This is an optimization exercise on Yosys and OpenROAD, whose aim is small area, not a production implementation.
Where RTL was checked, it was by simulation tests only, not by an equivalence proof against the original.
Not every run is shown, and edits may drop behaviour that the tests do not exercise.
No functional check of the RTL was part of runs 5 to 9.
Power figures rest on the tool's default switching activity, not on a simulated workload. The clock port is modelled as an ideal driver; clocking choices that lean on that would not hold on a real chip.

Figure 1. PDN straps and rails (run 1).
The bar under the picture is 50 um long. Pins as bars on the die edge. Tap cells in grey.
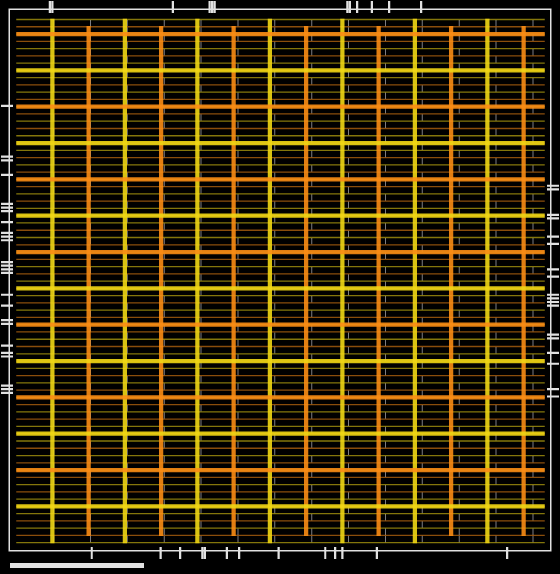
Figure 2. Cell classes on the final placement (run 1).
The bar under the picture is 50 um long.
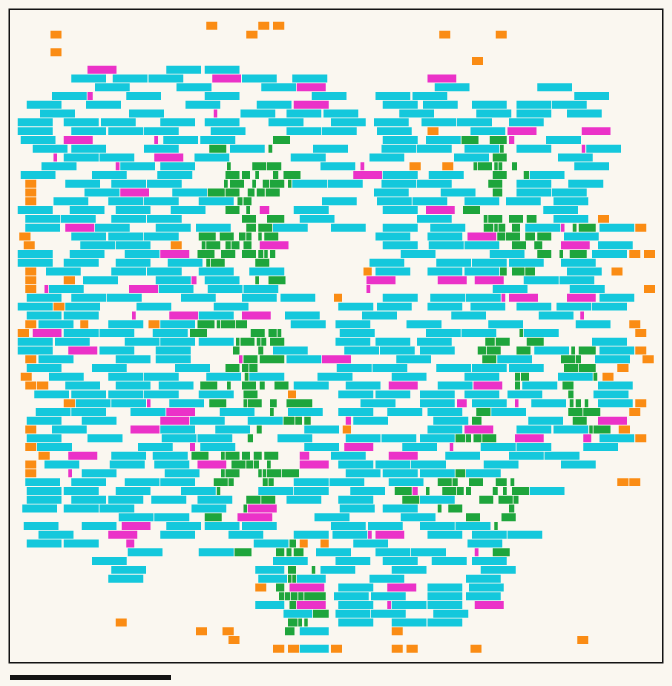
Figure 3. Clock wires, drivers and flops (run 1).
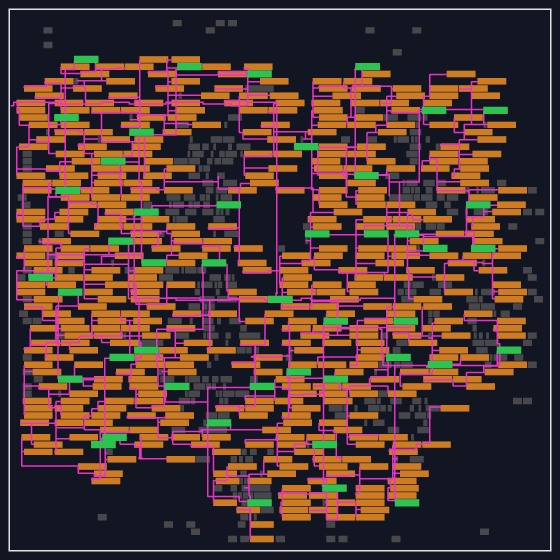
==> design.v <==
module max_fp_2input #(parameter DATA_WIDTH = 32)(o_sel, i_data_0, i_data_1);
input 	[DATA_WIDTH-1:0] 	i_data_0;    
input 	[DATA_WIDTH-1:0] 	i_data_1;    
output 							o_sel;       
wire lt = (i_data_0[DATA_WIDTH-2:0] < i_data_1[DATA_WIDTH-2:0]);
assign o_sel = lt ? ~i_data_1[DATA_WIDTH-1] : i_data_0[DATA_WIDTH-1];
endmodule
module lines_buffer_maxpool
	#(	parameter IMAGE_WIDTH = 28)
	(	input      clk,
		input      rst_n,
		input      i_valid,
		output reg col_odd,
		output reg row_odd,
		output reg o_valid
	);
localparam NB = IMAGE_WIDTH/2;
reg [3:0] blk;       
always @(posedge clk or negedge rst_n) begin
	if (!rst_n) begin
		col_odd <= 1'b0;
		row_odd <= 1'b0;
		blk     <= 0;
		o_valid <= 1'b0;
	end else begin
		o_valid <= i_valid & col_odd & row_odd;
		if (i_valid) begin
			col_odd <= ~col_odd;
			if (col_odd) begin
				if (blk == NB-1) begin
					blk     <= 0;
					row_odd <= ~row_odd;
				end else
					blk <= blk + 1'b1;
			end
		end
	end
end
endmodule
module max_pooling2x2 
	#(	parameter DATA_WIDTH = 32,
		parameter IMAGE_WIDTH = 28)
	(	clk,
		rst_n,
		i_valid,
		i_data,
		o_data,
		o_valid
	);
input 							clk;
input 							rst_n;
input 							i_valid;
input 	[DATA_WIDTH-1:0] 	i_data;
output 	[DATA_WIDTH-1:0] 	o_data;
output 							o_valid;
localparam NB = IMAGE_WIDTH/2;
wire col_odd, row_odd;
lines_buffer_maxpool #(.IMAGE_WIDTH(IMAGE_WIDTH)) Position (
	.clk(clk), .rst_n(rst_n), .i_valid(i_valid),
	.col_odd(col_odd), .row_odd(row_odd), .o_valid(o_valid));
reg [DATA_WIDTH-1:0] R [0:NB-1];
wire sel_head, sel_tail;
max_fp_2input #(.DATA_WIDTH(DATA_WIDTH)) MaxHead (sel_head, R[0],    i_data);
max_fp_2input #(.DATA_WIDTH(DATA_WIDTH)) MaxTail (sel_tail, R[NB-1], i_data);
wire take_new = col_odd ? sel_head : (~row_odd | sel_tail);
always @(posedge clk) begin
	if (i_valid) begin
		if (col_odd) begin
			if (take_new) R[0] <= i_data;
		end else begin
			R[0] <= take_new ? i_data : R[NB-1];
		end
	end
end
genvar k;
generate
	for (k = 1; k < NB; k = k + 1) begin : chain
		always @(posedge clk)
			if (i_valid & ~col_odd) R[k] <= R[k-1];
	end
endgenerate
assign o_data = R[0];
endmodule
==> run.sh <==
#!/bin/bash
# synth_recipe.tcl (not shown) runs the flow's synth.tcl, then flattens the netlist and writes it again
# the make line also repeats each setting of config.mk as NAME=value (left out here)
make -C /OpenROAD-flow-scripts/flow DESIGN_CONFIG=/design/flow/config.mk WORK_HOME=/design/flow/orfs CLKGATE_MAP_FILE= SYNTH_SCRIPT=/design/flow/synth_recipe.tcl finish
==> config.mk <==
export PLATFORM = sky130hd
export DESIGN_NAME = max_pooling2x2
export DESIGN_NICKNAME = max_pooling2x2
export VERILOG_FILES = /design/flow/design.v
export SDC_FILE = /design/flow/constraint.sdc
export NUM_CORES = 8
export LEC_CHECK = 0
export CAP_MARGIN = 20
export CORE_MARGIN = 2
export CORE_UTILIZATION = 40
export SLEW_MARGIN = 20
==> constraint.sdc <==
create_clock -name core_clock -period 30.0 [get_ports {clk}]
set_input_delay 6.0000 -clock core_clock [delete_from_list [all_inputs] [get_ports {clk}]]
set_output_delay 6.0000 -clock core_clock [all_outputs]
set_load 0.01 [all_outputs]
==> reports/summary.txt, run 1 <==
================================================================================
Final count of pins violating max slew                                         0
Post-synthesis instance area                                         0.0157 mm^2
Post-synthesis average cell area                                       22.8 um^2
Cell total after placement                                                  1278
Via count normalized by instance count                                      4.70
Slew at the pin closest to its max-slew limit                            1.06 ns
Ports placed on the boundary                                                  68
FF+latch count, synth                                                        455
Die Outline Area                                                     0.0408 mm^2
Post-synth net total                                                         785
Number of antenna violations at the first check in global routing              0
Number of synthesized flops with an enable pin                               448
Worst-case setup slack after placement                                  18.34 ns
Clock latency (worst-skew pair)                                          0.54 ns
Largest area contributor in the synthesized netlist                 sky130_fd_sc_hd__edfxtp_1
Deepest clock path buffer count                                                3
Dpl cell area                                                        0.0171 mm^2
Number of standard cells after synthesis                                     690
Post-route DRC violation count                                                 0
Clock tree from TritonCTS                                                   done
Final Setup Violations                                                         0
Distinct cell type count of the synthesized netlist                           41
Share of Yosys cell area claimed by the top area cell type                 85.7%
Capturing element type of the critical path                                 flop
Post-CTS setup-driven buffer insertion count                                   0
Final non-filler cell area                                           0.0185 mm^2
Final antenna diode count                                                      0
CTS-repair resized insts                                                       0
Count of clock tree sinks                                                    455
Tot GR Track Use                                                           11.7%
Most frequently used flop master after synthesis                    sky130_fd_sc_hd__edfxtp_1
Slew HR                                                                    29.0%
Via count                                                                   6382
Dominant cells by area after synthesis                              sky130_fd_sc_hd__edfxtp_1, sky130_fd_sc_hd__ha_1, sky130_fd_sc_hd__mux2_4
Final Hold Vio Count                                                           0
Worst Hold Slack                                                        0.412 ns
Length of the first detailed-routing pass in iterations                        6
Count of nets left with antenna violations after detail routing                0
Most used standard cells in the synthesized netlist                 sky130_fd_sc_hd__edfxtp_1, sky130_fd_sc_hd__ha_1, sky130_fd_sc_hd__inv_1, sky130_fd_sc_hd__mux2_4, sky130_fd_sc_hd__a21oi_1
Critical path's largest stage delay                                      0.95 ns
Outcome                                                 timing/DRC/antenna clean
================================================================================
-- Figure 1 (at the start) --
VDD -> orange
VSS -> yellow
tap cells = 518
met5 straps = 14
rows = 72
core area: 0.0387 mm^2
Die Ht: 202 um
Chip Width: 202 um
Peak VDD IR: 0.0718 mV

-- Figure 2 (at the start) --
flip-flops -> cyan  # cells 455
clock drivers and dummy loads -> magenta  # cells 81
other buffers and delay cells -> orange  # cells 74
all other logic -> green  # cells 231

-- Figure 3 (at the start) --
cells driving clock nets -> green  # count 45
flip-flops -> orange  # count 455
clock wires -> magenta  # length 5260 um
routed clock nets = 46
flops lie = all over the die

-- run 1: sequential cells by signal, summed over array words and instances, names as in the netlist --
signal and flops:
Position.col_odd 1, Position.blk 4, Position.o_valid 1, R 448
Position.row_odd 1
-- run 1: area by class of cell --
type	instances	area, um^2
inverters	32	120
flip-flops and latches	455	13600
clock inverters	27	210
fillers	3229	20300
clock buffers	54	1200
well taps	518	648
multi-input cells	199	1940
repair buffers	74	723
-- run 1: report_power, final --
part / switching, mW / internal (mW) / total [mW]
registers: 0.0540 / 0.899 / 0.953
logic: 0.118 / 0.0742 / 0.192
clock network: 0.226 / 0.311 / 0.537
total: 0.398 / 1.28 / 1.68
-- run 1: cell families (layout without fill, tap and decap cells) --
family	after synthesis	count (layout)	synth area share (%)
DFF	455	455	86.8
muxes	33	33	3.09
AOI/OAI and AO/OA	59	59	2.49
xor gates and xnor gates	3	3	0.167
and+or+nand+nor	44	44	1.66
buffers and inverters	36	187	1.00
adders and majority gates	60	60	4.78
-- run 1: layout by cell type, fill, tap and decap left out, types with 2 or more instances in the layout --
cell type	synthesis	routed
sky130_fd_sc_hd__or3_1	2	2
sky130_fd_sc_hd__and2_1	2	2
sky130_fd_sc_hd__clkbuf_16	0	47
sky130_fd_sc_hd__clkinvlp_4	0	2
sky130_fd_sc_hd__and4_2	2	2
sky130_fd_sc_hd__a211o_1	3	3
sky130_fd_sc_hd__clkinv_1	0	13
sky130_fd_sc_hd__edfxtp_1	448	448
sky130_fd_sc_hd__clkdlybuf4s50_1	0	67
sky130_fd_sc_hd__clkbuf_1	1	7
sky130_fd_sc_hd__a221oi_1	2	2
sky130_fd_sc_hd__a21oi_1	19	19
sky130_fd_sc_hd__nor2_1	8	8
sky130_fd_sc_hd__mux2_4	30	30
sky130_fd_sc_hd__buf_4	0	7
sky130_fd_sc_hd__a21o_1	12	12
sky130_fd_sc_hd__o2111ai_1	2	2
sky130_fd_sc_hd__clkinv_2	0	6
sky130_fd_sc_hd__nand2_1	11	11
sky130_fd_sc_hd__clkinv_4	0	2
sky130_fd_sc_hd__nand4_1	8	8
sky130_fd_sc_hd__dfrtp_1	7	7
sky130_fd_sc_hd__o21ai_0	10	10
sky130_fd_sc_hd__inv_1	32	32
sky130_fd_sc_hd__nand2b_1	2	2
sky130_fd_sc_hd__a211oi_1	2	2
sky130_fd_sc_hd__ha_1	60	60
sky130_fd_sc_hd__xnor2_1	2	2
sky130_fd_sc_hd__bufinv_16	0	3
sky130_fd_sc_hd__o211ai_1	2	2
sky130_fd_sc_hd__nand3_1	2	2
-- run 1: critical path: cells and delay by family --
kind | cells | cell delay (ns)
buffers and inverters | 5 | 4.15
and+or+nand+nor | 1 | 0.88
-- run 1: metal layers --
layer  track usage (%)  wire length (um)
met3              2.97              1270
met5                 0                 0
met4              3.91               606
met2              16.3             10000
met1              17.9             11900
-- run 1: worst paths after layout --
path / start / end / slack (ns) / cells after the start
worst max-delay path: i_valid / R[8][25]$_DFFE_PP_ / 19.05 / 6
worst min-delay path: R[4][24]$_DFFE_PP_ / R[5][24]$_DFFE_PP_ / 0.41 / 0
worst max register to register: Position.col_odd$_DFFE_PN0P_ / R[8][25]$_DFFE_PP_ / 24.62 / 5
worst min register to register: R[4][24]$_DFFE_PP_ / R[5][24]$_DFFE_PP_ / 0.41 / 0
max in group asynchronous: rst_n / Position.row_odd$_DFFE_PN0P_ / 24.04 / 1
min in group asynchronous: rst_n / Position.blk[3]$_DFFE_PN0P_ / 5.72 / 1
==> inputs of run 2 (changes only) <==
--- a/design.v
+++ b/design.v
@@ -1,7 +1,21 @@
-module max_fp_2input #(parameter DATA_WIDTH = 32)(o_sel, i_data_0, i_data_1);
+module max_fp_2input #(parameter DATA_WIDTH = 32)(o_sel, i_data_0, i_sign_1, i_nmag_1);
 input 	[DATA_WIDTH-1:0] 	i_data_0;    
-input 	[DATA_WIDTH-1:0] 	i_data_1;    
-output 							o_sel;       
-wire lt = (i_data_0[DATA_WIDTH-2:0] < i_data_1[DATA_WIDTH-2:0]);
-assign o_sel = lt ? ~i_data_1[DATA_WIDTH-1] : i_data_0[DATA_WIDTH-1];
+input 							i_sign_1;    
+input 	[DATA_WIDTH-2:0] 	i_nmag_1;    
+output 							o_sel;
+wire [DATA_WIDTH-1:0] ge;
+assign ge[1] = i_data_0[0] | i_nmag_1[0];
+genvar i;
+generate
+	for (i = 1; i < DATA_WIDTH-1; i = i + 1) begin : chain
+		maj3_cell Carry (.a(i_data_0[i]), .b(i_nmag_1[i]), .c(ge[i]), .y(ge[i+1]));
+	end
+endgenerate
+assign o_sel = ge[DATA_WIDTH-1] ? i_data_0[DATA_WIDTH-1] : ~i_sign_1;
+endmodule
+module maj3_cell (input a, input b, input c, output y);
+assign y = (a & b) | (c & (a | b));
+endmodule
+module mux2_cell (input a0, input a1, input s, output y);
+assign y = s ? a1 : a0;
 endmodule
@@ -61,16 +75,18 @@
 reg [DATA_WIDTH-1:0] R [0:NB-1];
+wire [DATA_WIDTH-2:0] nmag = ~i_data[DATA_WIDTH-2:0];
 wire sel_head, sel_tail;
-max_fp_2input #(.DATA_WIDTH(DATA_WIDTH)) MaxHead (sel_head, R[0],    i_data);
-max_fp_2input #(.DATA_WIDTH(DATA_WIDTH)) MaxTail (sel_tail, R[NB-1], i_data);
-wire take_new = col_odd ? sel_head : (~row_odd | sel_tail);
-always @(posedge clk) begin
-	if (i_valid) begin
-		if (col_odd) begin
-			if (take_new) R[0] <= i_data;
-		end else begin
-			R[0] <= take_new ? i_data : R[NB-1];
-		end
+max_fp_2input #(.DATA_WIDTH(DATA_WIDTH)) MaxHead (sel_head, R[0],    i_data[DATA_WIDTH-1], nmag);
+max_fp_2input #(.DATA_WIDTH(DATA_WIDTH)) MaxTail (sel_tail, R[NB-1], i_data[DATA_WIDTH-1], nmag);
+wire pick_new = col_odd | ~row_odd | sel_tail;
+wire load0 = i_valid & (~col_odd | sel_head);
+wire shift = i_valid & ~col_odd;
+wire [DATA_WIDTH-1:0] next0;
+genvar k;
+generate
+	for (k = 0; k < DATA_WIDTH; k = k + 1) begin : in_mux
+		mux2_cell Sel (.a0(R[NB-1][k]), .a1(i_data[k]), .s(pick_new), .y(next0[k]));
 	end
-end
-genvar k;
+endgenerate
+always @(posedge clk)
+	if (load0) R[0] <= next0;
 generate
@@ -78,3 +94,3 @@
 		always @(posedge clk)
-			if (i_valid & ~col_odd) R[k] <= R[k-1];
+			if (shift) R[k] <= R[k-1];
 	end
--- a/config.mk
+++ b/config.mk
@@ -9,3 +9,8 @@
 export CORE_MARGIN = 2
-export CORE_UTILIZATION = 40
+export CORE_UTILIZATION = 70
+export CTS_BUF_LIST = sky130_fd_sc_hd__clkbuf_8
+export CTS_CLUSTER_DIAMETER = 60
+export CTS_CLUSTER_SIZE = 16
 export SLEW_MARGIN = 20
+export SYNTH_HIERARCHICAL = 1
+export SYNTH_MINIMUM_KEEP_SIZE = 0
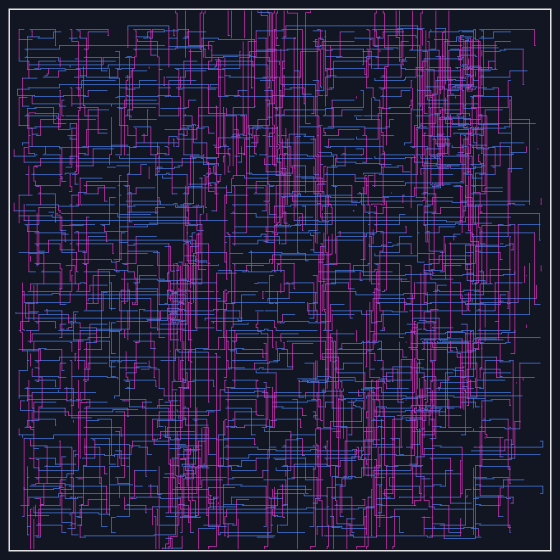
Figure 4: run 2, routed metal, one colour a layer.
Two of the layers only.
met1 -> blue  # wire length 9330 um
met2 -> magenta  # wire length 10500 um

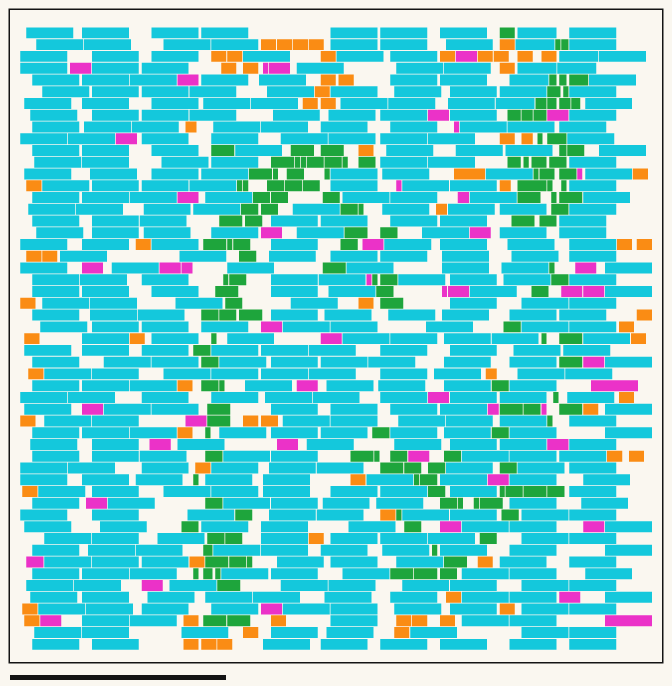
Figure 5: run 2, cell classes on the final placement.
The bar under the picture is 50 um long.
other buffers and delay cells -> orange  # cells 74
flip-flops -> cyan  # cells 455
clock drivers and dummy loads -> magenta  # cells 49
all other logic -> green  # cells 150
final non-filler cell area: 0.0168 mm^2
sequential fraction of total cell area: 81.1%
core area: 0.0211 mm^2
site row count: 53
Util after Layout: 79.7%

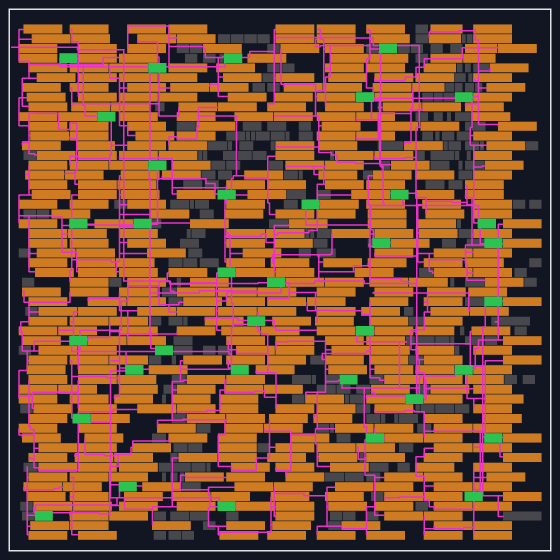
Figure 6: run 2, clock wires, drivers and flops.
clock wires -> magenta  # length 4370 um
cells driving clock nets -> green  # count 35
flip-flops -> orange  # count 455
flops lie = all over the die
fraction of power consumed by the clock network: 22.5%
clock latency (worst-skew pair): 0.56 ns
power of the clock network: 0.312 mW
worst-case clock skew: 0.0231 ns

==> run 2 against run 1 <==
Die area shrank 44%; area after synthesis shrank 3.9%; largest power group unchanged; register-to-register slack lost 6.4 ns; final cell count shrank 26%; clock power shrank 42%; via count shrank 11%.
==> reports/summary.txt, run 2 <==
====================================================================================
Cell repeated most along the worst path                                 sky130_fd_sc_hd__maj3_2
Deepest clock path buffer count                                                    3   unchanged
Total leakage power                                                          5.69 nW
Post-synthesis instance area                                             0.0151 mm^2   -3.9%
Capturing element type of the critical path                                     flop
Die Outline Area                                                         0.0227 mm^2   -44%
Length of the first detailed-routing pass in iterations                            5   -1
Most used standard cells in the synthesized netlist                     sky130_fd_sc_hd__edfxtp_1, sky130_fd_sc_hd__maj3_2, sky130_fd_sc_hd__inv_1, sky130_fd_sc_hd__mux2_4, sky130_fd_sc_hd__dfrtp_1
Registers with the most flip-flops                                      R: 448 flops, Position.blk: 4 flops
Post-synthesis average cell area                                           24.9 um^2   +9.6%
Largest Register                                                                   R
Via count normalized by instance count                                          5.67   +21%
Slew at the pin closest to its max-slew limit                                1.02 ns   -0.0415 ns
Tot GR Track Use                                                               19.7%   +8.0 points
Number of synthesized flops with an enable pin                                   448   unchanged
Count of clock tree sinks                                                        455   unchanged
Count of nets left with antenna violations after detail routing                    0   unchanged
Most frequently used flop master after synthesis                        sky130_fd_sc_hd__edfxtp_1
Global routing met1 resource utilization                                       28.4%   +10 points
Clock H-tree levels                                                                2
Chip Width                                                                    151 um   -25%
Highest-count cells in the layout ignoring fill and taps                sky130_fd_sc_hd__edfxtp_1, sky130_fd_sc_hd__clkdlybuf4s50_1, sky130_fd_sc_hd__maj3_2, sky130_fd_sc_hd__inv_1, sky130_fd_sc_hd__clkbuf_8
Unrepaired setup endpoints after global routing                                false
GR Util met2                                                                   31.0%   +15 points
Number of antenna violations at the first check in global routing                  1   +1
Post-CTS setup-driven buffer insertion count                                       0   unchanged
Number of standard cells after synthesis                                         605   -12%
Clock tree from TritonCTS                                                       done
Slew HR                                                                        31.8%   +2.8 points
Ports placed on the boundary                                                      68   unchanged
Outcome                                                     timing/DRC/antenna clean
Post-synth net total                                                             640   -18%
Met3 Resource Use GR                                                           4.46%   +1.5 points
Share of Yosys cell area claimed by the top area cell type                     89.2%   +3.5 points
Post-route DRC violation count                                                     0   unchanged
FF+latch count, synth                                                            455   unchanged
Clock Pin Slew Worst Setup and Hold Paths                                    0.10 ns
Critical path's largest stage delay                                          0.48 ns   -0.47 ns
Via count                                                                       5686   -11%
Most common cell after layout, fill and taps aside                      sky130_fd_sc_hd__edfxtp_1
Flip-flop count of the largest register after layout                             448   unchanged
Final antenna diode count                                                          0   unchanged
Final Hold Vio Count                                                               0   unchanged
Dominant cells by area after synthesis                                  sky130_fd_sc_hd__edfxtp_1, sky130_fd_sc_hd__maj3_2, sky130_fd_sc_hd__mux2_4
CTS-repair resized insts                                                           0   unchanged
Die Ht                                                                        151 um   -25%
Proportion of synthesized flip-flops having asynchronous set or reset          1.54%
Distinct cell type count of the synthesized netlist                               23   -44%
Final Setup Violations                                                             0   unchanged
Largest area contributor in the synthesized netlist                     sky130_fd_sc_hd__edfxtp_1
====================================================================================
-- run 2: changes by cell type after synthesis, sizes merged, moves of 3 or more --
cell,change
nand2,-9
nor2,-7
a21o,-11
o21ai,-8
a211o,-3
nand4,-7
and4,-3
ha,-60
maj3,+60
buf,-3
a21oi,-19
-- run 2: worst paths after layout --
path                                           endpoint  slack (ns)  depth (start not counted)                 from
max                                   R[0][1]$_DFFE_PP_       12.71                         37            i_data[0]
min                                 R[13][10]$_DFFE_PP_        0.42                          0  R[12][10]$_DFFE_PP_
max reg2reg                           R[0][1]$_DFFE_PP_       18.24                         35   R[13][0]$_DFFE_PP_
min reg2reg                         R[13][10]$_DFFE_PP_        0.42                          0  R[12][10]$_DFFE_PP_
max in group asynchronous   Position.blk[2]$_DFFE_PN0P_       24.09                          1                rst_n
min in group asynchronous  Position.col_odd$_DFFE_PN0P_        5.68                          1                rst_n
-- run 2: report_power, final --
| part | internal (mW) | switching [mW] |
|---|---|---|
| logic | 0.0479 | 0.0862 |
| registers | 0.887 | 0.0518 |
| clock network | 0.129 | 0.183 |
| total | 1.06 | 0.321 |
-- run 2: area by class of cell --
class / count / area [um^2]
fillers: 988 / 4290
multi-input cells: 116 / 1340
clock buffers: 36 / 495
well taps: 275 / 344
clock inverters: 13 / 120
flip-flops and latches: 455 / 13600
inverters: 34 / 128
repair buffers: 74 / 739
-- run 2: routing by layer --
layer	share of wire [%]	wire, um
met1	44	9330
met2	49	10500
met3	5.5	1170
met4	1.7	363
met5	0.033	7
-- run 2: worst max-delay path: cells and delay by family --
kind / cells / cell delay [ns]
and+or+nand+nor: 2 / 0.67
buffers and inverters: 3 / 0.87
muxes: 2 / 0.50
adders and majority gates: 30 / 9.51
-- run 2: stage by stage --
step	setup WS (ns)	power, mW	area (um^2)	instances	hold slack [ns]
after floorplan	11.58	1.04	15100	605	0.400
after detailed placement	12.17	1.09	16200	953	0.405
after global placement	12.29	1.07	16200	953	0.401
final	12.71	1.39	16800	1003	0.415
after global routing	12.54	1.44	16800	1003	0.425
after CTS	12.69	1.40	16800	1002	0.419
-- run 2: Yosys stat by module, one instance, submodules excluded, excerpt --
module	cells inside	flops+latches	times used	area, um^2
mux2_cell	1	0	32	15.0
maj3_cell	1	0	60	11.3
max_pooling2x2	483	448	1	13600
-- run 2: cell families (layout without fill, tap and decap cells) --
logic type	Yosys count	count (layout)	synth area share, %
compound gates	6	6	0.249
xor+xnor	3	3	0.174
fa+ha+maj	60	60	4.48
buf+inv	34	157	0.846
flops	455	455	90.3
mux	34	34	3.32
simple gates	13	13	0.605
==> inputs of run 3 (changes only) <==
--- a/config.mk
+++ b/config.mk
@@ -10,5 +10,5 @@
 export CORE_UTILIZATION = 70
-export CTS_BUF_LIST = sky130_fd_sc_hd__clkbuf_8
-export CTS_CLUSTER_DIAMETER = 60
-export CTS_CLUSTER_SIZE = 16
+export CTS_BUF_LIST = sky130_fd_sc_hd__clkbuf_16
+export CTS_CLUSTER_DIAMETER = 100
+export CTS_CLUSTER_SIZE = 30
 export SLEW_MARGIN = 20
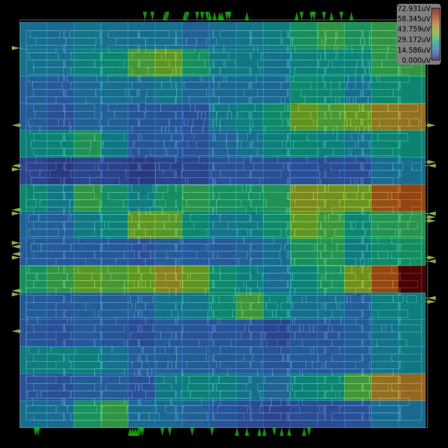
Figure 7: run 3, static IR drop.
internal power: 1.05 mW
post-route total power: 1.36 mW
switching power: 0.310 mW
power per standard cell area: 81.5 mW/mm^2

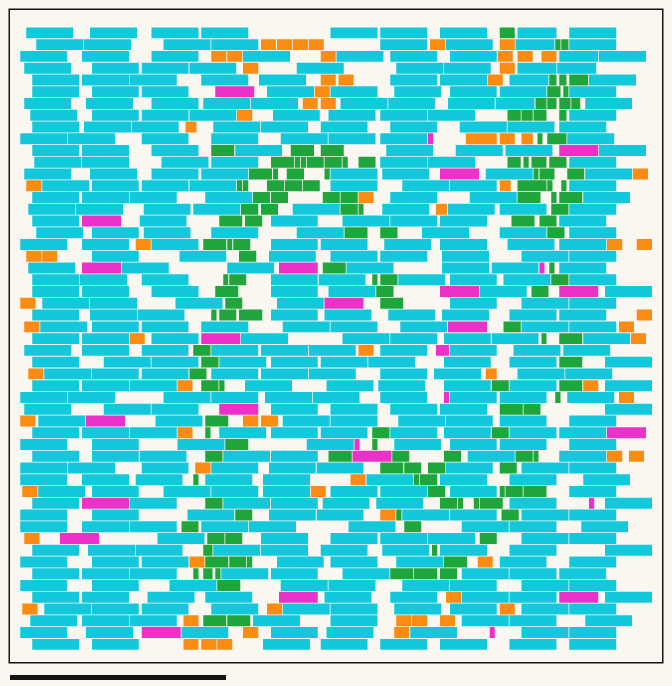
Figure 8: run 3, cell classes on the final placement.
The bar under the picture is 50 um long.
all other logic -> green  # cells 150
other buffers and delay cells -> orange  # cells 74
clock drivers and dummy loads -> magenta  # cells 27
flip-flops -> cyan  # cells 455

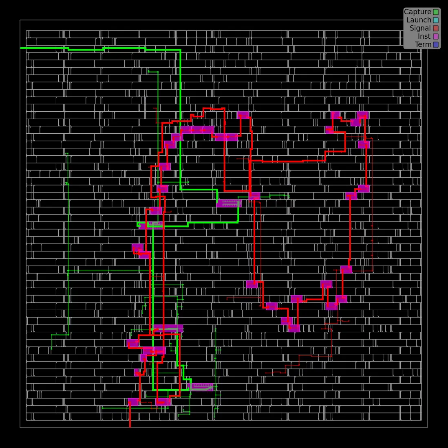
Figure 9: run 3, the worst timing path.
final std cells w/o fill: 981
least setup slack across all paths after layout: 12.73 ns
sum of negative setup slack: 0 ns
shortest period the worst path allows: 17.27 ns
Util after Layout: 79.3%

==> run 3 against run 2 <==
Highest routed layer is now met4; critical path depth is the same; global-route usage shrank 1.1 points; setup slack gained 0.021 ns; still clean on timing, DRC and antenna; area after synthesis is the same.
==> reports/summary.txt, run 3 <==
====================================================================================
Site row count                                                                    53   unchanged
Proportion of synthesized flip-flops having asynchronous set or reset          1.54%   unchanged
Most common cell after layout, fill and taps aside                      sky130_fd_sc_hd__edfxtp_1
Cell depth of the worst flop-to-flop path                                         35   unchanged
Worst-case setup slack after placement                                      12.17 ns   unchanged
Outcome                                                     timing/DRC/antenna clean
Clock H-tree levels                                                                1   -1
Post-route DRC violation count                                                     0   unchanged
Slew at the pin closest to its max-slew limit                                1.02 ns   -0.00275 ns
CTS-repair resized insts                                                           0   unchanged
Start of the worst register-to-register path                            R[13][0]$_DFFE_PP_
Worst-case clock skew                                                      0.0262 ns   +0.00310 ns
Post-synth net total                                                             640   unchanged
Capturing element type of the critical path                                     flop
Largest area contributor in the synthesized netlist                     sky130_fd_sc_hd__edfxtp_1
Distinct cell type count of the synthesized netlist                               23   unchanged
Number of antenna violations at the first check in global routing                  0   -1
Hold_sp                                                                 R[5][2]$_DFFE_PP_
Largest Register                                                                   R
Registers with the most flip-flops                                      R: 448 flops, Position.blk: 4 flops
Clock Pin Slew Worst Setup and Hold Paths                                    0.10 ns   about the same
FF+latch count, synth                                                            455   unchanged
Tot GR Track Use                                                               18.6%   -1.1 points
Flop-to-flop setup slack                                                    18.28 ns   +0.04 ns
Flip-flop count of the largest register after layout                             448   unchanged
Count of nets left with antenna violations after detail routing                    0   unchanged
Share of Yosys cell area claimed by the top area cell type                     89.2%   unchanged
Final antenna diode count                                                          0   unchanged
Ports placed on the boundary                                                      68   unchanged
Count of cells along the worst hold path                                           0   unchanged
Core area                                                                0.0211 mm^2   unchanged
Number of standard cells after synthesis                                         605   unchanged
Most frequently used flop master after synthesis                        sky130_fd_sc_hd__edfxtp_1
Clock latency (worst-skew pair)                                              0.53 ns   -0.03 ns
Die Outline Area                                                         0.0227 mm^2   unchanged
Slew HR                                                                        32.0%   +0.18 points
====================================================================================
-- run 3: changes by cell type in the layout (fill, tap and decap cells not counted), moves of 2 or more --
cell and delta:
sky130_fd_sc_hd__bufinv_16 -2, sky130_fd_sc_hd__clkbuf_16 +19, sky130_fd_sc_hd__clkbuf_8 -36, sky130_fd_sc_hd__clkinvlp_4 -3
-- run 3: metrics by stage --
| step | instance area [um^2] | hold WS, ns | instances |
|---|---|---|---|
| 3_5_place_dp | 16200 | 0.405 | 953 |
| 6_report | 16700 | 0.402 | 981 |
| 3_3_place_gp | 16200 | 0.401 | 953 |
| 4_1_cts | 16700 | 0.407 | 980 |
| 5_1_grt | 16700 | 0.403 | 981 |
| 2_1_floorplan | 15100 | 0.400 | 605 |
-- run 3: final cells by class --
class	instances	area (um^2)
Clock buffer	19	475
Clock inverter	8	61.3
Fill cell	1007	4370
Inverter	34	128
Multi-Input combinational cell	116	1340
Sequential cell	455	13600
Tap cell	275	344
Timing Repair Buffer	74	739
-- run 3: worst max path at each step --
stage | cells past startpoint | from | slack [ns] | end
6_report | 37 | i_data[0] | 12.73 | R[0][1]$_DFFE_PP_
5_1_grt | 37 | i_data[0] | 12.57 | R[0][23]$_DFFE_PP_
4_1_cts | 37 | i_data[0] | 12.71 | R[0][23]$_DFFE_PP_
3_5_place_dp | 37 | i_data[0] | 12.17 | R[0][28]$_DFFE_PP_
3_3_place_gp | 37 | i_data[0] | 12.29 | R[0][0]$_DFFE_PP_
2_1_floorplan | 35 | i_data[0] | 11.58 | R[0][0]$_DFFE_PP_
-- run 3: logic make-up (layout without fill, tap and decap cells) --
group | Yosys count | count (layout) | share of synthesized area [%]
DFF | 455 | 455 | 90.3
adders and majority gates | 60 | 60 | 4.48
muxes | 34 | 34 | 3.32
buffers and inverters | 34 | 135 | 0.846
and+or+nand+nor | 13 | 13 | 0.605
AOI/OAI and AO/OA | 6 | 6 | 0.249
xor gates and xnor gates | 3 | 3 | 0.174
-- run 3: metal layers --
metal	global-route usage [%]	up-vias	share of wire (%)	routed length, um
met5	0	-	0	0
met2	29.9	76	49	10100
met1	27.7	2917	46	9460
li1	-	2540	-	-
met3	3.22	28	3.4	708
met4	4.30	0	1.9	393
-- run 3: worst max-delay path: cells and delay by family --
kind | cells | cell delay [ns]
fa+ha+maj | 30 | 9.45
simple gates | 2 | 0.67
mux | 2 | 0.51
buf+inv | 3 | 0.87
-- run 3: power breakdown --
group	switching, mW	internal, mW
sequential	0.0511	0.887
clock	0.173	0.119
combinational	0.0856	0.0478
-- run 3: Yosys stat by module (local to each module, per instance), a selection --
module,cell area (um^2),cells inside
max_pooling2x2,13600,483
mux2_cell,15.0,1
maj3_cell,11.3,1
==> inputs of run 4 (changes only) <==
==> flow/run.sh (new file) <==
#!/bin/bash
# Own layout flow: the standard synthesis, then every combinational cell
# set to its smallest drive strength (placement repair sizes up what needs
# it), then the standard layout with minimum-size port buffers and a
# clock tree built from fewer, larger clusters.
set -euo pipefail
LIB=$FLOW_HOME/platforms/$FLOW_PLATFORM/lib/sky130_fd_sc_hd__tt_025C_1v80.lib
RES=orfs/results/$FLOW_PLATFORM/max_pooling2x2/base

bash standard.sh synth > synth.log 2>&1
python3 flow/downsize.py "$LIB" $RES/1_2_yosys.v > downsize.log 2>&1

export BUFFER_PORTS_ARGS="-buffer_cell sky130_fd_sc_hd__buf_1"
export CTS_ARGS="-sink_clustering_enable -repair_clock_nets -sink_clustering_size 30 -sink_clustering_max_diameter 100 -buf_list sky130_fd_sc_hd__clkbuf_16"
bash standard.sh finish > layout.log 2>&1
==> flow/downsize.py (new file) <==
#!/usr/bin/env python3
"""Set every combinational cell of a synthesised netlist to the smallest drive
strength of its kind (same function and pins); flip-flops are left as they
are. Placement's repair then sizes up what needs more drive.
usage: downsize.py LIBERTY NETLIST"""
import re, sys, collections

lib, net = sys.argv[1], sys.argv[2]
txt = open(lib).read()
area = {}
seq = set()
for m in re.finditer(r'\n\s*cell\s*\(\s*"?(\w+)"?\s*\)\s*\{', txt):
    name = m.group(1)
    end = txt.find('\n    cell (', m.end())
    body = txt[m.end(): end if end > 0 else len(txt)]
    a = re.search(r'area\s*:\s*([\d.]+)', body)
    if a:
        area[name] = float(a.group(1))
    if re.search(r'\b(ff|latch|statetable)\s*\(', body) or 'dont_use : true' in body:
        seq.add(name)
dont = ('lpflow', 'probe', 'clk', 'dly', 'buf', 'conb', 'tap', 'fill', 'decap', 'diode')
groups = collections.defaultdict(list)
for n in area:
    m = re.match(r'(sky130_fd_sc_hd__\w+?)_(\d+)$', n)
    if m and n not in seq and not any(d in n for d in dont):
        groups[m.group(1)].append(n)
best = {}
for base, ns in groups.items():
    small = min(ns, key=lambda n: (area[n], n))
    for n in ns:
        if n != small and area[n] > area[small]:
            best[n] = small

src = open(net).read()
count = collections.Counter()
def sub(m):
    c = m.group(1)
    if c in best:
        count[c + ' -> ' + best[c]] += 1
        return m.group(0).replace(c, best[c], 1)
    return m.group(0)
out = re.sub(r'^(\s*)(sky130_fd_sc_hd__\w+)(\s)', lambda m: m.group(1) + best.get(m.group(2), m.group(2)) + m.group(3), src, flags=re.M)
for m in re.finditer(r'^\s*(sky130_fd_sc_hd__\w+)\s', src, flags=re.M):
    if m.group(1) in best:
        count[m.group(1) + ' -> ' + best[m.group(1)]] += 1
open(net, 'w').write(out)
for k, v in sorted(count.items()):
    print(f'{v:5d} {k}')
==> standard.sh (new file) <==
#!/bin/bash
# synth_recipe.tcl (not shown) runs the flow's synth.tcl, then flattens the netlist and writes it again
# the make line also repeats each setting of config.mk as NAME=value (left out here)
make -C /OpenROAD-flow-scripts/flow DESIGN_CONFIG=/design/flow/config.mk WORK_HOME=/design/flow/orfs CLKGATE_MAP_FILE= SYNTH_SCRIPT=/design/flow/synth_recipe.tcl "${@:-finish}"
--- a/config.mk
+++ b/config.mk
@@ -10,5 +10,2 @@
 export CORE_UTILIZATION = 70
-export CTS_BUF_LIST = sky130_fd_sc_hd__clkbuf_16
-export CTS_CLUSTER_DIAMETER = 100
-export CTS_CLUSTER_SIZE = 30
 export SLEW_MARGIN = 20
removed: run.sh
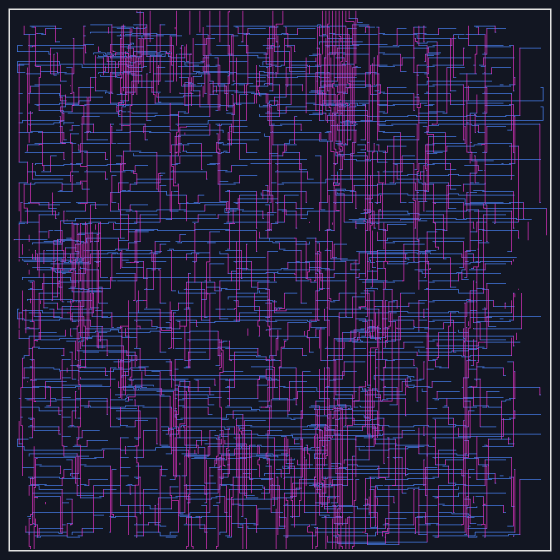
Figure 10: run 4, routed metal, one colour a layer.
Two of the layers only.
met1 -> blue  # wire length 9520 um
met2 -> magenta  # wire length 9390 um
wire length per cell: 20.5 um
Tot GR Track Use: 18.2%
Routed WL: 20100 um

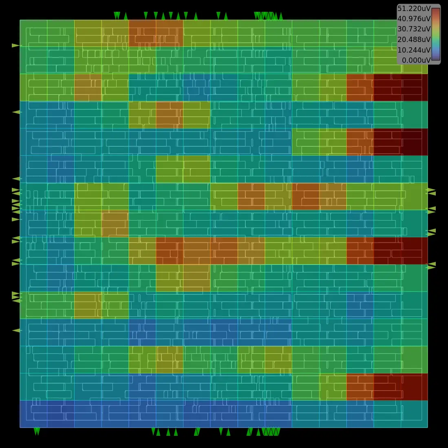
Figure 11: run 4, static IR drop.
switching power: 0.307 mW
power per standard cell area: 83.3 mW/mm^2
post-route total power: 1.34 mW
internal power: 1.03 mW

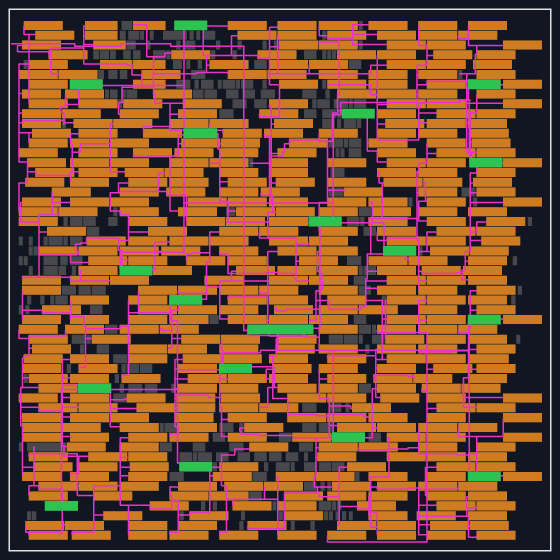
Figure 12: run 4, clock wires, drivers and flops.
flip-flops -> orange  # count 455
cells driving clock nets -> green  # count 19
clock wires -> magenta  # length 4000 um
flops lie = all over the die
routed clock nets = 20

==> run 4 against run 3 <==
Synthesized cell count is the same; wire length shrank 2.6%; register-to-register slack got worse by 1.8 ns; clock power hardly changed; highest routed layer unchanged.
==> reports/summary.txt, run 4 <==
================================================================================
Final antenna diode count                                                      0   unchanged
Count of nets left with antenna violations after detail routing                0   unchanged
Post-route DRC violation count                                                 0   unchanged
Flop-to-flop setup slack                                                16.47 ns   -1.81 ns
Least setup slack across all paths after layout                         11.28 ns   -1.46 ns
Number of standard cells after synthesis                                     605   unchanged
Cell depth of the worst flop-to-flop path                                     34   -2.9%
Count of cells along the worst hold path                                       0   unchanged
Most common cell after layout, fill and taps aside                  sky130_fd_sc_hd__edfxtp_1
Core area                                                            0.0210 mm^2   -0.63%
Site row count                                                                53   unchanged
Largest Register                                                               R
Sum of negative setup slack                                                 0 ns   unchanged
Worst-case setup slack after placement                                  10.74 ns   -1.43 ns
Clock latency (worst-skew pair)                                          0.53 ns   about the same
Post-synthesis instance area                                         0.0149 mm^2
Shortest period the worst path allows                                   18.72 ns   +1.46 ns
Capturing element type of the critical path                                 flop
Worst-case clock skew                                                  0.0289 ns   +0.00274 ns
Ports placed on the boundary                                                  68   unchanged
Clock Pin Slew Worst Setup and Hold Paths                                0.11 ns   about the same
Slew at the pin closest to its max-slew limit                            1.04 ns   +0.0160 ns
Final period util                                                          62.4%
Chip Width                                                                150 um
Hold_sp                                                             R[4][9]$_DFFE_PP_
Flip-flop count of the largest register after layout                         448   unchanged
Clock tree from TritonCTS                                                   done
Start of the worst register-to-register path                        R[13][0]$_DFFE_PP_
Unrepaired setup endpoints after global routing                            false
Fraction of layout instances using a drive strength above 1                3.98%
Final non-filler cell area                                           0.0161 mm^2   -3.9%
Dpl cell area                                                        0.0155 mm^2   -3.9%
Outcome                                                 timing/DRC/antenna clean
Via count                                                                   5505
Clock H-tree levels                                                            1   unchanged
Registers with the most flip-flops                                  R: 448 flops, Position.blk: 4 flops
CTS-repair resized insts                                                       0   unchanged
Util after Layout                                                          76.6%   -2.6 points
Slew HR                                                                    30.9%   -1.1 points
Count of max-cap constraint violations                                         0
Die Outline Area                                                     0.0224 mm^2   -1.3%
Number of antenna violations at the first check in global routing              0   unchanged
================================================================================
## run 4: cell count changes in the layout (fill, tap and decap cells not counted), moves of 32 or more
cell | previous run | this run
sky130_fd_sc_hd__mux2_4 | 32 | 0
sky130_fd_sc_hd__maj3_1 | 0 | 60
sky130_fd_sc_hd__buf_1 | 0 | 67
sky130_fd_sc_hd__mux2_1 | 0 | 32
sky130_fd_sc_hd__maj3_2 | 60 | 0
sky130_fd_sc_hd__clkdlybuf4s50_1 | 67 | 0
## run 4: cell type report
class | count | area [um^2] | area share (%)
inverter | 34 | 128 | 0.795
timing repair buffer | 72 | 293 | 1.82
clock buffer | 19 | 475 | 2.96
clock inverter | 8 | 56.3 | 0.351
sequential | 455 | 13600 | 84.9
multi-input combinational | 116 | 1140 | 7.07
tap | 275 | 344 | 2.14
## run 4: critical path: cells and delay by family
kind | cells | cell delay (ns)
multiplexers | 2 | 0.58
adder cells (fa/ha/maj) | 30 | 11.20
AND/OR/NAND/NOR | 2 | 1.04
buffers and inverters | 2 | 0.16
## run 4: worst max-delay path by stage
stage / endpoint / slack (ns) / from / cells past startpoint
2_1_floorplan: R[0][0]$_DFFE_PP_ / 10.12 / i_data[0] / 35
3_3_place_gp: R[0][8]$_DFFE_PP_ / 10.95 / i_data[0] / 36
3_5_place_dp: R[0][16]$_DFFE_PP_ / 10.74 / i_data[0] / 36
4_1_cts: R[0][16]$_DFFE_PP_ / 11.25 / i_data[0] / 36
5_1_grt: R[0][16]$_DFFE_PP_ / 11.00 / i_data[0] / 36
6_report: R[0][4]$_DFFE_PP_ / 11.28 / i_data[0] / 36
## run 4: layer usage
metal	global-route usage, %	up-vias	part of all wire (%)
met1	28.5	2849	47
li1	-	2544	-
met5	0	-	0
met4	4.91	0	2.0
met3	2.84	29	3.8
met2	27.9	83	47
## run 4: per-stage QoR
stage / total power [mW] / hold slack (ns) / cells
finish: 1.34 / 0.405 / 979
floorplan: 1.06 / 0.400 / 605
global placement: 1.05 / 0.400 / 952
detailed placement: 1.06 / 0.405 / 952
CTS: 1.35 / 0.403 / 979
global route: 1.39 / 0.406 / 979
## run 4: power by group
group	switching, mW	internal [mW]
registers	0.0504	0.887
logic	0.0823	0.0260
clock network	0.174	0.118
total	0.307	1.03
==> inputs of run 5 (changes only) <==
--- a/design.v
+++ b/design.v
@@ -18,4 +18,4 @@
 endmodule
-module mux2_cell (input a0, input a1, input s, output y);
-assign y = s ? a1 : a0;
+module mux2_cell (input a0, input a1, input s0, input s1, output y);
+assign y = (s1 & a1) | (s0 & a0);
 endmodule
@@ -86,3 +86,3 @@
 	for (k = 0; k < DATA_WIDTH; k = k + 1) begin : in_mux
-		mux2_cell Sel (.a0(R[NB-1][k]), .a1(i_data[k]), .s(pick_new), .y(next0[k]));
+		mux2_cell Sel (.a0(R[NB-1][k]), .a1(i_data[k]), .s0(~pick_new), .s1(pick_new), .y(next0[k]));
 	end
--- a/flow/run.sh
+++ b/flow/run.sh
@@ -13,3 +13,3 @@
 export BUFFER_PORTS_ARGS="-buffer_cell sky130_fd_sc_hd__buf_1"
-export CTS_ARGS="-sink_clustering_enable -repair_clock_nets -sink_clustering_size 30 -sink_clustering_max_diameter 100 -buf_list sky130_fd_sc_hd__clkbuf_16"
+export CTS_ARGS="-sink_clustering_enable -repair_clock_nets -sink_clustering_size 30 -sink_clustering_max_diameter 100 -buf_list sky130_fd_sc_hd__clkbuf_16 -dont_use_dummy_load"
 bash standard.sh finish > layout.log 2>&1
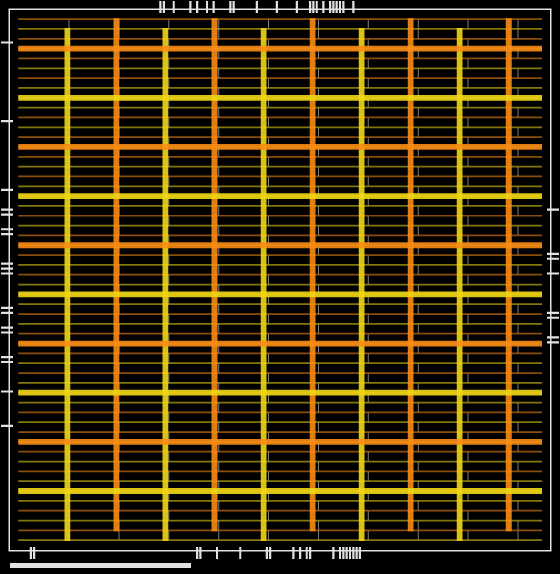
Figure 13: run 5, PDN straps and rails.
The bar under the picture is 50 um long. Pins as bars on the die edge. Tap cells in grey.
VSS -> yellow
VDD -> orange
rows = 53
tap cells = 275
met1 rails = 54

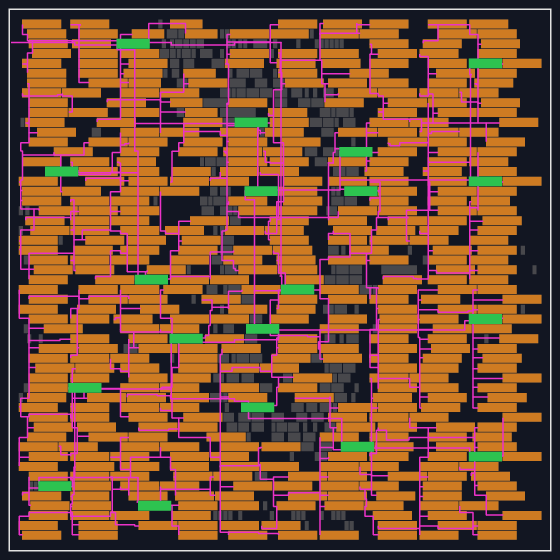
Figure 14: run 5, clock wires, drivers and flops.
clock wires -> magenta  # length 3640 um
cells driving clock nets -> green  # count 19
flip-flops -> orange  # count 455
flops lie = all over the die
routed clock nets = 20
power of the clock network: 0.275 mW
fraction of power consumed by the clock network: 20.7%
worst-case clock skew: 0.0597 ns

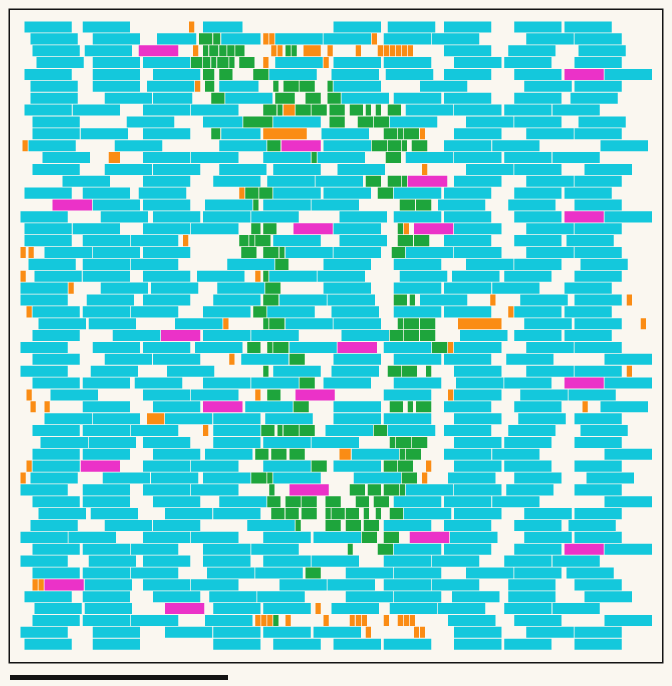
Figure 15: run 5, cell classes on the final placement.
The bar under the picture is 50 um long.
other buffers and delay cells -> orange  # cells 74
flip-flops -> cyan  # cells 455
cells driving clock nets -> magenta  # cells 19
all other logic -> green  # cells 151
core area: 0.0209 mm^2
Util after Layout: 76.6%
final non-filler cell area: 0.0160 mm^2
sequential fraction of total cell area: 85.2%

==> run 5 against run 4 <==
Worst hold slack worse by 0.048 ns; utilization is 0.068 points lower; sequential cell count stayed put; non-clock buffer count is 2 higher; register-to-register slack worse by 0.06 ns; power is 0.57% lower; setup slack worse by 0.10 ns.
==> reports/summary.txt, run 5 <==
==============================================================================
Sequential cell area                                               0.0136 mm^2   unchanged
Routed WL                                                             19700 um   -1.8%
Highest-delay cell along the critical path                        sky130_fd_sc_hd__inv_1
Count of max-cap constraint violations                                       0   unchanged
Fraction of layout instances using a drive strength above 1              4.15%   +0.17 points
Top Family by Delay on Critical Path                               adder cells
Chip Width                                                              149 um   -0.25%
Clock H-tree levels                                                          1   unchanged
Final period util                                                        62.8%   +0.34 points
Tot GR Track Use                                                         18.0%   -0.22 points
Post-synthesis instance area                                       0.0148 mm^2   -0.52%
Outcome                                               timing/DRC/antenna clean
Data arrival time of the worst path                                   19.10 ns
Ports placed on the boundary                                                68   unchanged
Registers with the most flip-flops                                R: 448 flops, Position.blk: 4 flops
Clock latency (worst-skew pair)                                        0.52 ns   about the same
Power per standard cell area                                      83.2 mW/mm^2   -0.17%
Clock Pin Slew Worst Setup and Hold Paths                              0.10 ns   about the same
Buffers plus inverters on the worst setup path                               4   +2
Via count                                                                 5495   -0.18%
Number of standard cells after synthesis                                   606   +0.17%
Shortest period the worst path allows                                 18.83 ns   +0.101 ns
Capturing element type of the critical path                               flop
Deepest clock path buffer count                                              3
Slew HR                                                                  29.5%   -1.4 points
Slew at the pin closest to its max-slew limit                          1.06 ns   +0.0212 ns
Post-route DRC violation count                                               0   unchanged
Count of nets left with antenna violations after detail routing              0   unchanged
Sum of negative setup slack                                               0 ns   unchanged
Largest Register                                                             R
Unrepaired setup endpoints after global routing                          false
Site row count                                                              53   unchanged
Wire length per cell                                                   20.2 um   -1.5%
Dpl cell area                                                      0.0155 mm^2   -0.47%
CTS-repair resized insts                                                     0   unchanged
Area occupied by multi-input gates                                0.00106 mm^2   -6.7%
Most used standard cells in the synthesized netlist               sky130_fd_sc_hd__edfxtp_1, sky130_fd_sc_hd__maj3_2, sky130_fd_sc_hd__inv_1, sky130_fd_sc_hd__a22o_1, sky130_fd_sc_hd__dfrtp_1
==============================================================================
[run 5: stage by stage]
step	power, mW	util (%)	worst slack (ns)	std cells	hold slack [ns]
5_1_grt	1.38	76.5	10.79	974	0.375
4_1_cts	1.34	76.3	11.20	972	0.365
3_5_place_dp	1.07	74.0	10.67	953	0.405
3_3_place_gp	1.05	74.0	10.85	953	0.401
2_1_floorplan	1.06	-	9.51	606	0.400
6_report	1.33	76.6	11.17	976	0.356
[run 5: final timing paths]
check                                    from                      endpoint  slack [ns]  depth (start not counted)
setup / recovery                    i_data[0]            R[0][30]$_DFFE_PP_       11.17                         38
hold / removal              R[6][9]$_DFFE_PP_             R[7][9]$_DFFE_PP_        0.36                          0
setup reg to reg           R[13][0]$_DFFE_PP_            R[0][30]$_DFFE_PP_       16.41                         36
hold reg to reg             R[6][9]$_DFFE_PP_             R[7][9]$_DFFE_PP_        0.36                          0
max in group asynchronous               rst_n  Position.row_odd$_DFFE_PN0P_       24.36                          1
min in group asynchronous               rst_n    Position.o_valid$_DFF_PN0_        5.37                          1
[run 5: area by class of cell]
class / count / area share (%)
diodes: 2 / 0.0313
flip-flops and latches: 455 / 85.2
well taps: 275 / 2.15
repair buffers: 74 / 2.20
inverters: 35 / 0.821
multi-input cells: 116 / 6.63
clock buffers: 19 / 2.97
[run 5: cell families after synthesis]
logic type	Yosys count	synth area share [%]
AO/OA/AOI/OAI	38	2.13
adder cells (fa/ha/maj)	60	4.54
flip-flops	455	91.5
XOR/XNOR	3	0.176
AND/OR/NAND/NOR	13	0.638
buffers and inverters	35	0.882
multiplexers	2	0.134
[run 5: modules after synthesis, one instance, submodules excluded, a selection]
| module | copies in the design | flip-flops and latches | cells |
|---|---|---|---|
| max_pooling2x2 | 1 | 448 | 484 |
| maj3_cell | 60 | 0 | 1 |
| mux2_cell | 32 | 0 | 1 |
[run 5: metal layers]
layer | up-vias | share of wire [%] | GRT usage, %
met1 | 2768 | 46 | 28.5
met2 | 115 | 46 | 26.3
met4 | 4 | 1.5 | 4.29
met3 | 29 | 6.2 | 4.42
li1 | 2579 | - | -
met5 | - | 0.14 | 0
[run 5: power breakdown]
| group | leakage (nW) | switching (mW) | internal (mW) |
|---|---|---|---|
| Clock | 0.234 | 0.161 | 0.114 |
| Combinational | 0.618 | 0.0846 | 0.0316 |
| Sequential | 4.30 | 0.0509 | 0.888 |
==> inputs of run 6 (changes only) <==
--- a/config.mk
+++ b/config.mk
@@ -7,6 +7,6 @@
 export LEC_CHECK = 0
-export CAP_MARGIN = 20
+export CAP_MARGIN = 0
 export CORE_MARGIN = 2
 export CORE_UTILIZATION = 70
-export SLEW_MARGIN = 20
+export SLEW_MARGIN = 0
 export SYNTH_HIERARCHICAL = 1
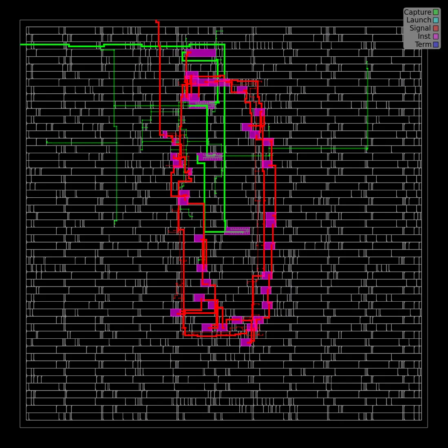
Figure 16: run 6, the worst timing path.
final std cells w/o fill: 974
least setup slack across all paths after layout: 11.23 ns

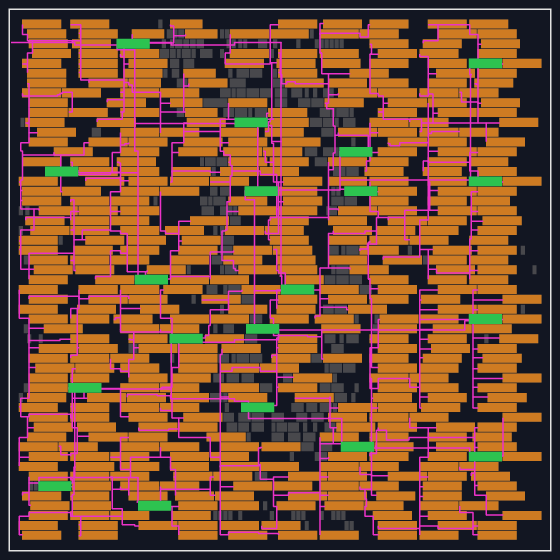
Figure 17: run 6, clock wires, drivers and flops.
flip-flops -> orange  # count 455
clock wires -> magenta  # length 3660 um
cells driving clock nets -> green  # count 19
routed clock nets = 20
clock latency (worst-skew pair): 0.52 ns
worst-case clock skew: 0.0593 ns

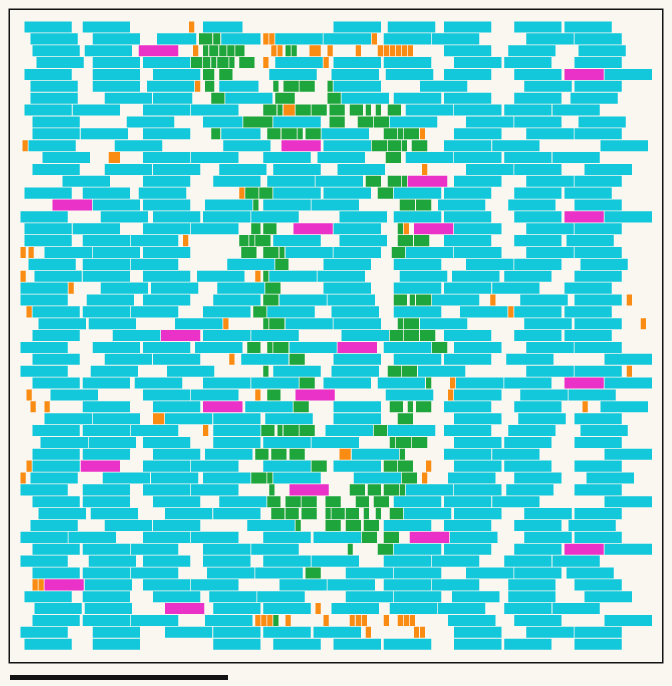
Figure 18: run 6, cell classes on the final placement.
The bar under the picture is 50 um long.
other buffers and delay cells -> orange  # cells 72
all other logic -> green  # cells 151
flip-flops -> cyan  # cells 455
cells driving clock nets -> magenta  # cells 19
sequential fraction of total cell area: 85.5%
Util after Layout: 76.3%
final non-filler cell area: 0.0159 mm^2

==> run 6 against run 5 <==
Combinational power fell by 4%; via count fell by 0.29%; wire length fell by 0.16%; critical path depth did not move; largest cell class unchanged.
==> reports/summary.txt, run 6 <==
==============================================================================
Sum of negative setup slack                                               0 ns   unchanged
Hold Crit Endpoint                                                R[7][9]$_DFFE_PP_
Clock H-tree levels                                                          1   unchanged
Slew at the pin closest to its max-slew limit                          1.16 ns   +0.103 ns
Core area                                                          0.0209 mm^2   unchanged
Ports placed on the boundary                                                68   unchanged
Dominant cells by area after synthesis                            sky130_fd_sc_hd__edfxtp_1, sky130_fd_sc_hd__maj3_2, sky130_fd_sc_hd__a22o_1
Maximum clock frequency                                               53.3 MHz
Highest-delay cell along the critical path                        sky130_fd_sc_hd__inv_1
Most common cell after layout, fill and taps aside                sky130_fd_sc_hd__edfxtp_1
CTS-repair resized insts                                                     0   unchanged
Power per standard cell area                                      83.3 mW/mm^2   about the same
Clock Pin Slew Worst Setup and Hold Paths                              0.11 ns   about the same
Registers with the most flip-flops                                R: 448 flops, Position.blk: 4 flops
Flop-to-flop setup slack                                              16.47 ns   +0.06 ns
Final period util                                                        62.6%   -0.18 points
Routed WL                                                             19700 um   -0.16%
Most used standard cells in the synthesized netlist               sky130_fd_sc_hd__edfxtp_1, sky130_fd_sc_hd__maj3_2, sky130_fd_sc_hd__inv_1, sky130_fd_sc_hd__a22o_1, sky130_fd_sc_hd__dfrtp_1
Length of the first detailed-routing pass in iterations                      4
Largest Register                                                             R
Slew HR                                                                  22.4%   -7.1 points
Post-synthesis instance area                                       0.0148 mm^2   unchanged
Cell total after placement                                                 953   unchanged
Start of the worst register-to-register path                      R[13][0]$_DFFE_PP_
Outcome                                               timing/DRC/antenna clean
Dpl cell area                                                      0.0155 mm^2   unchanged
Unrepaired setup endpoints after global routing                          false
Post-route DRC violation count                                               0   unchanged
Peak fanout along the critical path                                         33
Critical register-to-register path endpoint                       R[0][30]$_DFFE_PP_
Chip Width                                                              149 um   unchanged
Count of nets left with antenna violations after detail routing              0   unchanged
Deepest clock path buffer count                                              3   unchanged
Site row count                                                              53   unchanged
Via count                                                                 5479   -0.29%
Shortest period the worst path allows                                 18.77 ns   -0.0551 ns
Capturing element type of the critical path                               flop
Count of max-cap constraint violations                                       0   unchanged
Post-route total power                                                 1.33 mW   -0.31%
Number of standard cells after synthesis                                   606   unchanged
Fraction of layout instances using a drive strength above 1              3.87%   -0.28 points
Data arrival time of the worst path                                   19.04 ns   -0.06 ns
Cell depth of the worst flop-to-flop path                                   36   unchanged
==============================================================================
[run 6: cell counts after synthesis]
No cell type changed its count.
[run 6: Yosys stat by module (local to each module, per instance), excerpt]
module | times used | cell area, um^2
max_pooling2x2 | 1 | 13600
mux2_cell | 32 | 8.76
maj3_cell | 60 | 11.3
[run 6: critical path, delay by kind of cell]
| kind | cells | cell delay, ns |
|---|---|---|
| fa+ha+maj | 30 | 11.06 |
| buf+inv | 4 | 1.02 |
| compound gates | 1 | 0.41 |
| simple gates | 2 | 0.37 |
| mux | 1 | 0.14 |
[run 6: through the flow]
stage / utilization [%] / hold WS, ns
finish: 76.3 / 0.356
global route: 76.3 / 0.375
CTS: 76.3 / 0.365
detailed placement: 74.0 / 0.405
global placement: 74.0 / 0.401
floorplan: - / 0.400
[run 6: worst max-delay path by stage]
| stage | slack (ns) | endpoint | startpoint | cells after the start |
|---|---|---|---|---|
| floorplan | 9.51 | R[0][0]$_DFFE_PP_ | i_data[0] | 36 |
| global placement | 10.85 | R[0][26]$_DFFE_PP_ | i_data[0] | 38 |
| detailed placement | 10.67 | R[0][11]$_DFFE_PP_ | i_data[0] | 38 |
| CTS | 11.20 | R[0][29]$_DFFE_PP_ | i_data[0] | 38 |
| global route | 10.81 | R[0][30]$_DFFE_PP_ | i_data[0] | 38 |
| finish | 11.23 | R[0][30]$_DFFE_PP_ | i_data[0] | 38 |
[run 6: cell families after synthesis]
logic type                 synth area share [%]
xor gates and xnor gates                  0.176
adders and majority gates                  4.54
muxes                                     0.134
DFF                                        91.5
AOI/OAI and AO/OA                          2.13
buffers and inverters                     0.882
and+or+nand+nor                           0.638
[run 6: where the power goes]
| part | internal, mW | leakage, nW | switching (mW) |
|---|---|---|---|
| Combinational | 0.0275 | 0.592 | 0.0836 |
| Sequential | 0.890 | 4.30 | 0.0507 |
| Clock | 0.114 | 0.234 | 0.161 |
[run 6: per-layer routing]
layer  track usage (%)  wire length [um]  up-vias
met5                 0                27        -
met1              28.5              9210     2765
met3              4.42              1140       29
met2              26.3              9020      108
met4              4.29               292        4
li1                  -                 -     2573
[run 6: final cells by class]
class                   count  area (um^2)  share of cell area (%)
well taps                 275          344                    2.16
clock buffers              19          475                    2.98
diodes                      2         5.00                  0.0314
flip-flops and latches    455        13600                    85.5
repair buffers             72          289                    1.81
inverters                  35          131                   0.825
multi-input cells         116         1060                    6.65
==> inputs of run 7 (changes only) <==
--- a/flow/run.sh
+++ b/flow/run.sh
@@ -13,3 +13,3 @@
 export BUFFER_PORTS_ARGS="-buffer_cell sky130_fd_sc_hd__buf_1"
-export CTS_ARGS="-sink_clustering_enable -repair_clock_nets -sink_clustering_size 30 -sink_clustering_max_diameter 100 -buf_list sky130_fd_sc_hd__clkbuf_16 -dont_use_dummy_load"
+export CTS_ARGS="-sink_clustering_enable -repair_clock_nets -sink_clustering_size 33 -sink_clustering_max_diameter 100 -buf_list sky130_fd_sc_hd__clkbuf_16 -sink_clustering_buffer sky130_fd_sc_hd__clkbuf_16 -tree_buf sky130_fd_sc_hd__clkbuf_4 -root_buf sky130_fd_sc_hd__clkbuf_4 -dont_use_dummy_load"
 bash standard.sh finish > layout.log 2>&1
--- a/config.mk
+++ b/config.mk
@@ -7,6 +7,6 @@
 export LEC_CHECK = 0
-export CAP_MARGIN = 0
+export CAP_MARGIN = 20
 export CORE_MARGIN = 2
 export CORE_UTILIZATION = 70
-export SLEW_MARGIN = 0
+export SLEW_MARGIN = 20
 export SYNTH_HIERARCHICAL = 1
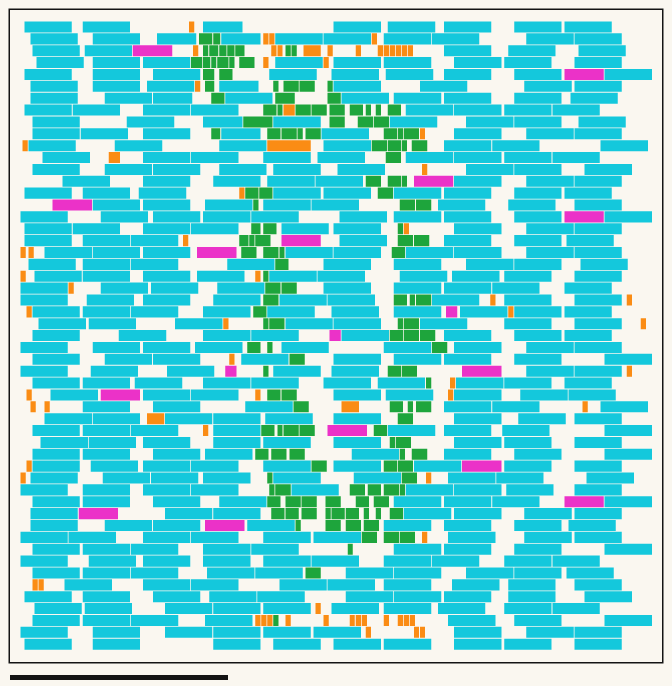
Figure 19: run 7, cell classes on the final placement.
The bar under the picture is 50 um long.
flip-flops -> cyan  # cells 455
other buffers and delay cells -> orange  # cells 73
cells driving clock nets -> magenta  # cells 17
all other logic -> green  # cells 151
sequential fraction of total cell area: 85.9%
Util after Layout: 76.0%
final non-filler cell area: 0.0159 mm^2

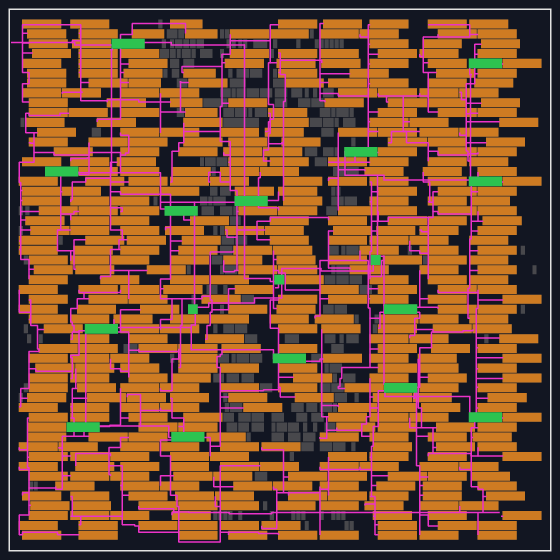
Figure 20: run 7, clock wires, drivers and flops.
clock wires -> magenta  # length 3700 um
cells driving clock nets -> green  # count 17
flip-flops -> orange  # count 455
routed clock nets = 18
worst-case clock skew: 0.0991 ns
fraction of power consumed by the clock network: 19.0%

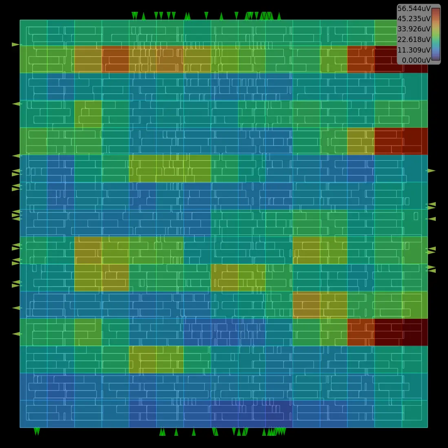
Figure 21: run 7, static IR drop.
internal power: 1.01 mW
power per standard cell area: 82.0 mW/mm^2
switching power: 0.296 mW

==> run 7 against run 6 <==
Still clean; register-to-register slack lost 0.11 ns; utilization shrank 0.28 points; die area is the same; clock power shrank 9.8%; synthesized cell count is the same; worst hold slack gained 0.0011 ns; count of clock-buffer cells in the layout shrank 2; critical path type unchanged; largest cell class unchanged; largest power group unchanged.
==> reports/summary.txt, run 7 <==
==============================================================================
Outcome                                               timing/DRC/antenna clean
Clock Pin Slew Worst Setup and Hold Paths                              0.12 ns   about the same
Fraction of layout instances using a drive strength above 1              3.74%   -0.14 points
Count of max-cap constraint violations                                       0   unchanged
Maximum clock frequency                                               53.6 MHz   +0.60%
Chip Width                                                              149 um   unchanged
Via count                                                                 5522   +0.78%
Clock latency (worst-skew pair)                                        0.73 ns   +0.21 ns
Count of nets left with antenna violations after detail routing              0   unchanged
CTS-repair resized insts                                                     0   unchanged
Most used standard cells in the synthesized netlist               sky130_fd_sc_hd__edfxtp_1, sky130_fd_sc_hd__maj3_2, sky130_fd_sc_hd__inv_1, sky130_fd_sc_hd__a22o_1, sky130_fd_sc_hd__dfrtp_1
Shortest period the worst path allows                                 18.66 ns   -0.111 ns
Dpl cell area                                                      0.0155 mm^2   unchanged
Dominant cells by area after synthesis                            sky130_fd_sc_hd__edfxtp_1, sky130_fd_sc_hd__maj3_2, sky130_fd_sc_hd__a22o_1
Ports placed on the boundary                                                68   unchanged
Slew HR                                                                  30.1%   +7.6 points
Routed WL                                                             20200 um   +2.6%
Post-synthesis instance area                                       0.0148 mm^2   unchanged
Length of the first detailed-routing pass in iterations                      5   +1
Core area                                                          0.0209 mm^2   unchanged
Data arrival time of the worst path                                   19.06 ns   +0.02 ns
Final std cells w/o fill                                                   975   +0.10%
Slew at the pin closest to its max-slew limit                          1.05 ns   -0.111 ns
Peak fanout along the critical path                                         33   unchanged
Final period util                                                        62.2%   -0.37 points
Site row count                                                              53   unchanged
Sum of negative setup slack                                               0 ns   unchanged
Number of standard cells after synthesis                                   606   unchanged
Deepest clock path buffer count                                              3   unchanged
Met2 wire len                                                          9380 um   +4.0%
Metal1 wirelength                                                      9390 um   +1.9%
Post-route DRC violation count                                               0   unchanged
==============================================================================
run 7: cell counts after synthesis:
Identical to the previous run, type by type.
run 7: path summary, 6_finish.rpt:
check,from,to,slack [ns],depth (start not counted)
worst min-delay path,R[2][27]$_DFFE_PP_,R[3][27]$_DFFE_PP_,0.36,0
min in group asynchronous,rst_n,Position.o_valid$_DFF_PN0_,5.14,1
max in group asynchronous,rst_n,Position.row_odd$_DFFE_PN0P_,24.57,1
worst max-delay path,i_data[0],R[0][26]$_DFFE_PP_,11.34,38
worst min register to register,R[2][27]$_DFFE_PP_,R[3][27]$_DFFE_PP_,0.36,0
worst max register to register,R[13][0]$_DFFE_PP_,R[0][26]$_DFFE_PP_,16.36,36
run 7: cell families after synthesis:
| group | count (synthesis) | synth area share, % |
|---|---|---|
| flip-flops | 455 | 91.5 |
| adder cells (fa/ha/maj) | 60 | 4.54 |
| AO/OA/AOI/OAI | 38 | 2.13 |
| buffers and inverters | 35 | 0.882 |
| AND/OR/NAND/NOR | 13 | 0.638 |
| XOR/XNOR | 3 | 0.176 |
| multiplexers | 2 | 0.134 |
run 7: area by class of cell:
| cell class | instances | area, um^2 |
|---|---|---|
| Antenna cell | 4 | 10.0 |
| Clock buffer | 17 | 373 |
| Fill cell | 1105 | 5010 |
| Inverter | 35 | 131 |
| Multi-Input combinational cell | 116 | 1060 |
| Sequential cell | 455 | 13600 |
| Tap cell | 275 | 344 |
| Timing Repair Buffer | 73 | 328 |
run 7: worst max-delay path: cells and delay by family:
kind,cells,cell delay (ns)
muxes,1,0.14
adders and majority gates,30,11.08
buffers and inverters,4,1.04
AOI/OAI and AO/OA,1,0.41
and+or+nand+nor,2,0.37
run 7: per-layer routing:
metal  track usage (%)  vias up
met5                 0        -
met4              3.57        4
met3              4.05       24
met2              26.7      105
met1              29.9     2818
li1                  -     2571
run 7: through the flow:
stage	hold slack [ns]	total power, mW	setup slack (ns)
after global placement	0.401	1.05	10.85
after floorplan	0.400	1.06	9.51
final	0.357	1.30	11.34
after global routing	0.364	1.35	10.98
after CTS	0.354	1.31	11.37
after detailed placement	0.405	1.07	10.67
run 7: modules after synthesis (local to each module, per instance), excerpt:
| module | copies in the design | cells inside | cell area [um^2] | flip-flops and latches |
|---|---|---|---|---|
| max_pooling2x2 | 1 | 484 | 13600 | 448 |
| maj3_cell | 60 | 1 | 11.3 | 0 |
| mux2_cell | 32 | 1 | 8.76 | 0 |
run 7: report_power, final:
group          switching (mW)  internal, mW  total, mW
Clock                   0.160        0.0881      0.248
Sequential             0.0521         0.888      0.940
Combinational          0.0842        0.0298      0.114
==> inputs of run 8 (changes only) <==
--- a/flow/run.sh
+++ b/flow/run.sh
@@ -13,3 +13,3 @@
 export BUFFER_PORTS_ARGS="-buffer_cell sky130_fd_sc_hd__buf_1"
-export CTS_ARGS="-sink_clustering_enable -repair_clock_nets -sink_clustering_size 33 -sink_clustering_max_diameter 100 -buf_list sky130_fd_sc_hd__clkbuf_16 -sink_clustering_buffer sky130_fd_sc_hd__clkbuf_16 -tree_buf sky130_fd_sc_hd__clkbuf_4 -root_buf sky130_fd_sc_hd__clkbuf_4 -dont_use_dummy_load"
+export CTS_ARGS="-sink_clustering_enable -repair_clock_nets -sink_clustering_size 30 -sink_clustering_max_diameter 100 -buf_list sky130_fd_sc_hd__buf_12 -sink_clustering_buffer sky130_fd_sc_hd__buf_12 -tree_buf sky130_fd_sc_hd__clkbuf_4 -root_buf sky130_fd_sc_hd__clkbuf_4 -dont_use_dummy_load"
 bash standard.sh finish > layout.log 2>&1
--- a/config.mk
+++ b/config.mk
@@ -7,6 +7,6 @@
 export LEC_CHECK = 0
-export CAP_MARGIN = 20
+export CAP_MARGIN = 0
 export CORE_MARGIN = 2
 export CORE_UTILIZATION = 70
-export SLEW_MARGIN = 20
+export SLEW_MARGIN = 0
 export SYNTH_HIERARCHICAL = 1
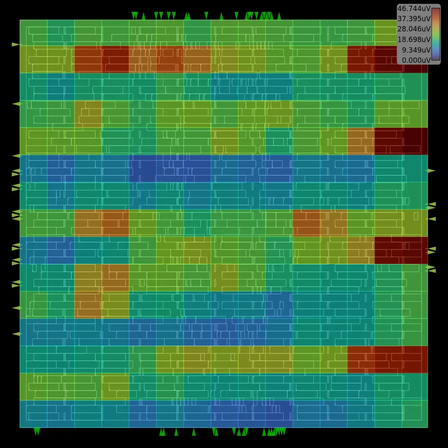
Figure 22: run 8, static IR drop.
power per standard cell area: 82.4 mW/mm^2
switching power: 0.299 mW

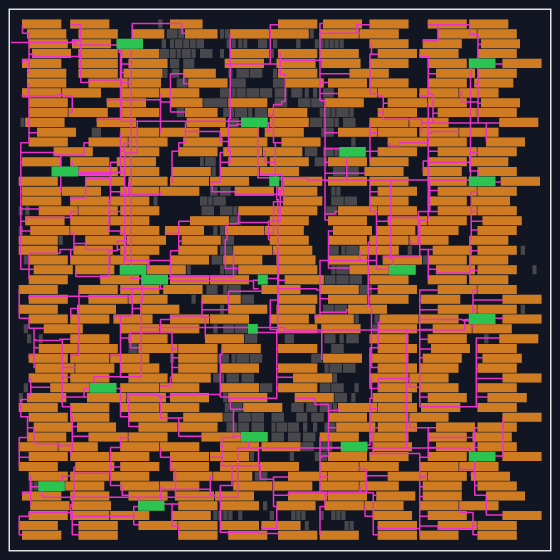
Figure 23: run 8, clock wires, drivers and flops.
clock wires -> magenta  # length 3740 um
cells driving clock nets -> green  # count 19
flip-flops -> orange  # count 455
routed clock nets = 20
flops lie = all over the die
clock latency (worst-skew pair): 0.72 ns
power of the clock network: 0.251 mW
worst-case clock skew: 0.0653 ns
fraction of power consumed by the clock network: 19.3%

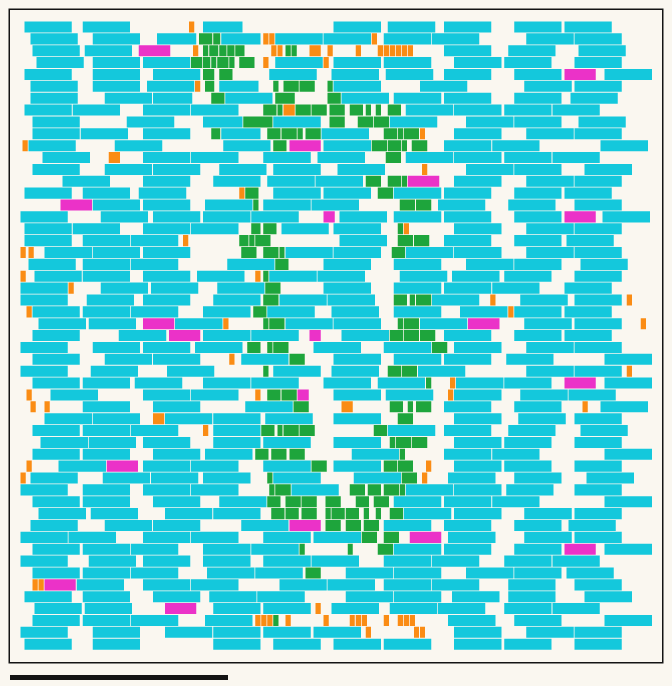
Figure 24: run 8, cell classes on the final placement.
The bar under the picture is 50 um long.
flip-flops -> cyan  # cells 455
cells driving clock nets -> magenta  # cells 19
all other logic -> green  # cells 151
other buffers and delay cells -> orange  # cells 72
final non-filler cell area: 0.0158 mm^2
sequential fraction of total cell area: 86.2%
Util after Layout: 75.7%

==> run 8 against run 7 <==
Still clean; critical path depth unchanged; non-clock buffer count shrank 1; worst hold slack worse by 0.0014 ns; critical endpoint is now R[0][30]$_DFFE_PP_; largest cell class unchanged.
==> reports/summary.txt, run 8 <==
==============================================================================
Site row count                                                              53   unchanged
Fraction of layout instances using a drive strength above 1              3.87%   +0.14 points
Final std cells w/o fill                                                   976   +0.10%
Routed WL                                                             19700 um   -2.4%
Core area                                                          0.0209 mm^2   unchanged
Sequential power share                                                   72.2%   about the same
Internal power                                                         1.00 mW   -0.28%
Slew HR                                                                  23.0%   -7.0 points
Clock Pin Slew Worst Setup and Hold Paths                              0.11 ns   about the same
Post-route total power                                                 1.30 mW   unchanged
Count of max-cap constraint violations                                       0   unchanged
Length of the first detailed-routing pass in iterations                      4   -1
Post-synthesis instance area                                       0.0148 mm^2   unchanged
Via count                                                                 5500   -0.40%
Data arrival time of the worst path                                   19.05 ns   about the same
Number of filler cells placed in the layout                               1115   +0.90%
Metal1 wirelength                                                      9290 um   -1.0%
Comb pwr share                                                            8.5%   -0.3 points
Sequential cell area                                               0.0136 mm^2   unchanged
Xor and xnor area share after synthesis                                 0.176%   unchanged
Outcome                                               timing/DRC/antenna clean
Dominant combinational cell family by area after synthesis         adder cells
Deepest clock path buffer count                                              3   unchanged
Count of nets left with antenna violations after detail routing              0   unchanged
Dominant cells by area after synthesis                            sky130_fd_sc_hd__edfxtp_1, sky130_fd_sc_hd__maj3_2, sky130_fd_sc_hd__a22o_1
Flop-to-flop setup slack                                              16.46 ns   +0.10 ns
Start point of the critical path                                     i_data[0]
Number of standard cells after synthesis                                   606   unchanged
Slew at the pin closest to its max-slew limit                          1.15 ns   +0.106 ns
Worst Hold Slack                                                      0.356 ns   -0.00136 ns
Shortest period the worst path allows                                 18.59 ns   -0.0685 ns
Area occupied by multi-input gates                                0.00106 mm^2   unchanged
Most used standard cells in the synthesized netlist               sky130_fd_sc_hd__edfxtp_1, sky130_fd_sc_hd__maj3_2, sky130_fd_sc_hd__inv_1, sky130_fd_sc_hd__a22o_1, sky130_fd_sc_hd__dfrtp_1
CTS-repair resized insts                                                     0   unchanged
==============================================================================
-- run 8: Yosys stat by module, one instance, submodules excluded, excerpt --
module	flops+latches	cells	cell area (um^2)	copies in the design
maj3_cell	0	1	11.3	60
max_pooling2x2	448	484	13600	1
mux2_cell	0	1	8.76	32
-- run 8: routing by layer --
layer,GRT usage [%],up-vias
met3,4.51,28
li1,-,2573
met2,25.9,97
met5,0,-
met1,28.9,2800
met4,4.19,2
-- run 8: cells by family after synthesis --
logic type | count (synthesis)
DFF | 455
adders and majority gates | 60
AOI/OAI and AO/OA | 38
buffers and inverters | 35
and+or+nand+nor | 13
xor gates and xnor gates | 3
muxes | 2
-- run 8: per-stage QoR --
step / instance area [um^2] / util (%)
after detailed placement: 15500 / 74.0
after global routing: 15800 / 75.6
after CTS: 15800 / 75.6
after floorplan: 14800 / -
final: 15800 / 75.7
after global placement: 15500 / 74.0
-- run 8: path summary, 6_finish.rpt --
kind	end	cells after the start
setup / recovery	R[0][30]$_DFFE_PP_	38
hold / removal	R[7][9]$_DFFE_PP_	0
setup reg to reg	R[0][30]$_DFFE_PP_	36
hold reg to reg	R[7][9]$_DFFE_PP_	0
max in group asynchronous	Position.row_odd$_DFFE_PN0P_	1
min in group asynchronous	Position.o_valid$_DFF_PN0_	1
-- run 8: area by class of cell --
| type | count | share of cell area (%) |
|---|---|---|
| clock buffer | 19 | 2.17 |
| tap | 275 | 2.18 |
| inverter | 35 | 0.831 |
| multi-input combinational | 116 | 6.71 |
| sequential | 455 | 86.2 |
| timing repair buffer | 72 | 1.83 |
| antenna | 4 | 0.0633 |
-- run 8: critical path: cells and delay by family --
family | cells | cell delay, ns
multiplexers | 1 | 0.14
AND/OR/NAND/NOR | 2 | 0.37
buffers and inverters | 4 | 1.01
AO/OA/AOI/OAI | 1 | 0.42
adder cells (fa/ha/maj) | 30 | 11.05
-- run 8: power by group through the flow --
stage | clock [mW] | combinational [mW] | sequential (mW)
after floorplan | 0 | 0.0752 | 0.987
after global placement | 0 | 0.108 | 0.947
after detailed placement | 0 | 0.113 | 0.954
after CTS | 0.261 | 0.112 | 0.944
after global routing | 0.279 | 0.123 | 0.955
final | 0.251 | 0.111 | 0.940
==> inputs of run 9 (changes only) <==
--- a/flow/run.sh
+++ b/flow/run.sh
@@ -13,3 +13,3 @@
 export BUFFER_PORTS_ARGS="-buffer_cell sky130_fd_sc_hd__buf_1"
-export CTS_ARGS="-sink_clustering_enable -repair_clock_nets -sink_clustering_size 30 -sink_clustering_max_diameter 100 -buf_list sky130_fd_sc_hd__buf_12 -sink_clustering_buffer sky130_fd_sc_hd__buf_12 -tree_buf sky130_fd_sc_hd__clkbuf_4 -root_buf sky130_fd_sc_hd__clkbuf_4 -dont_use_dummy_load"
+export CTS_ARGS="-sink_clustering_enable -repair_clock_nets -sink_clustering_size 30 -sink_clustering_max_diameter 100 -buf_list sky130_fd_sc_hd__clkbuf_16 -sink_clustering_buffer sky130_fd_sc_hd__clkbuf_16 -tree_buf sky130_fd_sc_hd__clkbuf_4 -root_buf sky130_fd_sc_hd__clkbuf_4 -dont_use_dummy_load"
 bash standard.sh finish > layout.log 2>&1
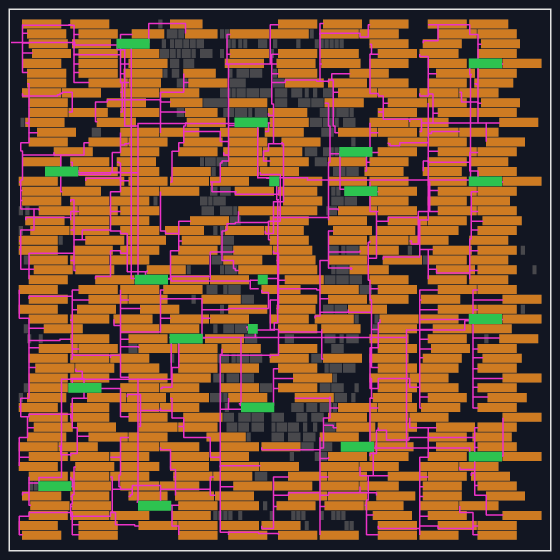
Figure 25: run 9, clock wires, drivers and flops.
cells driving clock nets -> green  # count 19
flip-flops -> orange  # count 455
clock wires -> magenta  # length 3690 um
routed clock nets = 20

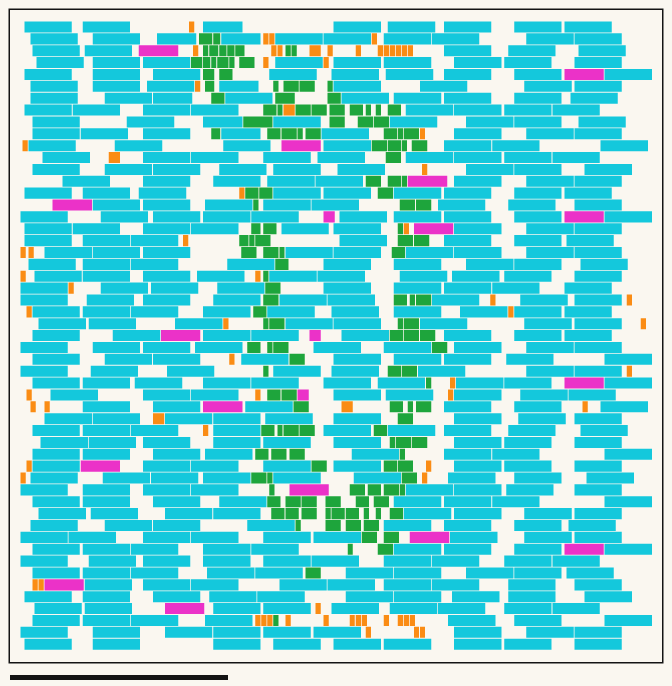
Figure 26: run 9, cell classes on the final placement.
The bar under the picture is 50 um long.
cells driving clock nets -> magenta  # cells 19
other buffers and delay cells -> orange  # cells 72
all other logic -> green  # cells 151
flip-flops -> cyan  # cells 455

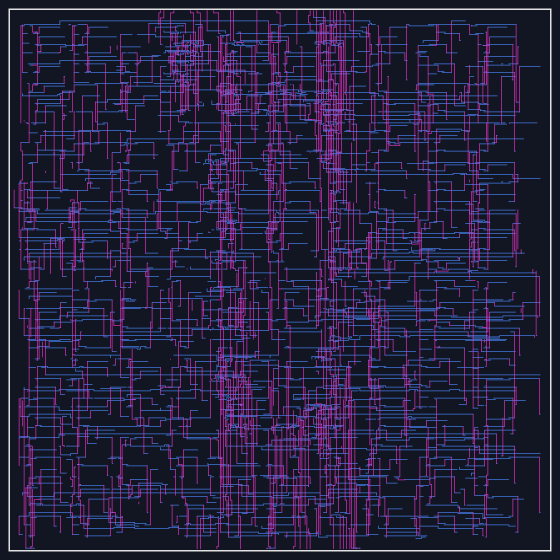
Figure 27: run 9, routed metal, one colour a layer.
Two of the layers only.
met1 -> blue  # wire length 9110 um
met2 -> magenta  # wire length 9030 um
via count: 5492
Tot GR Track Use: 18.0%

==> run 9 against run 8 <==
Still clean on timing, DRC and antenna; via count down 0.15%; die area unchanged; design area is 0.49% higher; sequential share of layout area decreased by 0.42 points; critical path depth stayed put; critical endpoint unchanged.
==> reports/summary.txt, run 9 <==
================================================================================
Deepest clock path buffer count                                                3   unchanged
Highest-count cells in the layout ignoring fill and taps            sky130_fd_sc_hd__edfxtp_1, sky130_fd_sc_hd__buf_1, sky130_fd_sc_hd__maj3_1, sky130_fd_sc_hd__inv_1, sky130_fd_sc_hd__a22o_1
Clock Pin Slew Worst Setup and Hold Paths                                0.11 ns   about the same
Length of the first detailed-routing pass in iterations                        4   unchanged
Fraction of layout instances using a drive strength above 1                3.87%   unchanged
Registers with the most flip-flops                                  R: 448 flops, Position.blk: 4 flops
Flop-to-flop setup slack                                                16.48 ns   +0.02 ns
Outcome                                                 timing/DRC/antenna clean
Count of nets left with antenna violations after detail routing                0   unchanged
Unrepaired setup endpoints after global routing                            false
Clock tree from TritonCTS                                                   done
RePlAce Congestion                                                         0.759
Slew HR                                                                    23.0%   about the same
Number of standard cells after synthesis                                     606   unchanged
Via count of the first global-routing pass                                  5394
Final std cells w/o fill                                                     975   -0.10%
Buffers plus inverters on the worst setup path                                 4   unchanged
Core area                                                            0.0209 mm^2   unchanged
Critical path capture point                                         R[0][30]$_DFFE_PP_
Synth warnings                                                                10
Worst-case clock skew                                                  0.0629 ns   -0.00245 ns
Dominant cells by area after synthesis                              sky130_fd_sc_hd__edfxtp_1, sky130_fd_sc_hd__maj3_2, sky130_fd_sc_hd__a22o_1
Initial core utilization                                                   70.9%
Post-route DRC violation count                                                 0
Critical Path Stages                                                          38   unchanged
Data arrival time of the worst path                                     19.03 ns   -0.02 ns
Clock latency (worst-skew pair)                                          0.73 ns   about the same
Type of the worst min-delay path                                      reg -> reg
Start point of the critical path                                       i_data[0]
CTS-repair resized insts                                                       0   unchanged
Power per standard cell area                                        82.5 mW/mm^2   +0.18%
Die Ht                                                                    149 um
Critical register-to-register path endpoint                         R[0][30]$_DFFE_PP_
Most used standard cells in the synthesized netlist                 sky130_fd_sc_hd__edfxtp_1, sky130_fd_sc_hd__maj3_2, sky130_fd_sc_hd__inv_1, sky130_fd_sc_hd__a22o_1, sky130_fd_sc_hd__dfrtp_1
Cell depth of the worst flop-to-flop path                                     36   unchanged
Buffers added on ports                                                        67
Number of filler cells placed in the layout                                 1099   -1.4%
Number of buffers inserted during clock tree synthesis                        19
Largest Register                                                               R
Top Family by Delay on Critical Path                                 adder cells
Count of max-cap constraint violations                                         0   unchanged
Die Outline Area                                                     0.0223 mm^2
Shortest period the worst path allows                                   18.55 ns   -0.0362 ns
CTS Root Buffer Type                                                sky130_fd_sc_hd__clkbuf_4
Yosys chip area                                                      0.0149 mm^2
Post-synthesis instance area                                         0.0148 mm^2   unchanged
Slew at the pin closest to its max-slew limit                            1.15 ns   -0.00261 ns
Routed WL                                                               19700 um   about the same
Chip Width                                                                149 um
Cell with the most instances after synthesis                        sky130_fd_sc_hd__edfxtp_1
Site row count                                                                53   unchanged
Final nets                                                                   734
Largest area contributor in the synthesized netlist                 sky130_fd_sc_hd__edfxtp_1
Final period util                                                          61.8%
Number of antenna violations at the first check in global routing              5
Flip-flop count of the largest register after layout                         448
Capturing element type of the critical path                                 flop
================================================================================
==> run 9: cells by family (layout without fill, tap and decap cells) <==
kind of cell / after synthesis / after routing / share of synthesized area, %
xor gates and xnor gates: 3 / 3 / 0.176
buffers and inverters: 35 / 126 / 0.882
DFF: 455 / 455 / 91.5
muxes: 2 / 2 / 0.134
AOI/OAI and AO/OA: 38 / 38 / 2.13
and+or+nand+nor: 13 / 13 / 0.638
adders and majority gates: 60 / 60 / 4.54
other: 0 / 3 / 0
==> run 9: how the worst min path moves through the flow <==
stage | from | to | slack [ns] | depth (start not counted)
final | R[6][9]$_DFFE_PP_ | R[7][9]$_DFFE_PP_ | 0.36 | 0
after global routing | R[6][9]$_DFFE_PP_ | R[7][9]$_DFFE_PP_ | 0.37 | 0
after CTS | R[6][9]$_DFFE_PP_ | R[7][9]$_DFFE_PP_ | 0.36 | 0
after detailed placement | R[10][0]$_DFFE_PP_ | R[11][0]$_DFFE_PP_ | 0.40 | 0
after global placement | R[1][20]$_DFFE_PP_ | R[2][20]$_DFFE_PP_ | 0.40 | 0
after floorplan | R[9][0]$_DFFE_PP_ | R[10][0]$_DFFE_PP_ | 0.40 | 0
==> run 9: layout make-up <==
class,instances,area (um^2),area share [%]
flip-flops and latches,455,13600,85.8
multi-input cells,116,1060,6.67
clock buffers,19,423,2.66
well taps,275,344,2.17
repair buffers,72,289,1.82
inverters,35,131,0.827
diodes,3,7.51,0.0473
==> run 9: Yosys stat by module (local to each module, per instance), a selection <==
module / flops+latches / copies in the design / cells
maj3_cell: 0 / 60 / 1
max_pooling2x2: 448 / 1 / 484
mux2_cell: 0 / 32 / 1
==> run 9: metrics by stage <==
stage	cell area [um^2]	total power [mW]	utilization (%)	hold WS, ns	worst slack [ns]
floorplan	14800	1.06	-	0.400	9.51
global placement	15500	1.05	74.0	0.401	10.85
detailed placement	15500	1.07	74.0	0.405	10.67
CTS	15900	1.33	76.0	0.365	11.43
global route	15900	1.36	76.0	0.375	11.04
finish	15900	1.31	76.0	0.359	11.45
==> run 9: metal layers <==
metal	track usage (%)	up-vias	wire length, um	share of wire [%]
met4	4.29	2	333	1.7
met1	28.5	2782	9110	46
met5	0	-	13	0.066
li1	-	2576	-	-
met3	4.33	29	1210	6.1
met2	26.3	103	9030	46
==> run 9: power breakdown <==
part           switching, mW  internal (mW)  total, mW
clock                  0.161         0.0987      0.260
sequential            0.0508          0.889      0.940
combinational         0.0834         0.0275      0.111
total                  0.295           1.02       1.31
==> inputs of run 10 (changes only) <==
--- a/design.v
+++ b/design.v
@@ -1,15 +1,23 @@
-module max_fp_2input #(parameter DATA_WIDTH = 32)(o_sel, i_data_0, i_sign_1, i_nmag_1);
-input 	[DATA_WIDTH-1:0] 	i_data_0;    
-input 							i_sign_1;    
-input 	[DATA_WIDTH-2:0] 	i_nmag_1;    
+module max_fp_2input #(parameter DATA_WIDTH = 32)(o_sel, i_data_a, i_data_b, i_sel_a, i_sel_b, i_data_1);
+input 	[DATA_WIDTH-1:0] 	i_data_a;
+input 	[DATA_WIDTH-1:0] 	i_data_b;
+input 							i_sel_a;
+input 							i_sel_b;
+input 	[DATA_WIDTH-1:0] 	i_data_1;    
 output 							o_sel;
-wire [DATA_WIDTH-1:0] ge;
-assign ge[1] = i_data_0[0] | i_nmag_1[0];
+wire [DATA_WIDTH-1:0] na;
 genvar i;
 generate
-	for (i = 1; i < DATA_WIDTH-1; i = i + 1) begin : chain
-		maj3_cell Carry (.a(i_data_0[i]), .b(i_nmag_1[i]), .c(ge[i]), .y(ge[i+1]));
+	for (i = 0; i < DATA_WIDTH; i = i + 1) begin : opsel
+		nmux2_cell Op (.a0(i_data_a[i]), .a1(i_data_b[i]), .s0(i_sel_a), .s1(i_sel_b), .y(na[i]));
 	end
 endgenerate
-assign o_sel = ge[DATA_WIDTH-1] ? i_data_0[DATA_WIDTH-1] : ~i_sign_1;
+wire [DATA_WIDTH-1:0] lt;
+assign lt[1] = na[0] & i_data_1[0];
+generate
+	for (i = 1; i < DATA_WIDTH-1; i = i + 1) begin : chain
+		maj3_cell Borrow (.a(na[i]), .b(i_data_1[i]), .c(lt[i]), .y(lt[i+1]));
+	end
+endgenerate
+assign o_sel = lt[DATA_WIDTH-1] ? ~i_data_1[DATA_WIDTH-1] : ~na[DATA_WIDTH-1];
 endmodule
@@ -17,2 +25,5 @@
 assign y = (a & b) | (c & (a | b));
+endmodule
+module nmux2_cell (input a0, input a1, input s0, input s1, output y);
+assign y = ~((s0 | a1) & (s1 | a0));
 endmodule
@@ -75,8 +86,6 @@
 reg [DATA_WIDTH-1:0] R [0:NB-1];
-wire [DATA_WIDTH-2:0] nmag = ~i_data[DATA_WIDTH-2:0];
-wire sel_head, sel_tail;
-max_fp_2input #(.DATA_WIDTH(DATA_WIDTH)) MaxHead (sel_head, R[0],    i_data[DATA_WIDTH-1], nmag);
-max_fp_2input #(.DATA_WIDTH(DATA_WIDTH)) MaxTail (sel_tail, R[NB-1], i_data[DATA_WIDTH-1], nmag);
-wire pick_new = col_odd | ~row_odd | sel_tail;
-wire load0 = i_valid & (~col_odd | sel_head);
+wire take;
+max_fp_2input #(.DATA_WIDTH(DATA_WIDTH)) Max (take, R[NB-1], R[0], ~col_odd, col_odd, i_data);
+wire pick_new = col_odd | ~row_odd | take;
+wire load0 = i_valid & (~col_odd | take);
 wire shift = i_valid & ~col_odd;
--- a/flow/run.sh
+++ b/flow/run.sh
@@ -13,3 +13,3 @@
 export BUFFER_PORTS_ARGS="-buffer_cell sky130_fd_sc_hd__buf_1"
-export CTS_ARGS="-sink_clustering_enable -repair_clock_nets -sink_clustering_size 30 -sink_clustering_max_diameter 100 -buf_list sky130_fd_sc_hd__clkbuf_16 -sink_clustering_buffer sky130_fd_sc_hd__clkbuf_16 -tree_buf sky130_fd_sc_hd__clkbuf_4 -root_buf sky130_fd_sc_hd__clkbuf_4 -dont_use_dummy_load"
+export CTS_ARGS="-sink_clustering_enable -repair_clock_nets -sink_clustering_size 33 -sink_clustering_max_diameter 100 -buf_list sky130_fd_sc_hd__buf_12 -sink_clustering_buffer sky130_fd_sc_hd__buf_12 -tree_buf sky130_fd_sc_hd__clkbuf_4 -root_buf sky130_fd_sc_hd__clkbuf_4 -dont_use_dummy_load"
 bash standard.sh finish > layout.log 2>&1
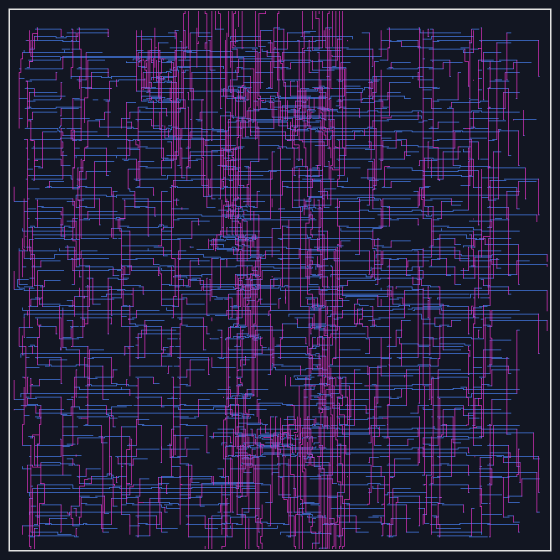
Figure 28: run 10, routed metal, one colour a layer.
Two of the layers only.
met1 -> blue  # wire length 9390 um
met2 -> magenta  # wire length 9110 um
wire length per cell: 21.1 um
via count: 5486

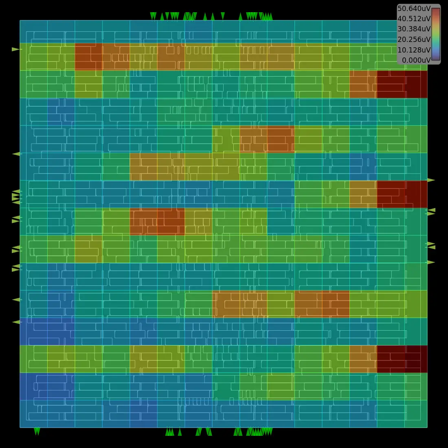
Figure 29: run 10, static IR drop.
switching power: 0.325 mW
internal power: 1.01 mW
power per standard cell area: 86.2 mW/mm^2

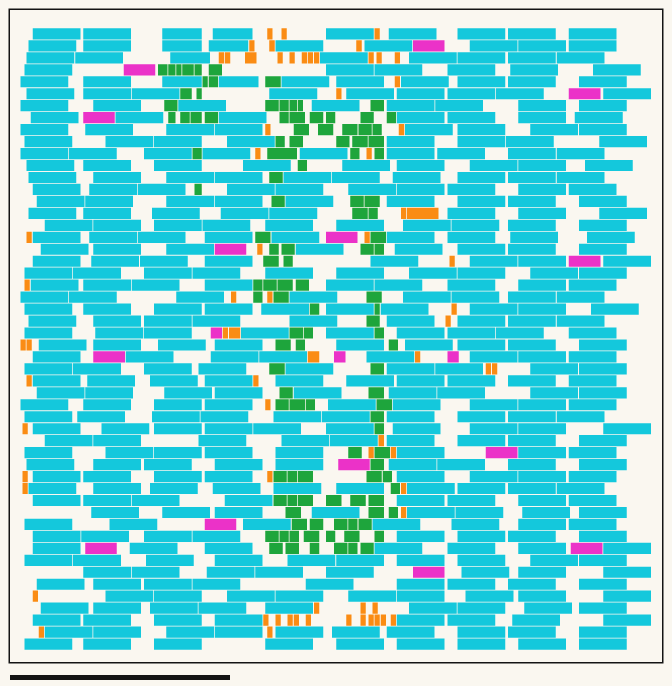
Figure 30: run 10, cell classes on the final placement.
The bar under the picture is 50 um long.
flip-flops -> cyan  # cells 455
cells driving clock nets -> magenta  # cells 17
all other logic -> green  # cells 119
other buffers and delay cells -> orange  # cells 71
final non-filler cell area: 0.0155 mm^2
core area: 0.0203 mm^2
sequential fraction of total cell area: 87.8%
Util after Layout: 76.5%

==> run 10 against run 9 <==
Synthesized cell count fell by 5.3%; worst hold slack improved by 0.036 ns; count of clock-buffer cells in the layout fell by 2; largest cell class unchanged; largest power group unchanged.
==> reports/summary.txt, run 10 <==
==============================================================================
Yosys chip area                                                    0.0146 mm^2   -1.9%
Post-route total power                                                 1.34 mW   +2.1%
Registers with the most flip-flops                                R: 448 flops, Position.blk: 4 flops
Slew at the pin closest to its max-slew limit                          1.33 ns   +0.177 ns
Die Ht                                                                  148 um   -0.78%
Highest routed layer                                                      met5
Clock Pin Slew Worst Setup and Hold Paths                              0.12 ns   about the same
Largest area contributor in the synthesized netlist               sky130_fd_sc_hd__edfxtp_1
Routed WL                                                             19800 um   +0.53%
Count of nets left with antenna violations after detail routing              0   unchanged
Dominant cells by area after synthesis                            sky130_fd_sc_hd__edfxtp_1, sky130_fd_sc_hd__maj3_2, sky130_fd_sc_hd__a22o_1
Final nets                                                                 699   -4.8%
Outcome                                               timing/DRC/antenna clean
Fraction of power consumed by the clock network                          17.7%   -2.1 points
Die Outline Area                                                   0.0220 mm^2   -1.6%
Slew HR                                                                  11.2%   -12 points
Worst-case setup slack after placement                                10.77 ns   +0.101 ns
Site row count                                                              52   -1.9%
Worst Hold Slack                                                      0.395 ns   +0.0359 ns
Cell with the most instances after synthesis                      sky130_fd_sc_hd__edfxtp_1
Total met3 wirelength after detailed routing                            907 um   -25%
Shortest period the worst path allows                                 18.58 ns   +0.0231 ns
Sequential power share                                                   70.7%   -1.0 points
Area occupied by multi-input gates                                    942 um^2   -11%
Initial core utilization                                                 71.7%   +0.89 points
Deepest clock path buffer count                                              3   unchanged
Number of filler cells placed in the layout                               1071   -2.5%
Sequential cell area                                               0.0136 mm^2   unchanged
Count of max-cap constraint violations                                       0   unchanged
Final period util                                                        61.9%   +0.077 points
Comb pwr share                                                           11.7%   +3.2 points
Final std cells w/o fill                                                   939   -3.7%
Via count of the first global-routing pass                                5314   -1.5%
==============================================================================
run 10: path summary, 6_finish.rpt:
check / from / end / slack (ns) / cells past startpoint
max: i_data[0] / R[0][10]$_DFFE_PP_ / 11.42 / 36
min: R[10][9]$_DFFE_PP_ / R[11][9]$_DFFE_PP_ / 0.39 / 0
max reg2reg: Position.col_odd$_DFFE_PN0P_ / R[0][10]$_DFFE_PP_ / 15.10 / 38
min reg2reg: R[10][9]$_DFFE_PP_ / R[11][9]$_DFFE_PP_ / 0.39 / 0
max in group asynchronous: rst_n / Position.blk[1]$_DFFE_PN0P_ / 24.56 / 1
min in group asynchronous: rst_n / Position.o_valid$_DFF_PN0_ / 5.19 / 1
run 10: layout make-up:
type / instances / area share, %
multi-input cells: 117 / 6.07
diodes: 7 / 0.113
repair buffers: 71 / 1.89
clock buffers: 17 / 1.95
well taps: 270 / 2.18
flip-flops and latches: 455 / 87.8
inverters: 2 / 0.0483
run 10: cells by family (layout without fill, tap and decap cells):
kind of cell / Yosys count / after routing / share of synthesized area [%]
other: 0 / 7 / 0
DFF: 455 / 455 / 93.2
muxes: 1 / 1 / 0.0685
adders and majority gates: 30 / 30 / 2.31
AOI/OAI and AO/OA: 70 / 70 / 3.54
and+or+nand+nor: 13 / 13 / 0.599
xor gates and xnor gates: 3 / 3 / 0.180
buffers and inverters: 2 / 90 / 0.0514
run 10: worst max-delay path, delay by kind of cell:
family / cells / cell delay, ns
AO/OA/AOI/OAI: 1 / 0.59
adder cells (fa/ha/maj): 30 / 10.98
buffers and inverters: 2 / 0.22
multiplexers: 1 / 0.13
AND/OR/NAND/NOR: 2 / 1.06
run 10: modules after synthesis (local to each module, per instance), excerpt:
| module | copies in the design | flip-flops and latches | cells inside | area (um^2) |
|---|---|---|---|---|
| maj3_cell | 30 | 0 | 1 | 11.3 |
| mux2_cell | 32 | 0 | 1 | 8.76 |
| max_pooling2x2 | 1 | 448 | 454 | 13500 |
| nmux2_cell | 32 | 0 | 1 | 6.26 |
run 10: routing by layer:
metal	up-vias	track usage [%]
li1	2543	-
met1	2816	29.1
met2	101	26.7
met3	24	4.54
met4	2	4.62
met5	-	0
run 10: power by group through the flow:
| stage | clock network (mW) | logic, mW | registers, mW |
|---|---|---|---|
| 2_1_floorplan | 0 | 0.0995 | 1.00 |
| 3_3_place_gp | 0 | 0.150 | 0.951 |
| 3_5_place_dp | 0 | 0.158 | 0.959 |
| 4_1_cts | 0.245 | 0.156 | 0.949 |
| 5_1_grt | 0.263 | 0.171 | 0.961 |
| 6_report | 0.236 | 0.156 | 0.946 |
==> inputs of run 11 (changes only) <==
--- a/flow/run.sh
+++ b/flow/run.sh
@@ -13,3 +13,3 @@
 export BUFFER_PORTS_ARGS="-buffer_cell sky130_fd_sc_hd__buf_1"
-export CTS_ARGS="-sink_clustering_enable -repair_clock_nets -sink_clustering_size 33 -sink_clustering_max_diameter 100 -buf_list sky130_fd_sc_hd__buf_12 -sink_clustering_buffer sky130_fd_sc_hd__buf_12 -tree_buf sky130_fd_sc_hd__clkbuf_4 -root_buf sky130_fd_sc_hd__clkbuf_4 -dont_use_dummy_load"
+export CTS_ARGS="-sink_clustering_enable -repair_clock_nets -sink_clustering_size 34 -sink_clustering_max_diameter 50 -buf_list sky130_fd_sc_hd__buf_12 -sink_clustering_buffer sky130_fd_sc_hd__buf_12 -tree_buf sky130_fd_sc_hd__clkbuf_4 -root_buf sky130_fd_sc_hd__clkbuf_4 -dont_use_dummy_load"
 bash standard.sh finish > layout.log 2>&1
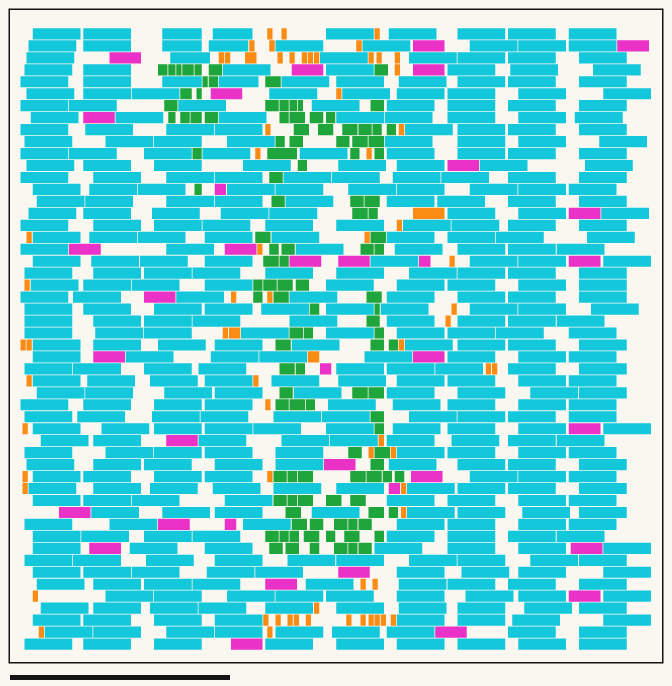
Figure 31: run 11, cell classes on the final placement.
The bar under the picture is 50 um long.
all other logic -> green  # cells 119
cells driving clock nets -> magenta  # cells 35
flip-flops -> cyan  # cells 455
other buffers and delay cells -> orange  # cells 71

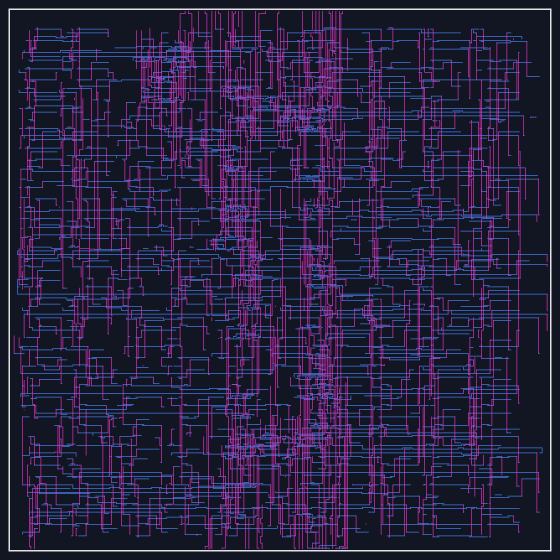
Figure 32: run 11, routed metal, one colour a layer.
Two of the layers only.
met2 -> magenta  # wire length 9970 um
met1 -> blue  # wire length 9570 um
Routed WL: 21500 um
wire length per cell: 22.4 um
via count: 5703
Tot GR Track Use: 20.4%

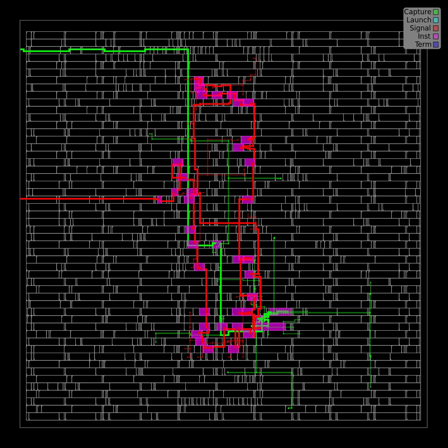
Figure 33: run 11, the worst timing path.
Util after Layout: 78.1%
shortest period the worst path allows: 18.65 ns
least setup slack across all paths after layout: 11.35 ns

==> run 11 against run 10 <==
Register-to-register slack lost 0.08 ns; wire length rose by 8.4%; sequential cell count did not move; clock skew rose by 0.0096 ns; first-iteration DRC count increased by 16%; combinational power is essentially flat; via count is 4.0% higher; design area increased by 2.1%; global-route usage increased by 2.1 points; critical endpoint is now R[0][20]$_DFFE_PP_; largest cell class unchanged; critical path type unchanged; still clean on timing, DRC and antenna; synthesized cell count unchanged; critical path depth did not move.
==> reports/summary.txt, run 11 <==
==============================================================================
Clock Pin Slew Worst Setup and Hold Paths                              0.10 ns   -0.02 ns
Cell depth of the worst flop-to-flop path                                   38   unchanged
Final period util                                                        62.2%   +0.24 points
Dominant cells by area after synthesis                            sky130_fd_sc_hd__edfxtp_1, sky130_fd_sc_hd__maj3_2, sky130_fd_sc_hd__a22o_1
Critical register-to-register path endpoint                       R[0][20]$_DFFE_PP_
Type of the worst min-delay path                                    reg -> reg
Clock tree from TritonCTS                                                 done
Start of the worst register-to-register path                      Position.col_odd$_DFFE_PN0P_
Power per standard cell area                                      91.9 mW/mm^2   +6.6%
Number of synthesized flops with an enable pin                             448
Count of nets left with antenna violations after detail routing              0   unchanged
Count of cells along the worst hold path                                     0   unchanged
Slew HR                                                                  7.26%   -3.9 points
Final nets                                                                 717   +2.6%
Initial core utilization                                                 71.7%   unchanged
Die Ht                                                                  148 um   unchanged
Deepest clock path buffer count                                              3   unchanged
Yosys chip area                                                    0.0146 mm^2   unchanged
Core area                                                          0.0203 mm^2   unchanged
Ports placed on the boundary                                                68
Die Outline Area                                                   0.0220 mm^2   unchanged
Post-route DRC violation count                                               0
Number of filler cells placed in the layout                               1047   -2.2%
Cell with the most instances after synthesis                      sky130_fd_sc_hd__edfxtp_1
Site row count                                                              52   unchanged
Hold Crit Endpoint                                                R[9][19]$_DFFE_PP_
Outcome                                               timing/DRC/antenna clean
Slew at the pin closest to its max-slew limit                          1.39 ns   +0.0582 ns
Count of max-cap constraint violations                                       0   unchanged
Top Family by Delay on Critical Path                               adder cells
Flop-to-flop setup slack                                              15.02 ns   -0.08 ns
Hold_sp                                                           R[8][19]$_DFFE_PP_
Registers with the most flip-flops                                R: 448 flops, Position.blk: 4 flops
Total leakage power                                                    5.01 nW
Via count of the first global-routing pass                                5545   +4.3%
Post-route total power                                                 1.46 mW   +8.9%
Largest area contributor in the synthesized netlist               sky130_fd_sc_hd__edfxtp_1
==============================================================================
==> run 11: how the worst max path moves through the flow <==
stage,end,depth (start not counted)
floorplan,R[0][0]$_DFFE_PP_,34
global placement,R[0][11]$_DFFE_PP_,36
detailed placement,R[0][14]$_DFFE_PP_,36
CTS,R[0][20]$_DFFE_PP_,36
global route,R[0][21]$_DFFE_PP_,36
finish,R[0][20]$_DFFE_PP_,36
==> run 11: cell families (layout without fill, tap and decap cells) <==
family          count (synthesis)  in the layout  share of synthesized area (%)
flops                         455            455                           93.2
compound gates                 70             70                           3.54
fa+ha+maj                      30             30                           2.31
simple gates                   13             13                          0.599
xor+xnor                        3              3                          0.180
buf+inv                         2            108                         0.0514
mux                             1              1                         0.0685
other cells                     0              6                              0
==> run 11: power breakdown <==
| part | internal, mW | leakage [nW] | total, mW | switching (mW) |
|---|---|---|---|---|
| registers | 0.897 | 4.30 | 0.951 | 0.0541 |
| clock network | 0.159 | 0.305 | 0.350 | 0.191 |
| logic | 0.0431 | 0.400 | 0.157 | 0.114 |
| total | 1.10 | 5.01 | 1.46 | 0.358 |
==> run 11: worst reg2reg max path: cells and delay by family, from the launching register on <==
| kind | cells | cell delay [ns] |
|---|---|---|
| AOI/OAI and AO/OA | 2 | 0.78 |
| adders and majority gates | 30 | 11.01 |
| buffers and inverters | 3 | 1.29 |
| DFF | 1 | 0.36 |
| muxes | 1 | 0.13 |
| and+or+nand+nor | 2 | 1.16 |
==> run 11: metrics by stage <==
step	util, %	setup slack [ns]	hold slack [ns]	instance area [um^2]	std cells
after floorplan	-	10.21	0.400	14600	574
after global placement	74.9	10.91	0.401	15200	915
after detailed placement	74.9	10.77	0.405	15200	915
after CTS	78.1	11.47	0.383	15800	950
after global routing	78.1	10.98	0.402	15900	951
final	78.1	11.35	0.382	15900	956
==> run 11: Yosys stat by module, one instance, submodules excluded, excerpt <==
module	times used	cells inside	flip-flops and latches
max_pooling2x2	1	454	448
maj3_cell	30	1	0
nmux2_cell	32	1	0
mux2_cell	32	1	0
==> run 11: final cells by class <==
type                            count  area (um^2)  share of cell area [%]
Multi-Input combinational cell    117          942                    5.94
Tap cell                          270          338                    2.13
Timing Repair Buffer               71          294                    1.85
Sequential cell                   455        13600                    85.9
Clock buffer                       35          638                    4.02
Antenna cell                        6         15.0                  0.0947
Inverter                            2         7.51                  0.0473
==> run 11: layer usage <==
layer,track usage [%],wire [um]
met5,0,7
met4,6.24,417
met3,4.91,1500
met2,28.8,9970
met1,33.0,9570
==> inputs of run 12 (changes only) <==
--- a/flow/run.sh
+++ b/flow/run.sh
@@ -13,3 +13,3 @@
 export BUFFER_PORTS_ARGS="-buffer_cell sky130_fd_sc_hd__buf_1"
-export CTS_ARGS="-sink_clustering_enable -repair_clock_nets -sink_clustering_size 34 -sink_clustering_max_diameter 50 -buf_list sky130_fd_sc_hd__buf_12 -sink_clustering_buffer sky130_fd_sc_hd__buf_12 -tree_buf sky130_fd_sc_hd__clkbuf_4 -root_buf sky130_fd_sc_hd__clkbuf_4 -dont_use_dummy_load"
+export CTS_ARGS="-sink_clustering_enable -repair_clock_nets -sink_clustering_size 40 -sink_clustering_max_diameter 60 -buf_list sky130_fd_sc_hd__buf_16 -sink_clustering_buffer sky130_fd_sc_hd__buf_16 -tree_buf sky130_fd_sc_hd__clkbuf_4 -root_buf sky130_fd_sc_hd__clkbuf_4 -dont_use_dummy_load"
 bash standard.sh finish > layout.log 2>&1
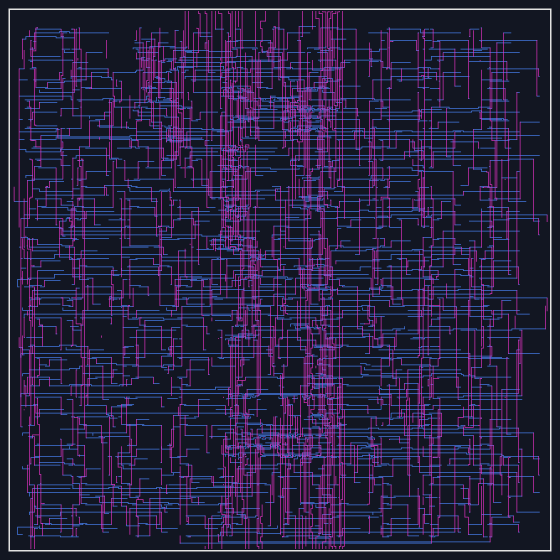
Figure 34: run 12, routed metal, one colour a layer.
Two of the layers only.
met1 -> blue  # wire length 9800 um
met2 -> magenta  # wire length 9910 um

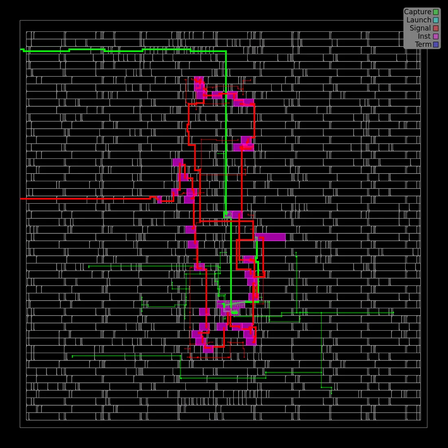
Figure 35: run 12, the worst timing path.
least setup slack across all paths after layout: 11.49 ns
shortest period the worst path allows: 18.51 ns
final std cells w/o fill: 941

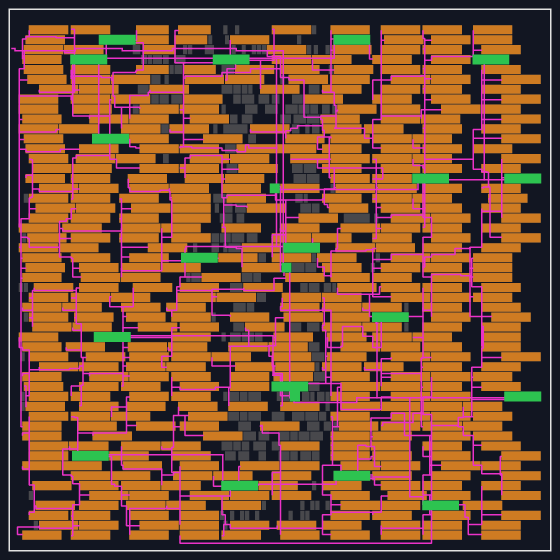
Figure 36: run 12, clock wires, drivers and flops.
flip-flops -> orange  # count 455
cells driving clock nets -> green  # count 21
clock wires -> magenta  # length 3980 um
routed clock nets = 22
worst-case clock skew: 0.0956 ns
power of the clock network: 0.315 mW
fraction of power consumed by the clock network: 22.2%

==> run 12 against run 11 <==
Utilization is 0.60 points lower; clock power shrank about 10%; register-to-register slack got worse by 0.04 ns; still clean; first-iteration DRC count up 8.7%.
==> reports/summary.txt, run 12 <==
========================================================================
Outcome                                         timing/DRC/antenna clean
Ports placed on the boundary                                          68   unchanged
Count of max-cap constraint violations                                 0   unchanged
Deepest clock path buffer count                                        3   unchanged
Power per standard cell area                                90.3 mW/mm^2   -1.7%
Number of synthesized flops with an enable pin                       448   unchanged
Tot GR Track Use                                                   19.7%   -0.73 points
Total leakage power                                              4.94 nW   -1.3%
Post-route DRC violation count                                         0   unchanged
Routed WL                                                       21300 um   -0.95%
Dominant cells by area after synthesis                      sky130_fd_sc_hd__edfxtp_1, sky130_fd_sc_hd__maj3_2, sky130_fd_sc_hd__a22o_1
Fraction of the mapped netlist area in simple logic gates         0.599%   unchanged
Adder-cell area share of the yosys netlist                         2.31%   unchanged
Switching power                                                 0.349 mW   -2.5%
Via count of the first global-routing pass                          5378   -3.0%
Sequential power share                                             66.8%   +1.5 points
Slew at the pin closest to its max-slew limit                    1.39 ns   +0.00214 ns
Number of filler cells placed in the layout                         1032   -1.4%
Dpl cell area                                                0.0152 mm^2   unchanged
Comb pwr share                                                     11.0%   +0.2 points
Die Outline Area                                             0.0220 mm^2   unchanged
Internal power                                                   1.07 mW   -2.4%
Clock tree from TritonCTS                                           done
Highest-delay cell along the critical path                  sky130_fd_sc_hd__nand3_1
Switching Share                                                    24.6%   about the same
Area growth, synth to finish                                       8.08%
Initial core utilization                                           71.7%   unchanged
Clock Pin Slew Worst Setup and Hold Paths                        0.11 ns   about the same
Die Ht                                                            148 um   unchanged
Type of the worst min-delay path                              reg -> reg
Via count                                                           5619   -1.5%
Xor and xnor area share after synthesis                           0.180%   unchanged
Final non-filler cell area                                   0.0157 mm^2   -0.77%
Registers with the most flip-flops                          R: 448 flops, Position.blk: 4 flops
Core area                                                    0.0203 mm^2   unchanged
Cell with the most instances after synthesis                sky130_fd_sc_hd__edfxtp_1
Mux contribution to synthesized area                             0.0685%   unchanged
Peak VDD IR                                                    0.0566 mV
Fraction of the mapped netlist area in compound gates              3.54%   unchanged
========================================================================
## run 12: cell counts after synthesis
Identical to the previous run, type by type.
## run 12: layout make-up
class	count	area [um^2]	area share, %
antenna	5	12.5	0.0795
clock buffer	21	518	3.29
inverter	2	7.51	0.0477
multi-input combinational	117	942	5.99
sequential	455	13600	86.6
tap	270	338	2.15
timing repair buffer	71	294	1.87
## run 12: power groups by stage
stage	clock, mW	sequential, mW	combinational [mW]
3_5_place_dp	0	0.959	0.158
3_3_place_gp	0	0.951	0.150
6_report	0.315	0.949	0.157
5_1_grt	0.344	0.964	0.171
4_1_cts	0.323	0.953	0.157
2_1_floorplan	0	1.00	0.0995
## run 12: worst paths after layout
kind | depth (start not counted) | end | from | slack [ns]
max | 36 | R[0][20]$_DFFE_PP_ | i_data[0] | 11.49
min | 0 | R[11][24]$_DFFE_PP_ | R[10][24]$_DFFE_PP_ | 0.38
max reg2reg | 38 | R[0][20]$_DFFE_PP_ | Position.col_odd$_DFFE_PN0P_ | 14.98
min reg2reg | 0 | R[11][24]$_DFFE_PP_ | R[10][24]$_DFFE_PP_ | 0.38
max in group asynchronous | 1 | Position.blk[1]$_DFFE_PN0P_ | rst_n | 24.70
min in group asynchronous | 1 | Position.o_valid$_DFF_PN0_ | rst_n | 5.03
## run 12: worst max-delay path: cells and delay by family
family / cells / cell delay [ns]
muxes: 1 / 0.13
buffers and inverters: 2 / 0.22
and+or+nand+nor: 2 / 1.10
AOI/OAI and AO/OA: 1 / 0.61
adders and majority gates: 30 / 10.93
## run 12: through the flow
| stage | utilization, % | hold slack, ns | setup slack (ns) |
|---|---|---|---|
| 5_1_grt | 77.5 | 0.390 | 11.19 |
| 3_5_place_dp | 74.9 | 0.405 | 10.77 |
| 3_3_place_gp | 74.9 | 0.401 | 10.91 |
| 6_report | 77.5 | 0.379 | 11.49 |
| 2_1_floorplan | - | 0.400 | 10.21 |
| 4_1_cts | 77.5 | 0.375 | 11.57 |
## run 12: cell families (layout without fill, tap and decap cells)
kind of cell    count (synthesis)  after routing
xor+xnor                        3              3
compound gates                 70             70
flops                         455            455
mux                             1              1
simple gates                   13             13
buf+inv                         2             94
other cells                     0              5
fa+ha+maj                      30             30
## run 12: per-layer routing
metal | vias up | global-route usage (%) | wire (um)
met2 | 157 | 29.0 | 9910
met5 | - | 0 | 13
met1 | 2879 | 31.8 | 9800
met4 | 2 | 4.67 | 329
li1 | 2558 | - | -
met3 | 23 | 3.99 | 1200
## run 12: per-module statistics from Yosys, one instance, submodules excluded, a selection
module | times used | area, um^2 | flip-flops and latches
nmux2_cell | 32 | 6.26 | 0
maj3_cell | 30 | 11.3 | 0
mux2_cell | 32 | 8.76 | 0
max_pooling2x2 | 1 | 13500 | 448

==> layout pictures side by side <==
Routed metal, one colour a layer.
Two of the layers only.
picture 1
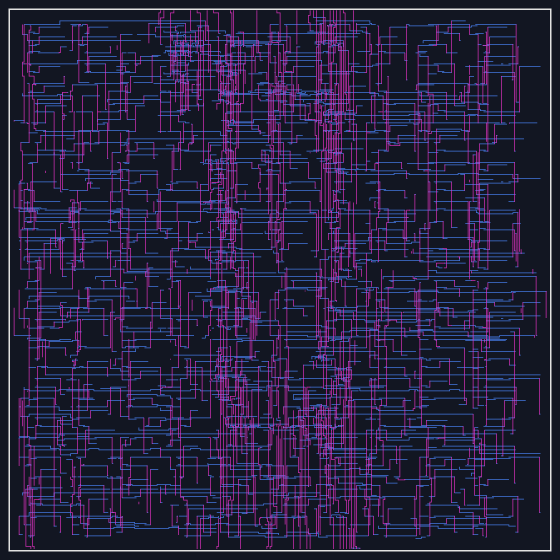
picture 2
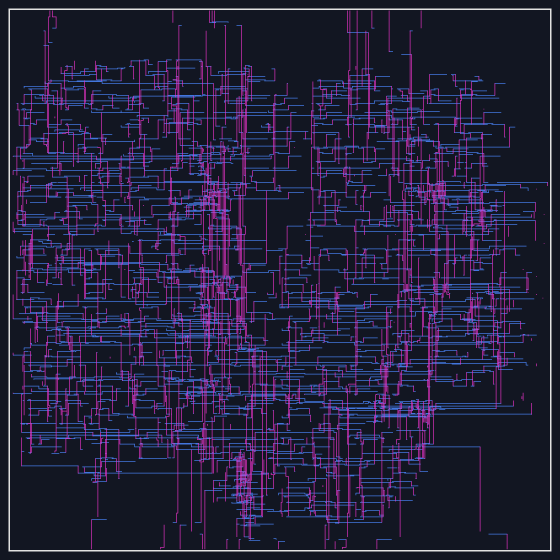
picture 3
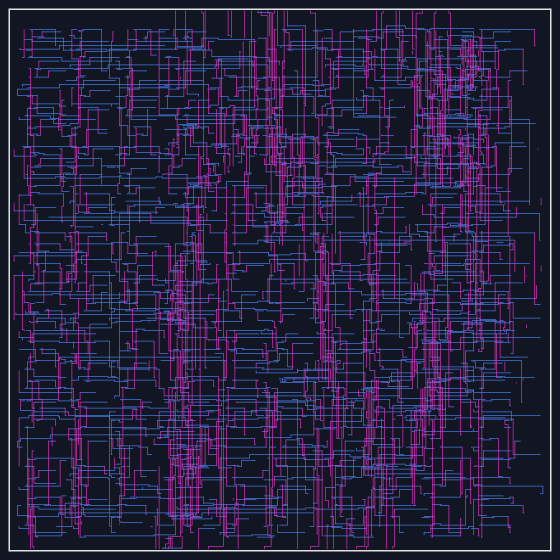
Run 1 is picture 2.
Run 5 is picture 1.
Run 3 is picture 3.
The one with the most wire is picture 2.

-- separate check: timing with driven ports --
The flow's constraints put no driver on any port. The routed layouts listed below were extracted and timed again, unchanged, in two steps. Step 1: set_driving_cell puts a clkbuf_16 on clk and a buf_2 on each other input, an assumption about the parent block. Step 2, shift: input delay + t, output delay - t, t = (earliest + latest rising clock arrival at the registers) / 2. This alone moves slack from input paths to output paths. Slacks: ideal / step 1 / step 2; pairs: ideal / step 1.
run | t (ns) | setup slack, ns | cell pins on the clock port's net
run 1 | 0.589 | 19.046 / 19.077 / 18.488 | 1
run 2 | 0.593 | 12.713 / 12.730 / 12.137 | 1
run 3 | 0.564 | 12.734 / 12.754 / 12.190 | 1
run 4 | 0.558 | 11.275 / 11.301 / 10.743 | 1
run 5 | 0.541 | 11.174 / 11.174 / 10.633 | 1
run 6 | 0.539 | 11.229 / 11.229 / 10.690 | 1
run 7 | 0.721 | 11.341 / 11.334 / 10.613 | 1
run 8 | 0.728 | 11.409 / 11.397 / 10.669 | 1
run 9 | 0.739 | 11.446 / 11.434 / 10.695 | 1
run 10 | 0.714 | 11.423 / 11.419 / 10.705 | 1
run 11 | 0.738 | 11.351 / 11.346 / 10.608 | 1
run 12 | 0.861 | 11.492 / 11.485 / 10.624 | 1
After both steps every run listed still meets setup and hold. For run 12, which loses most, drivers alone change the setup slack by -0.007 ns; drivers and shift together by -0.868 ns.
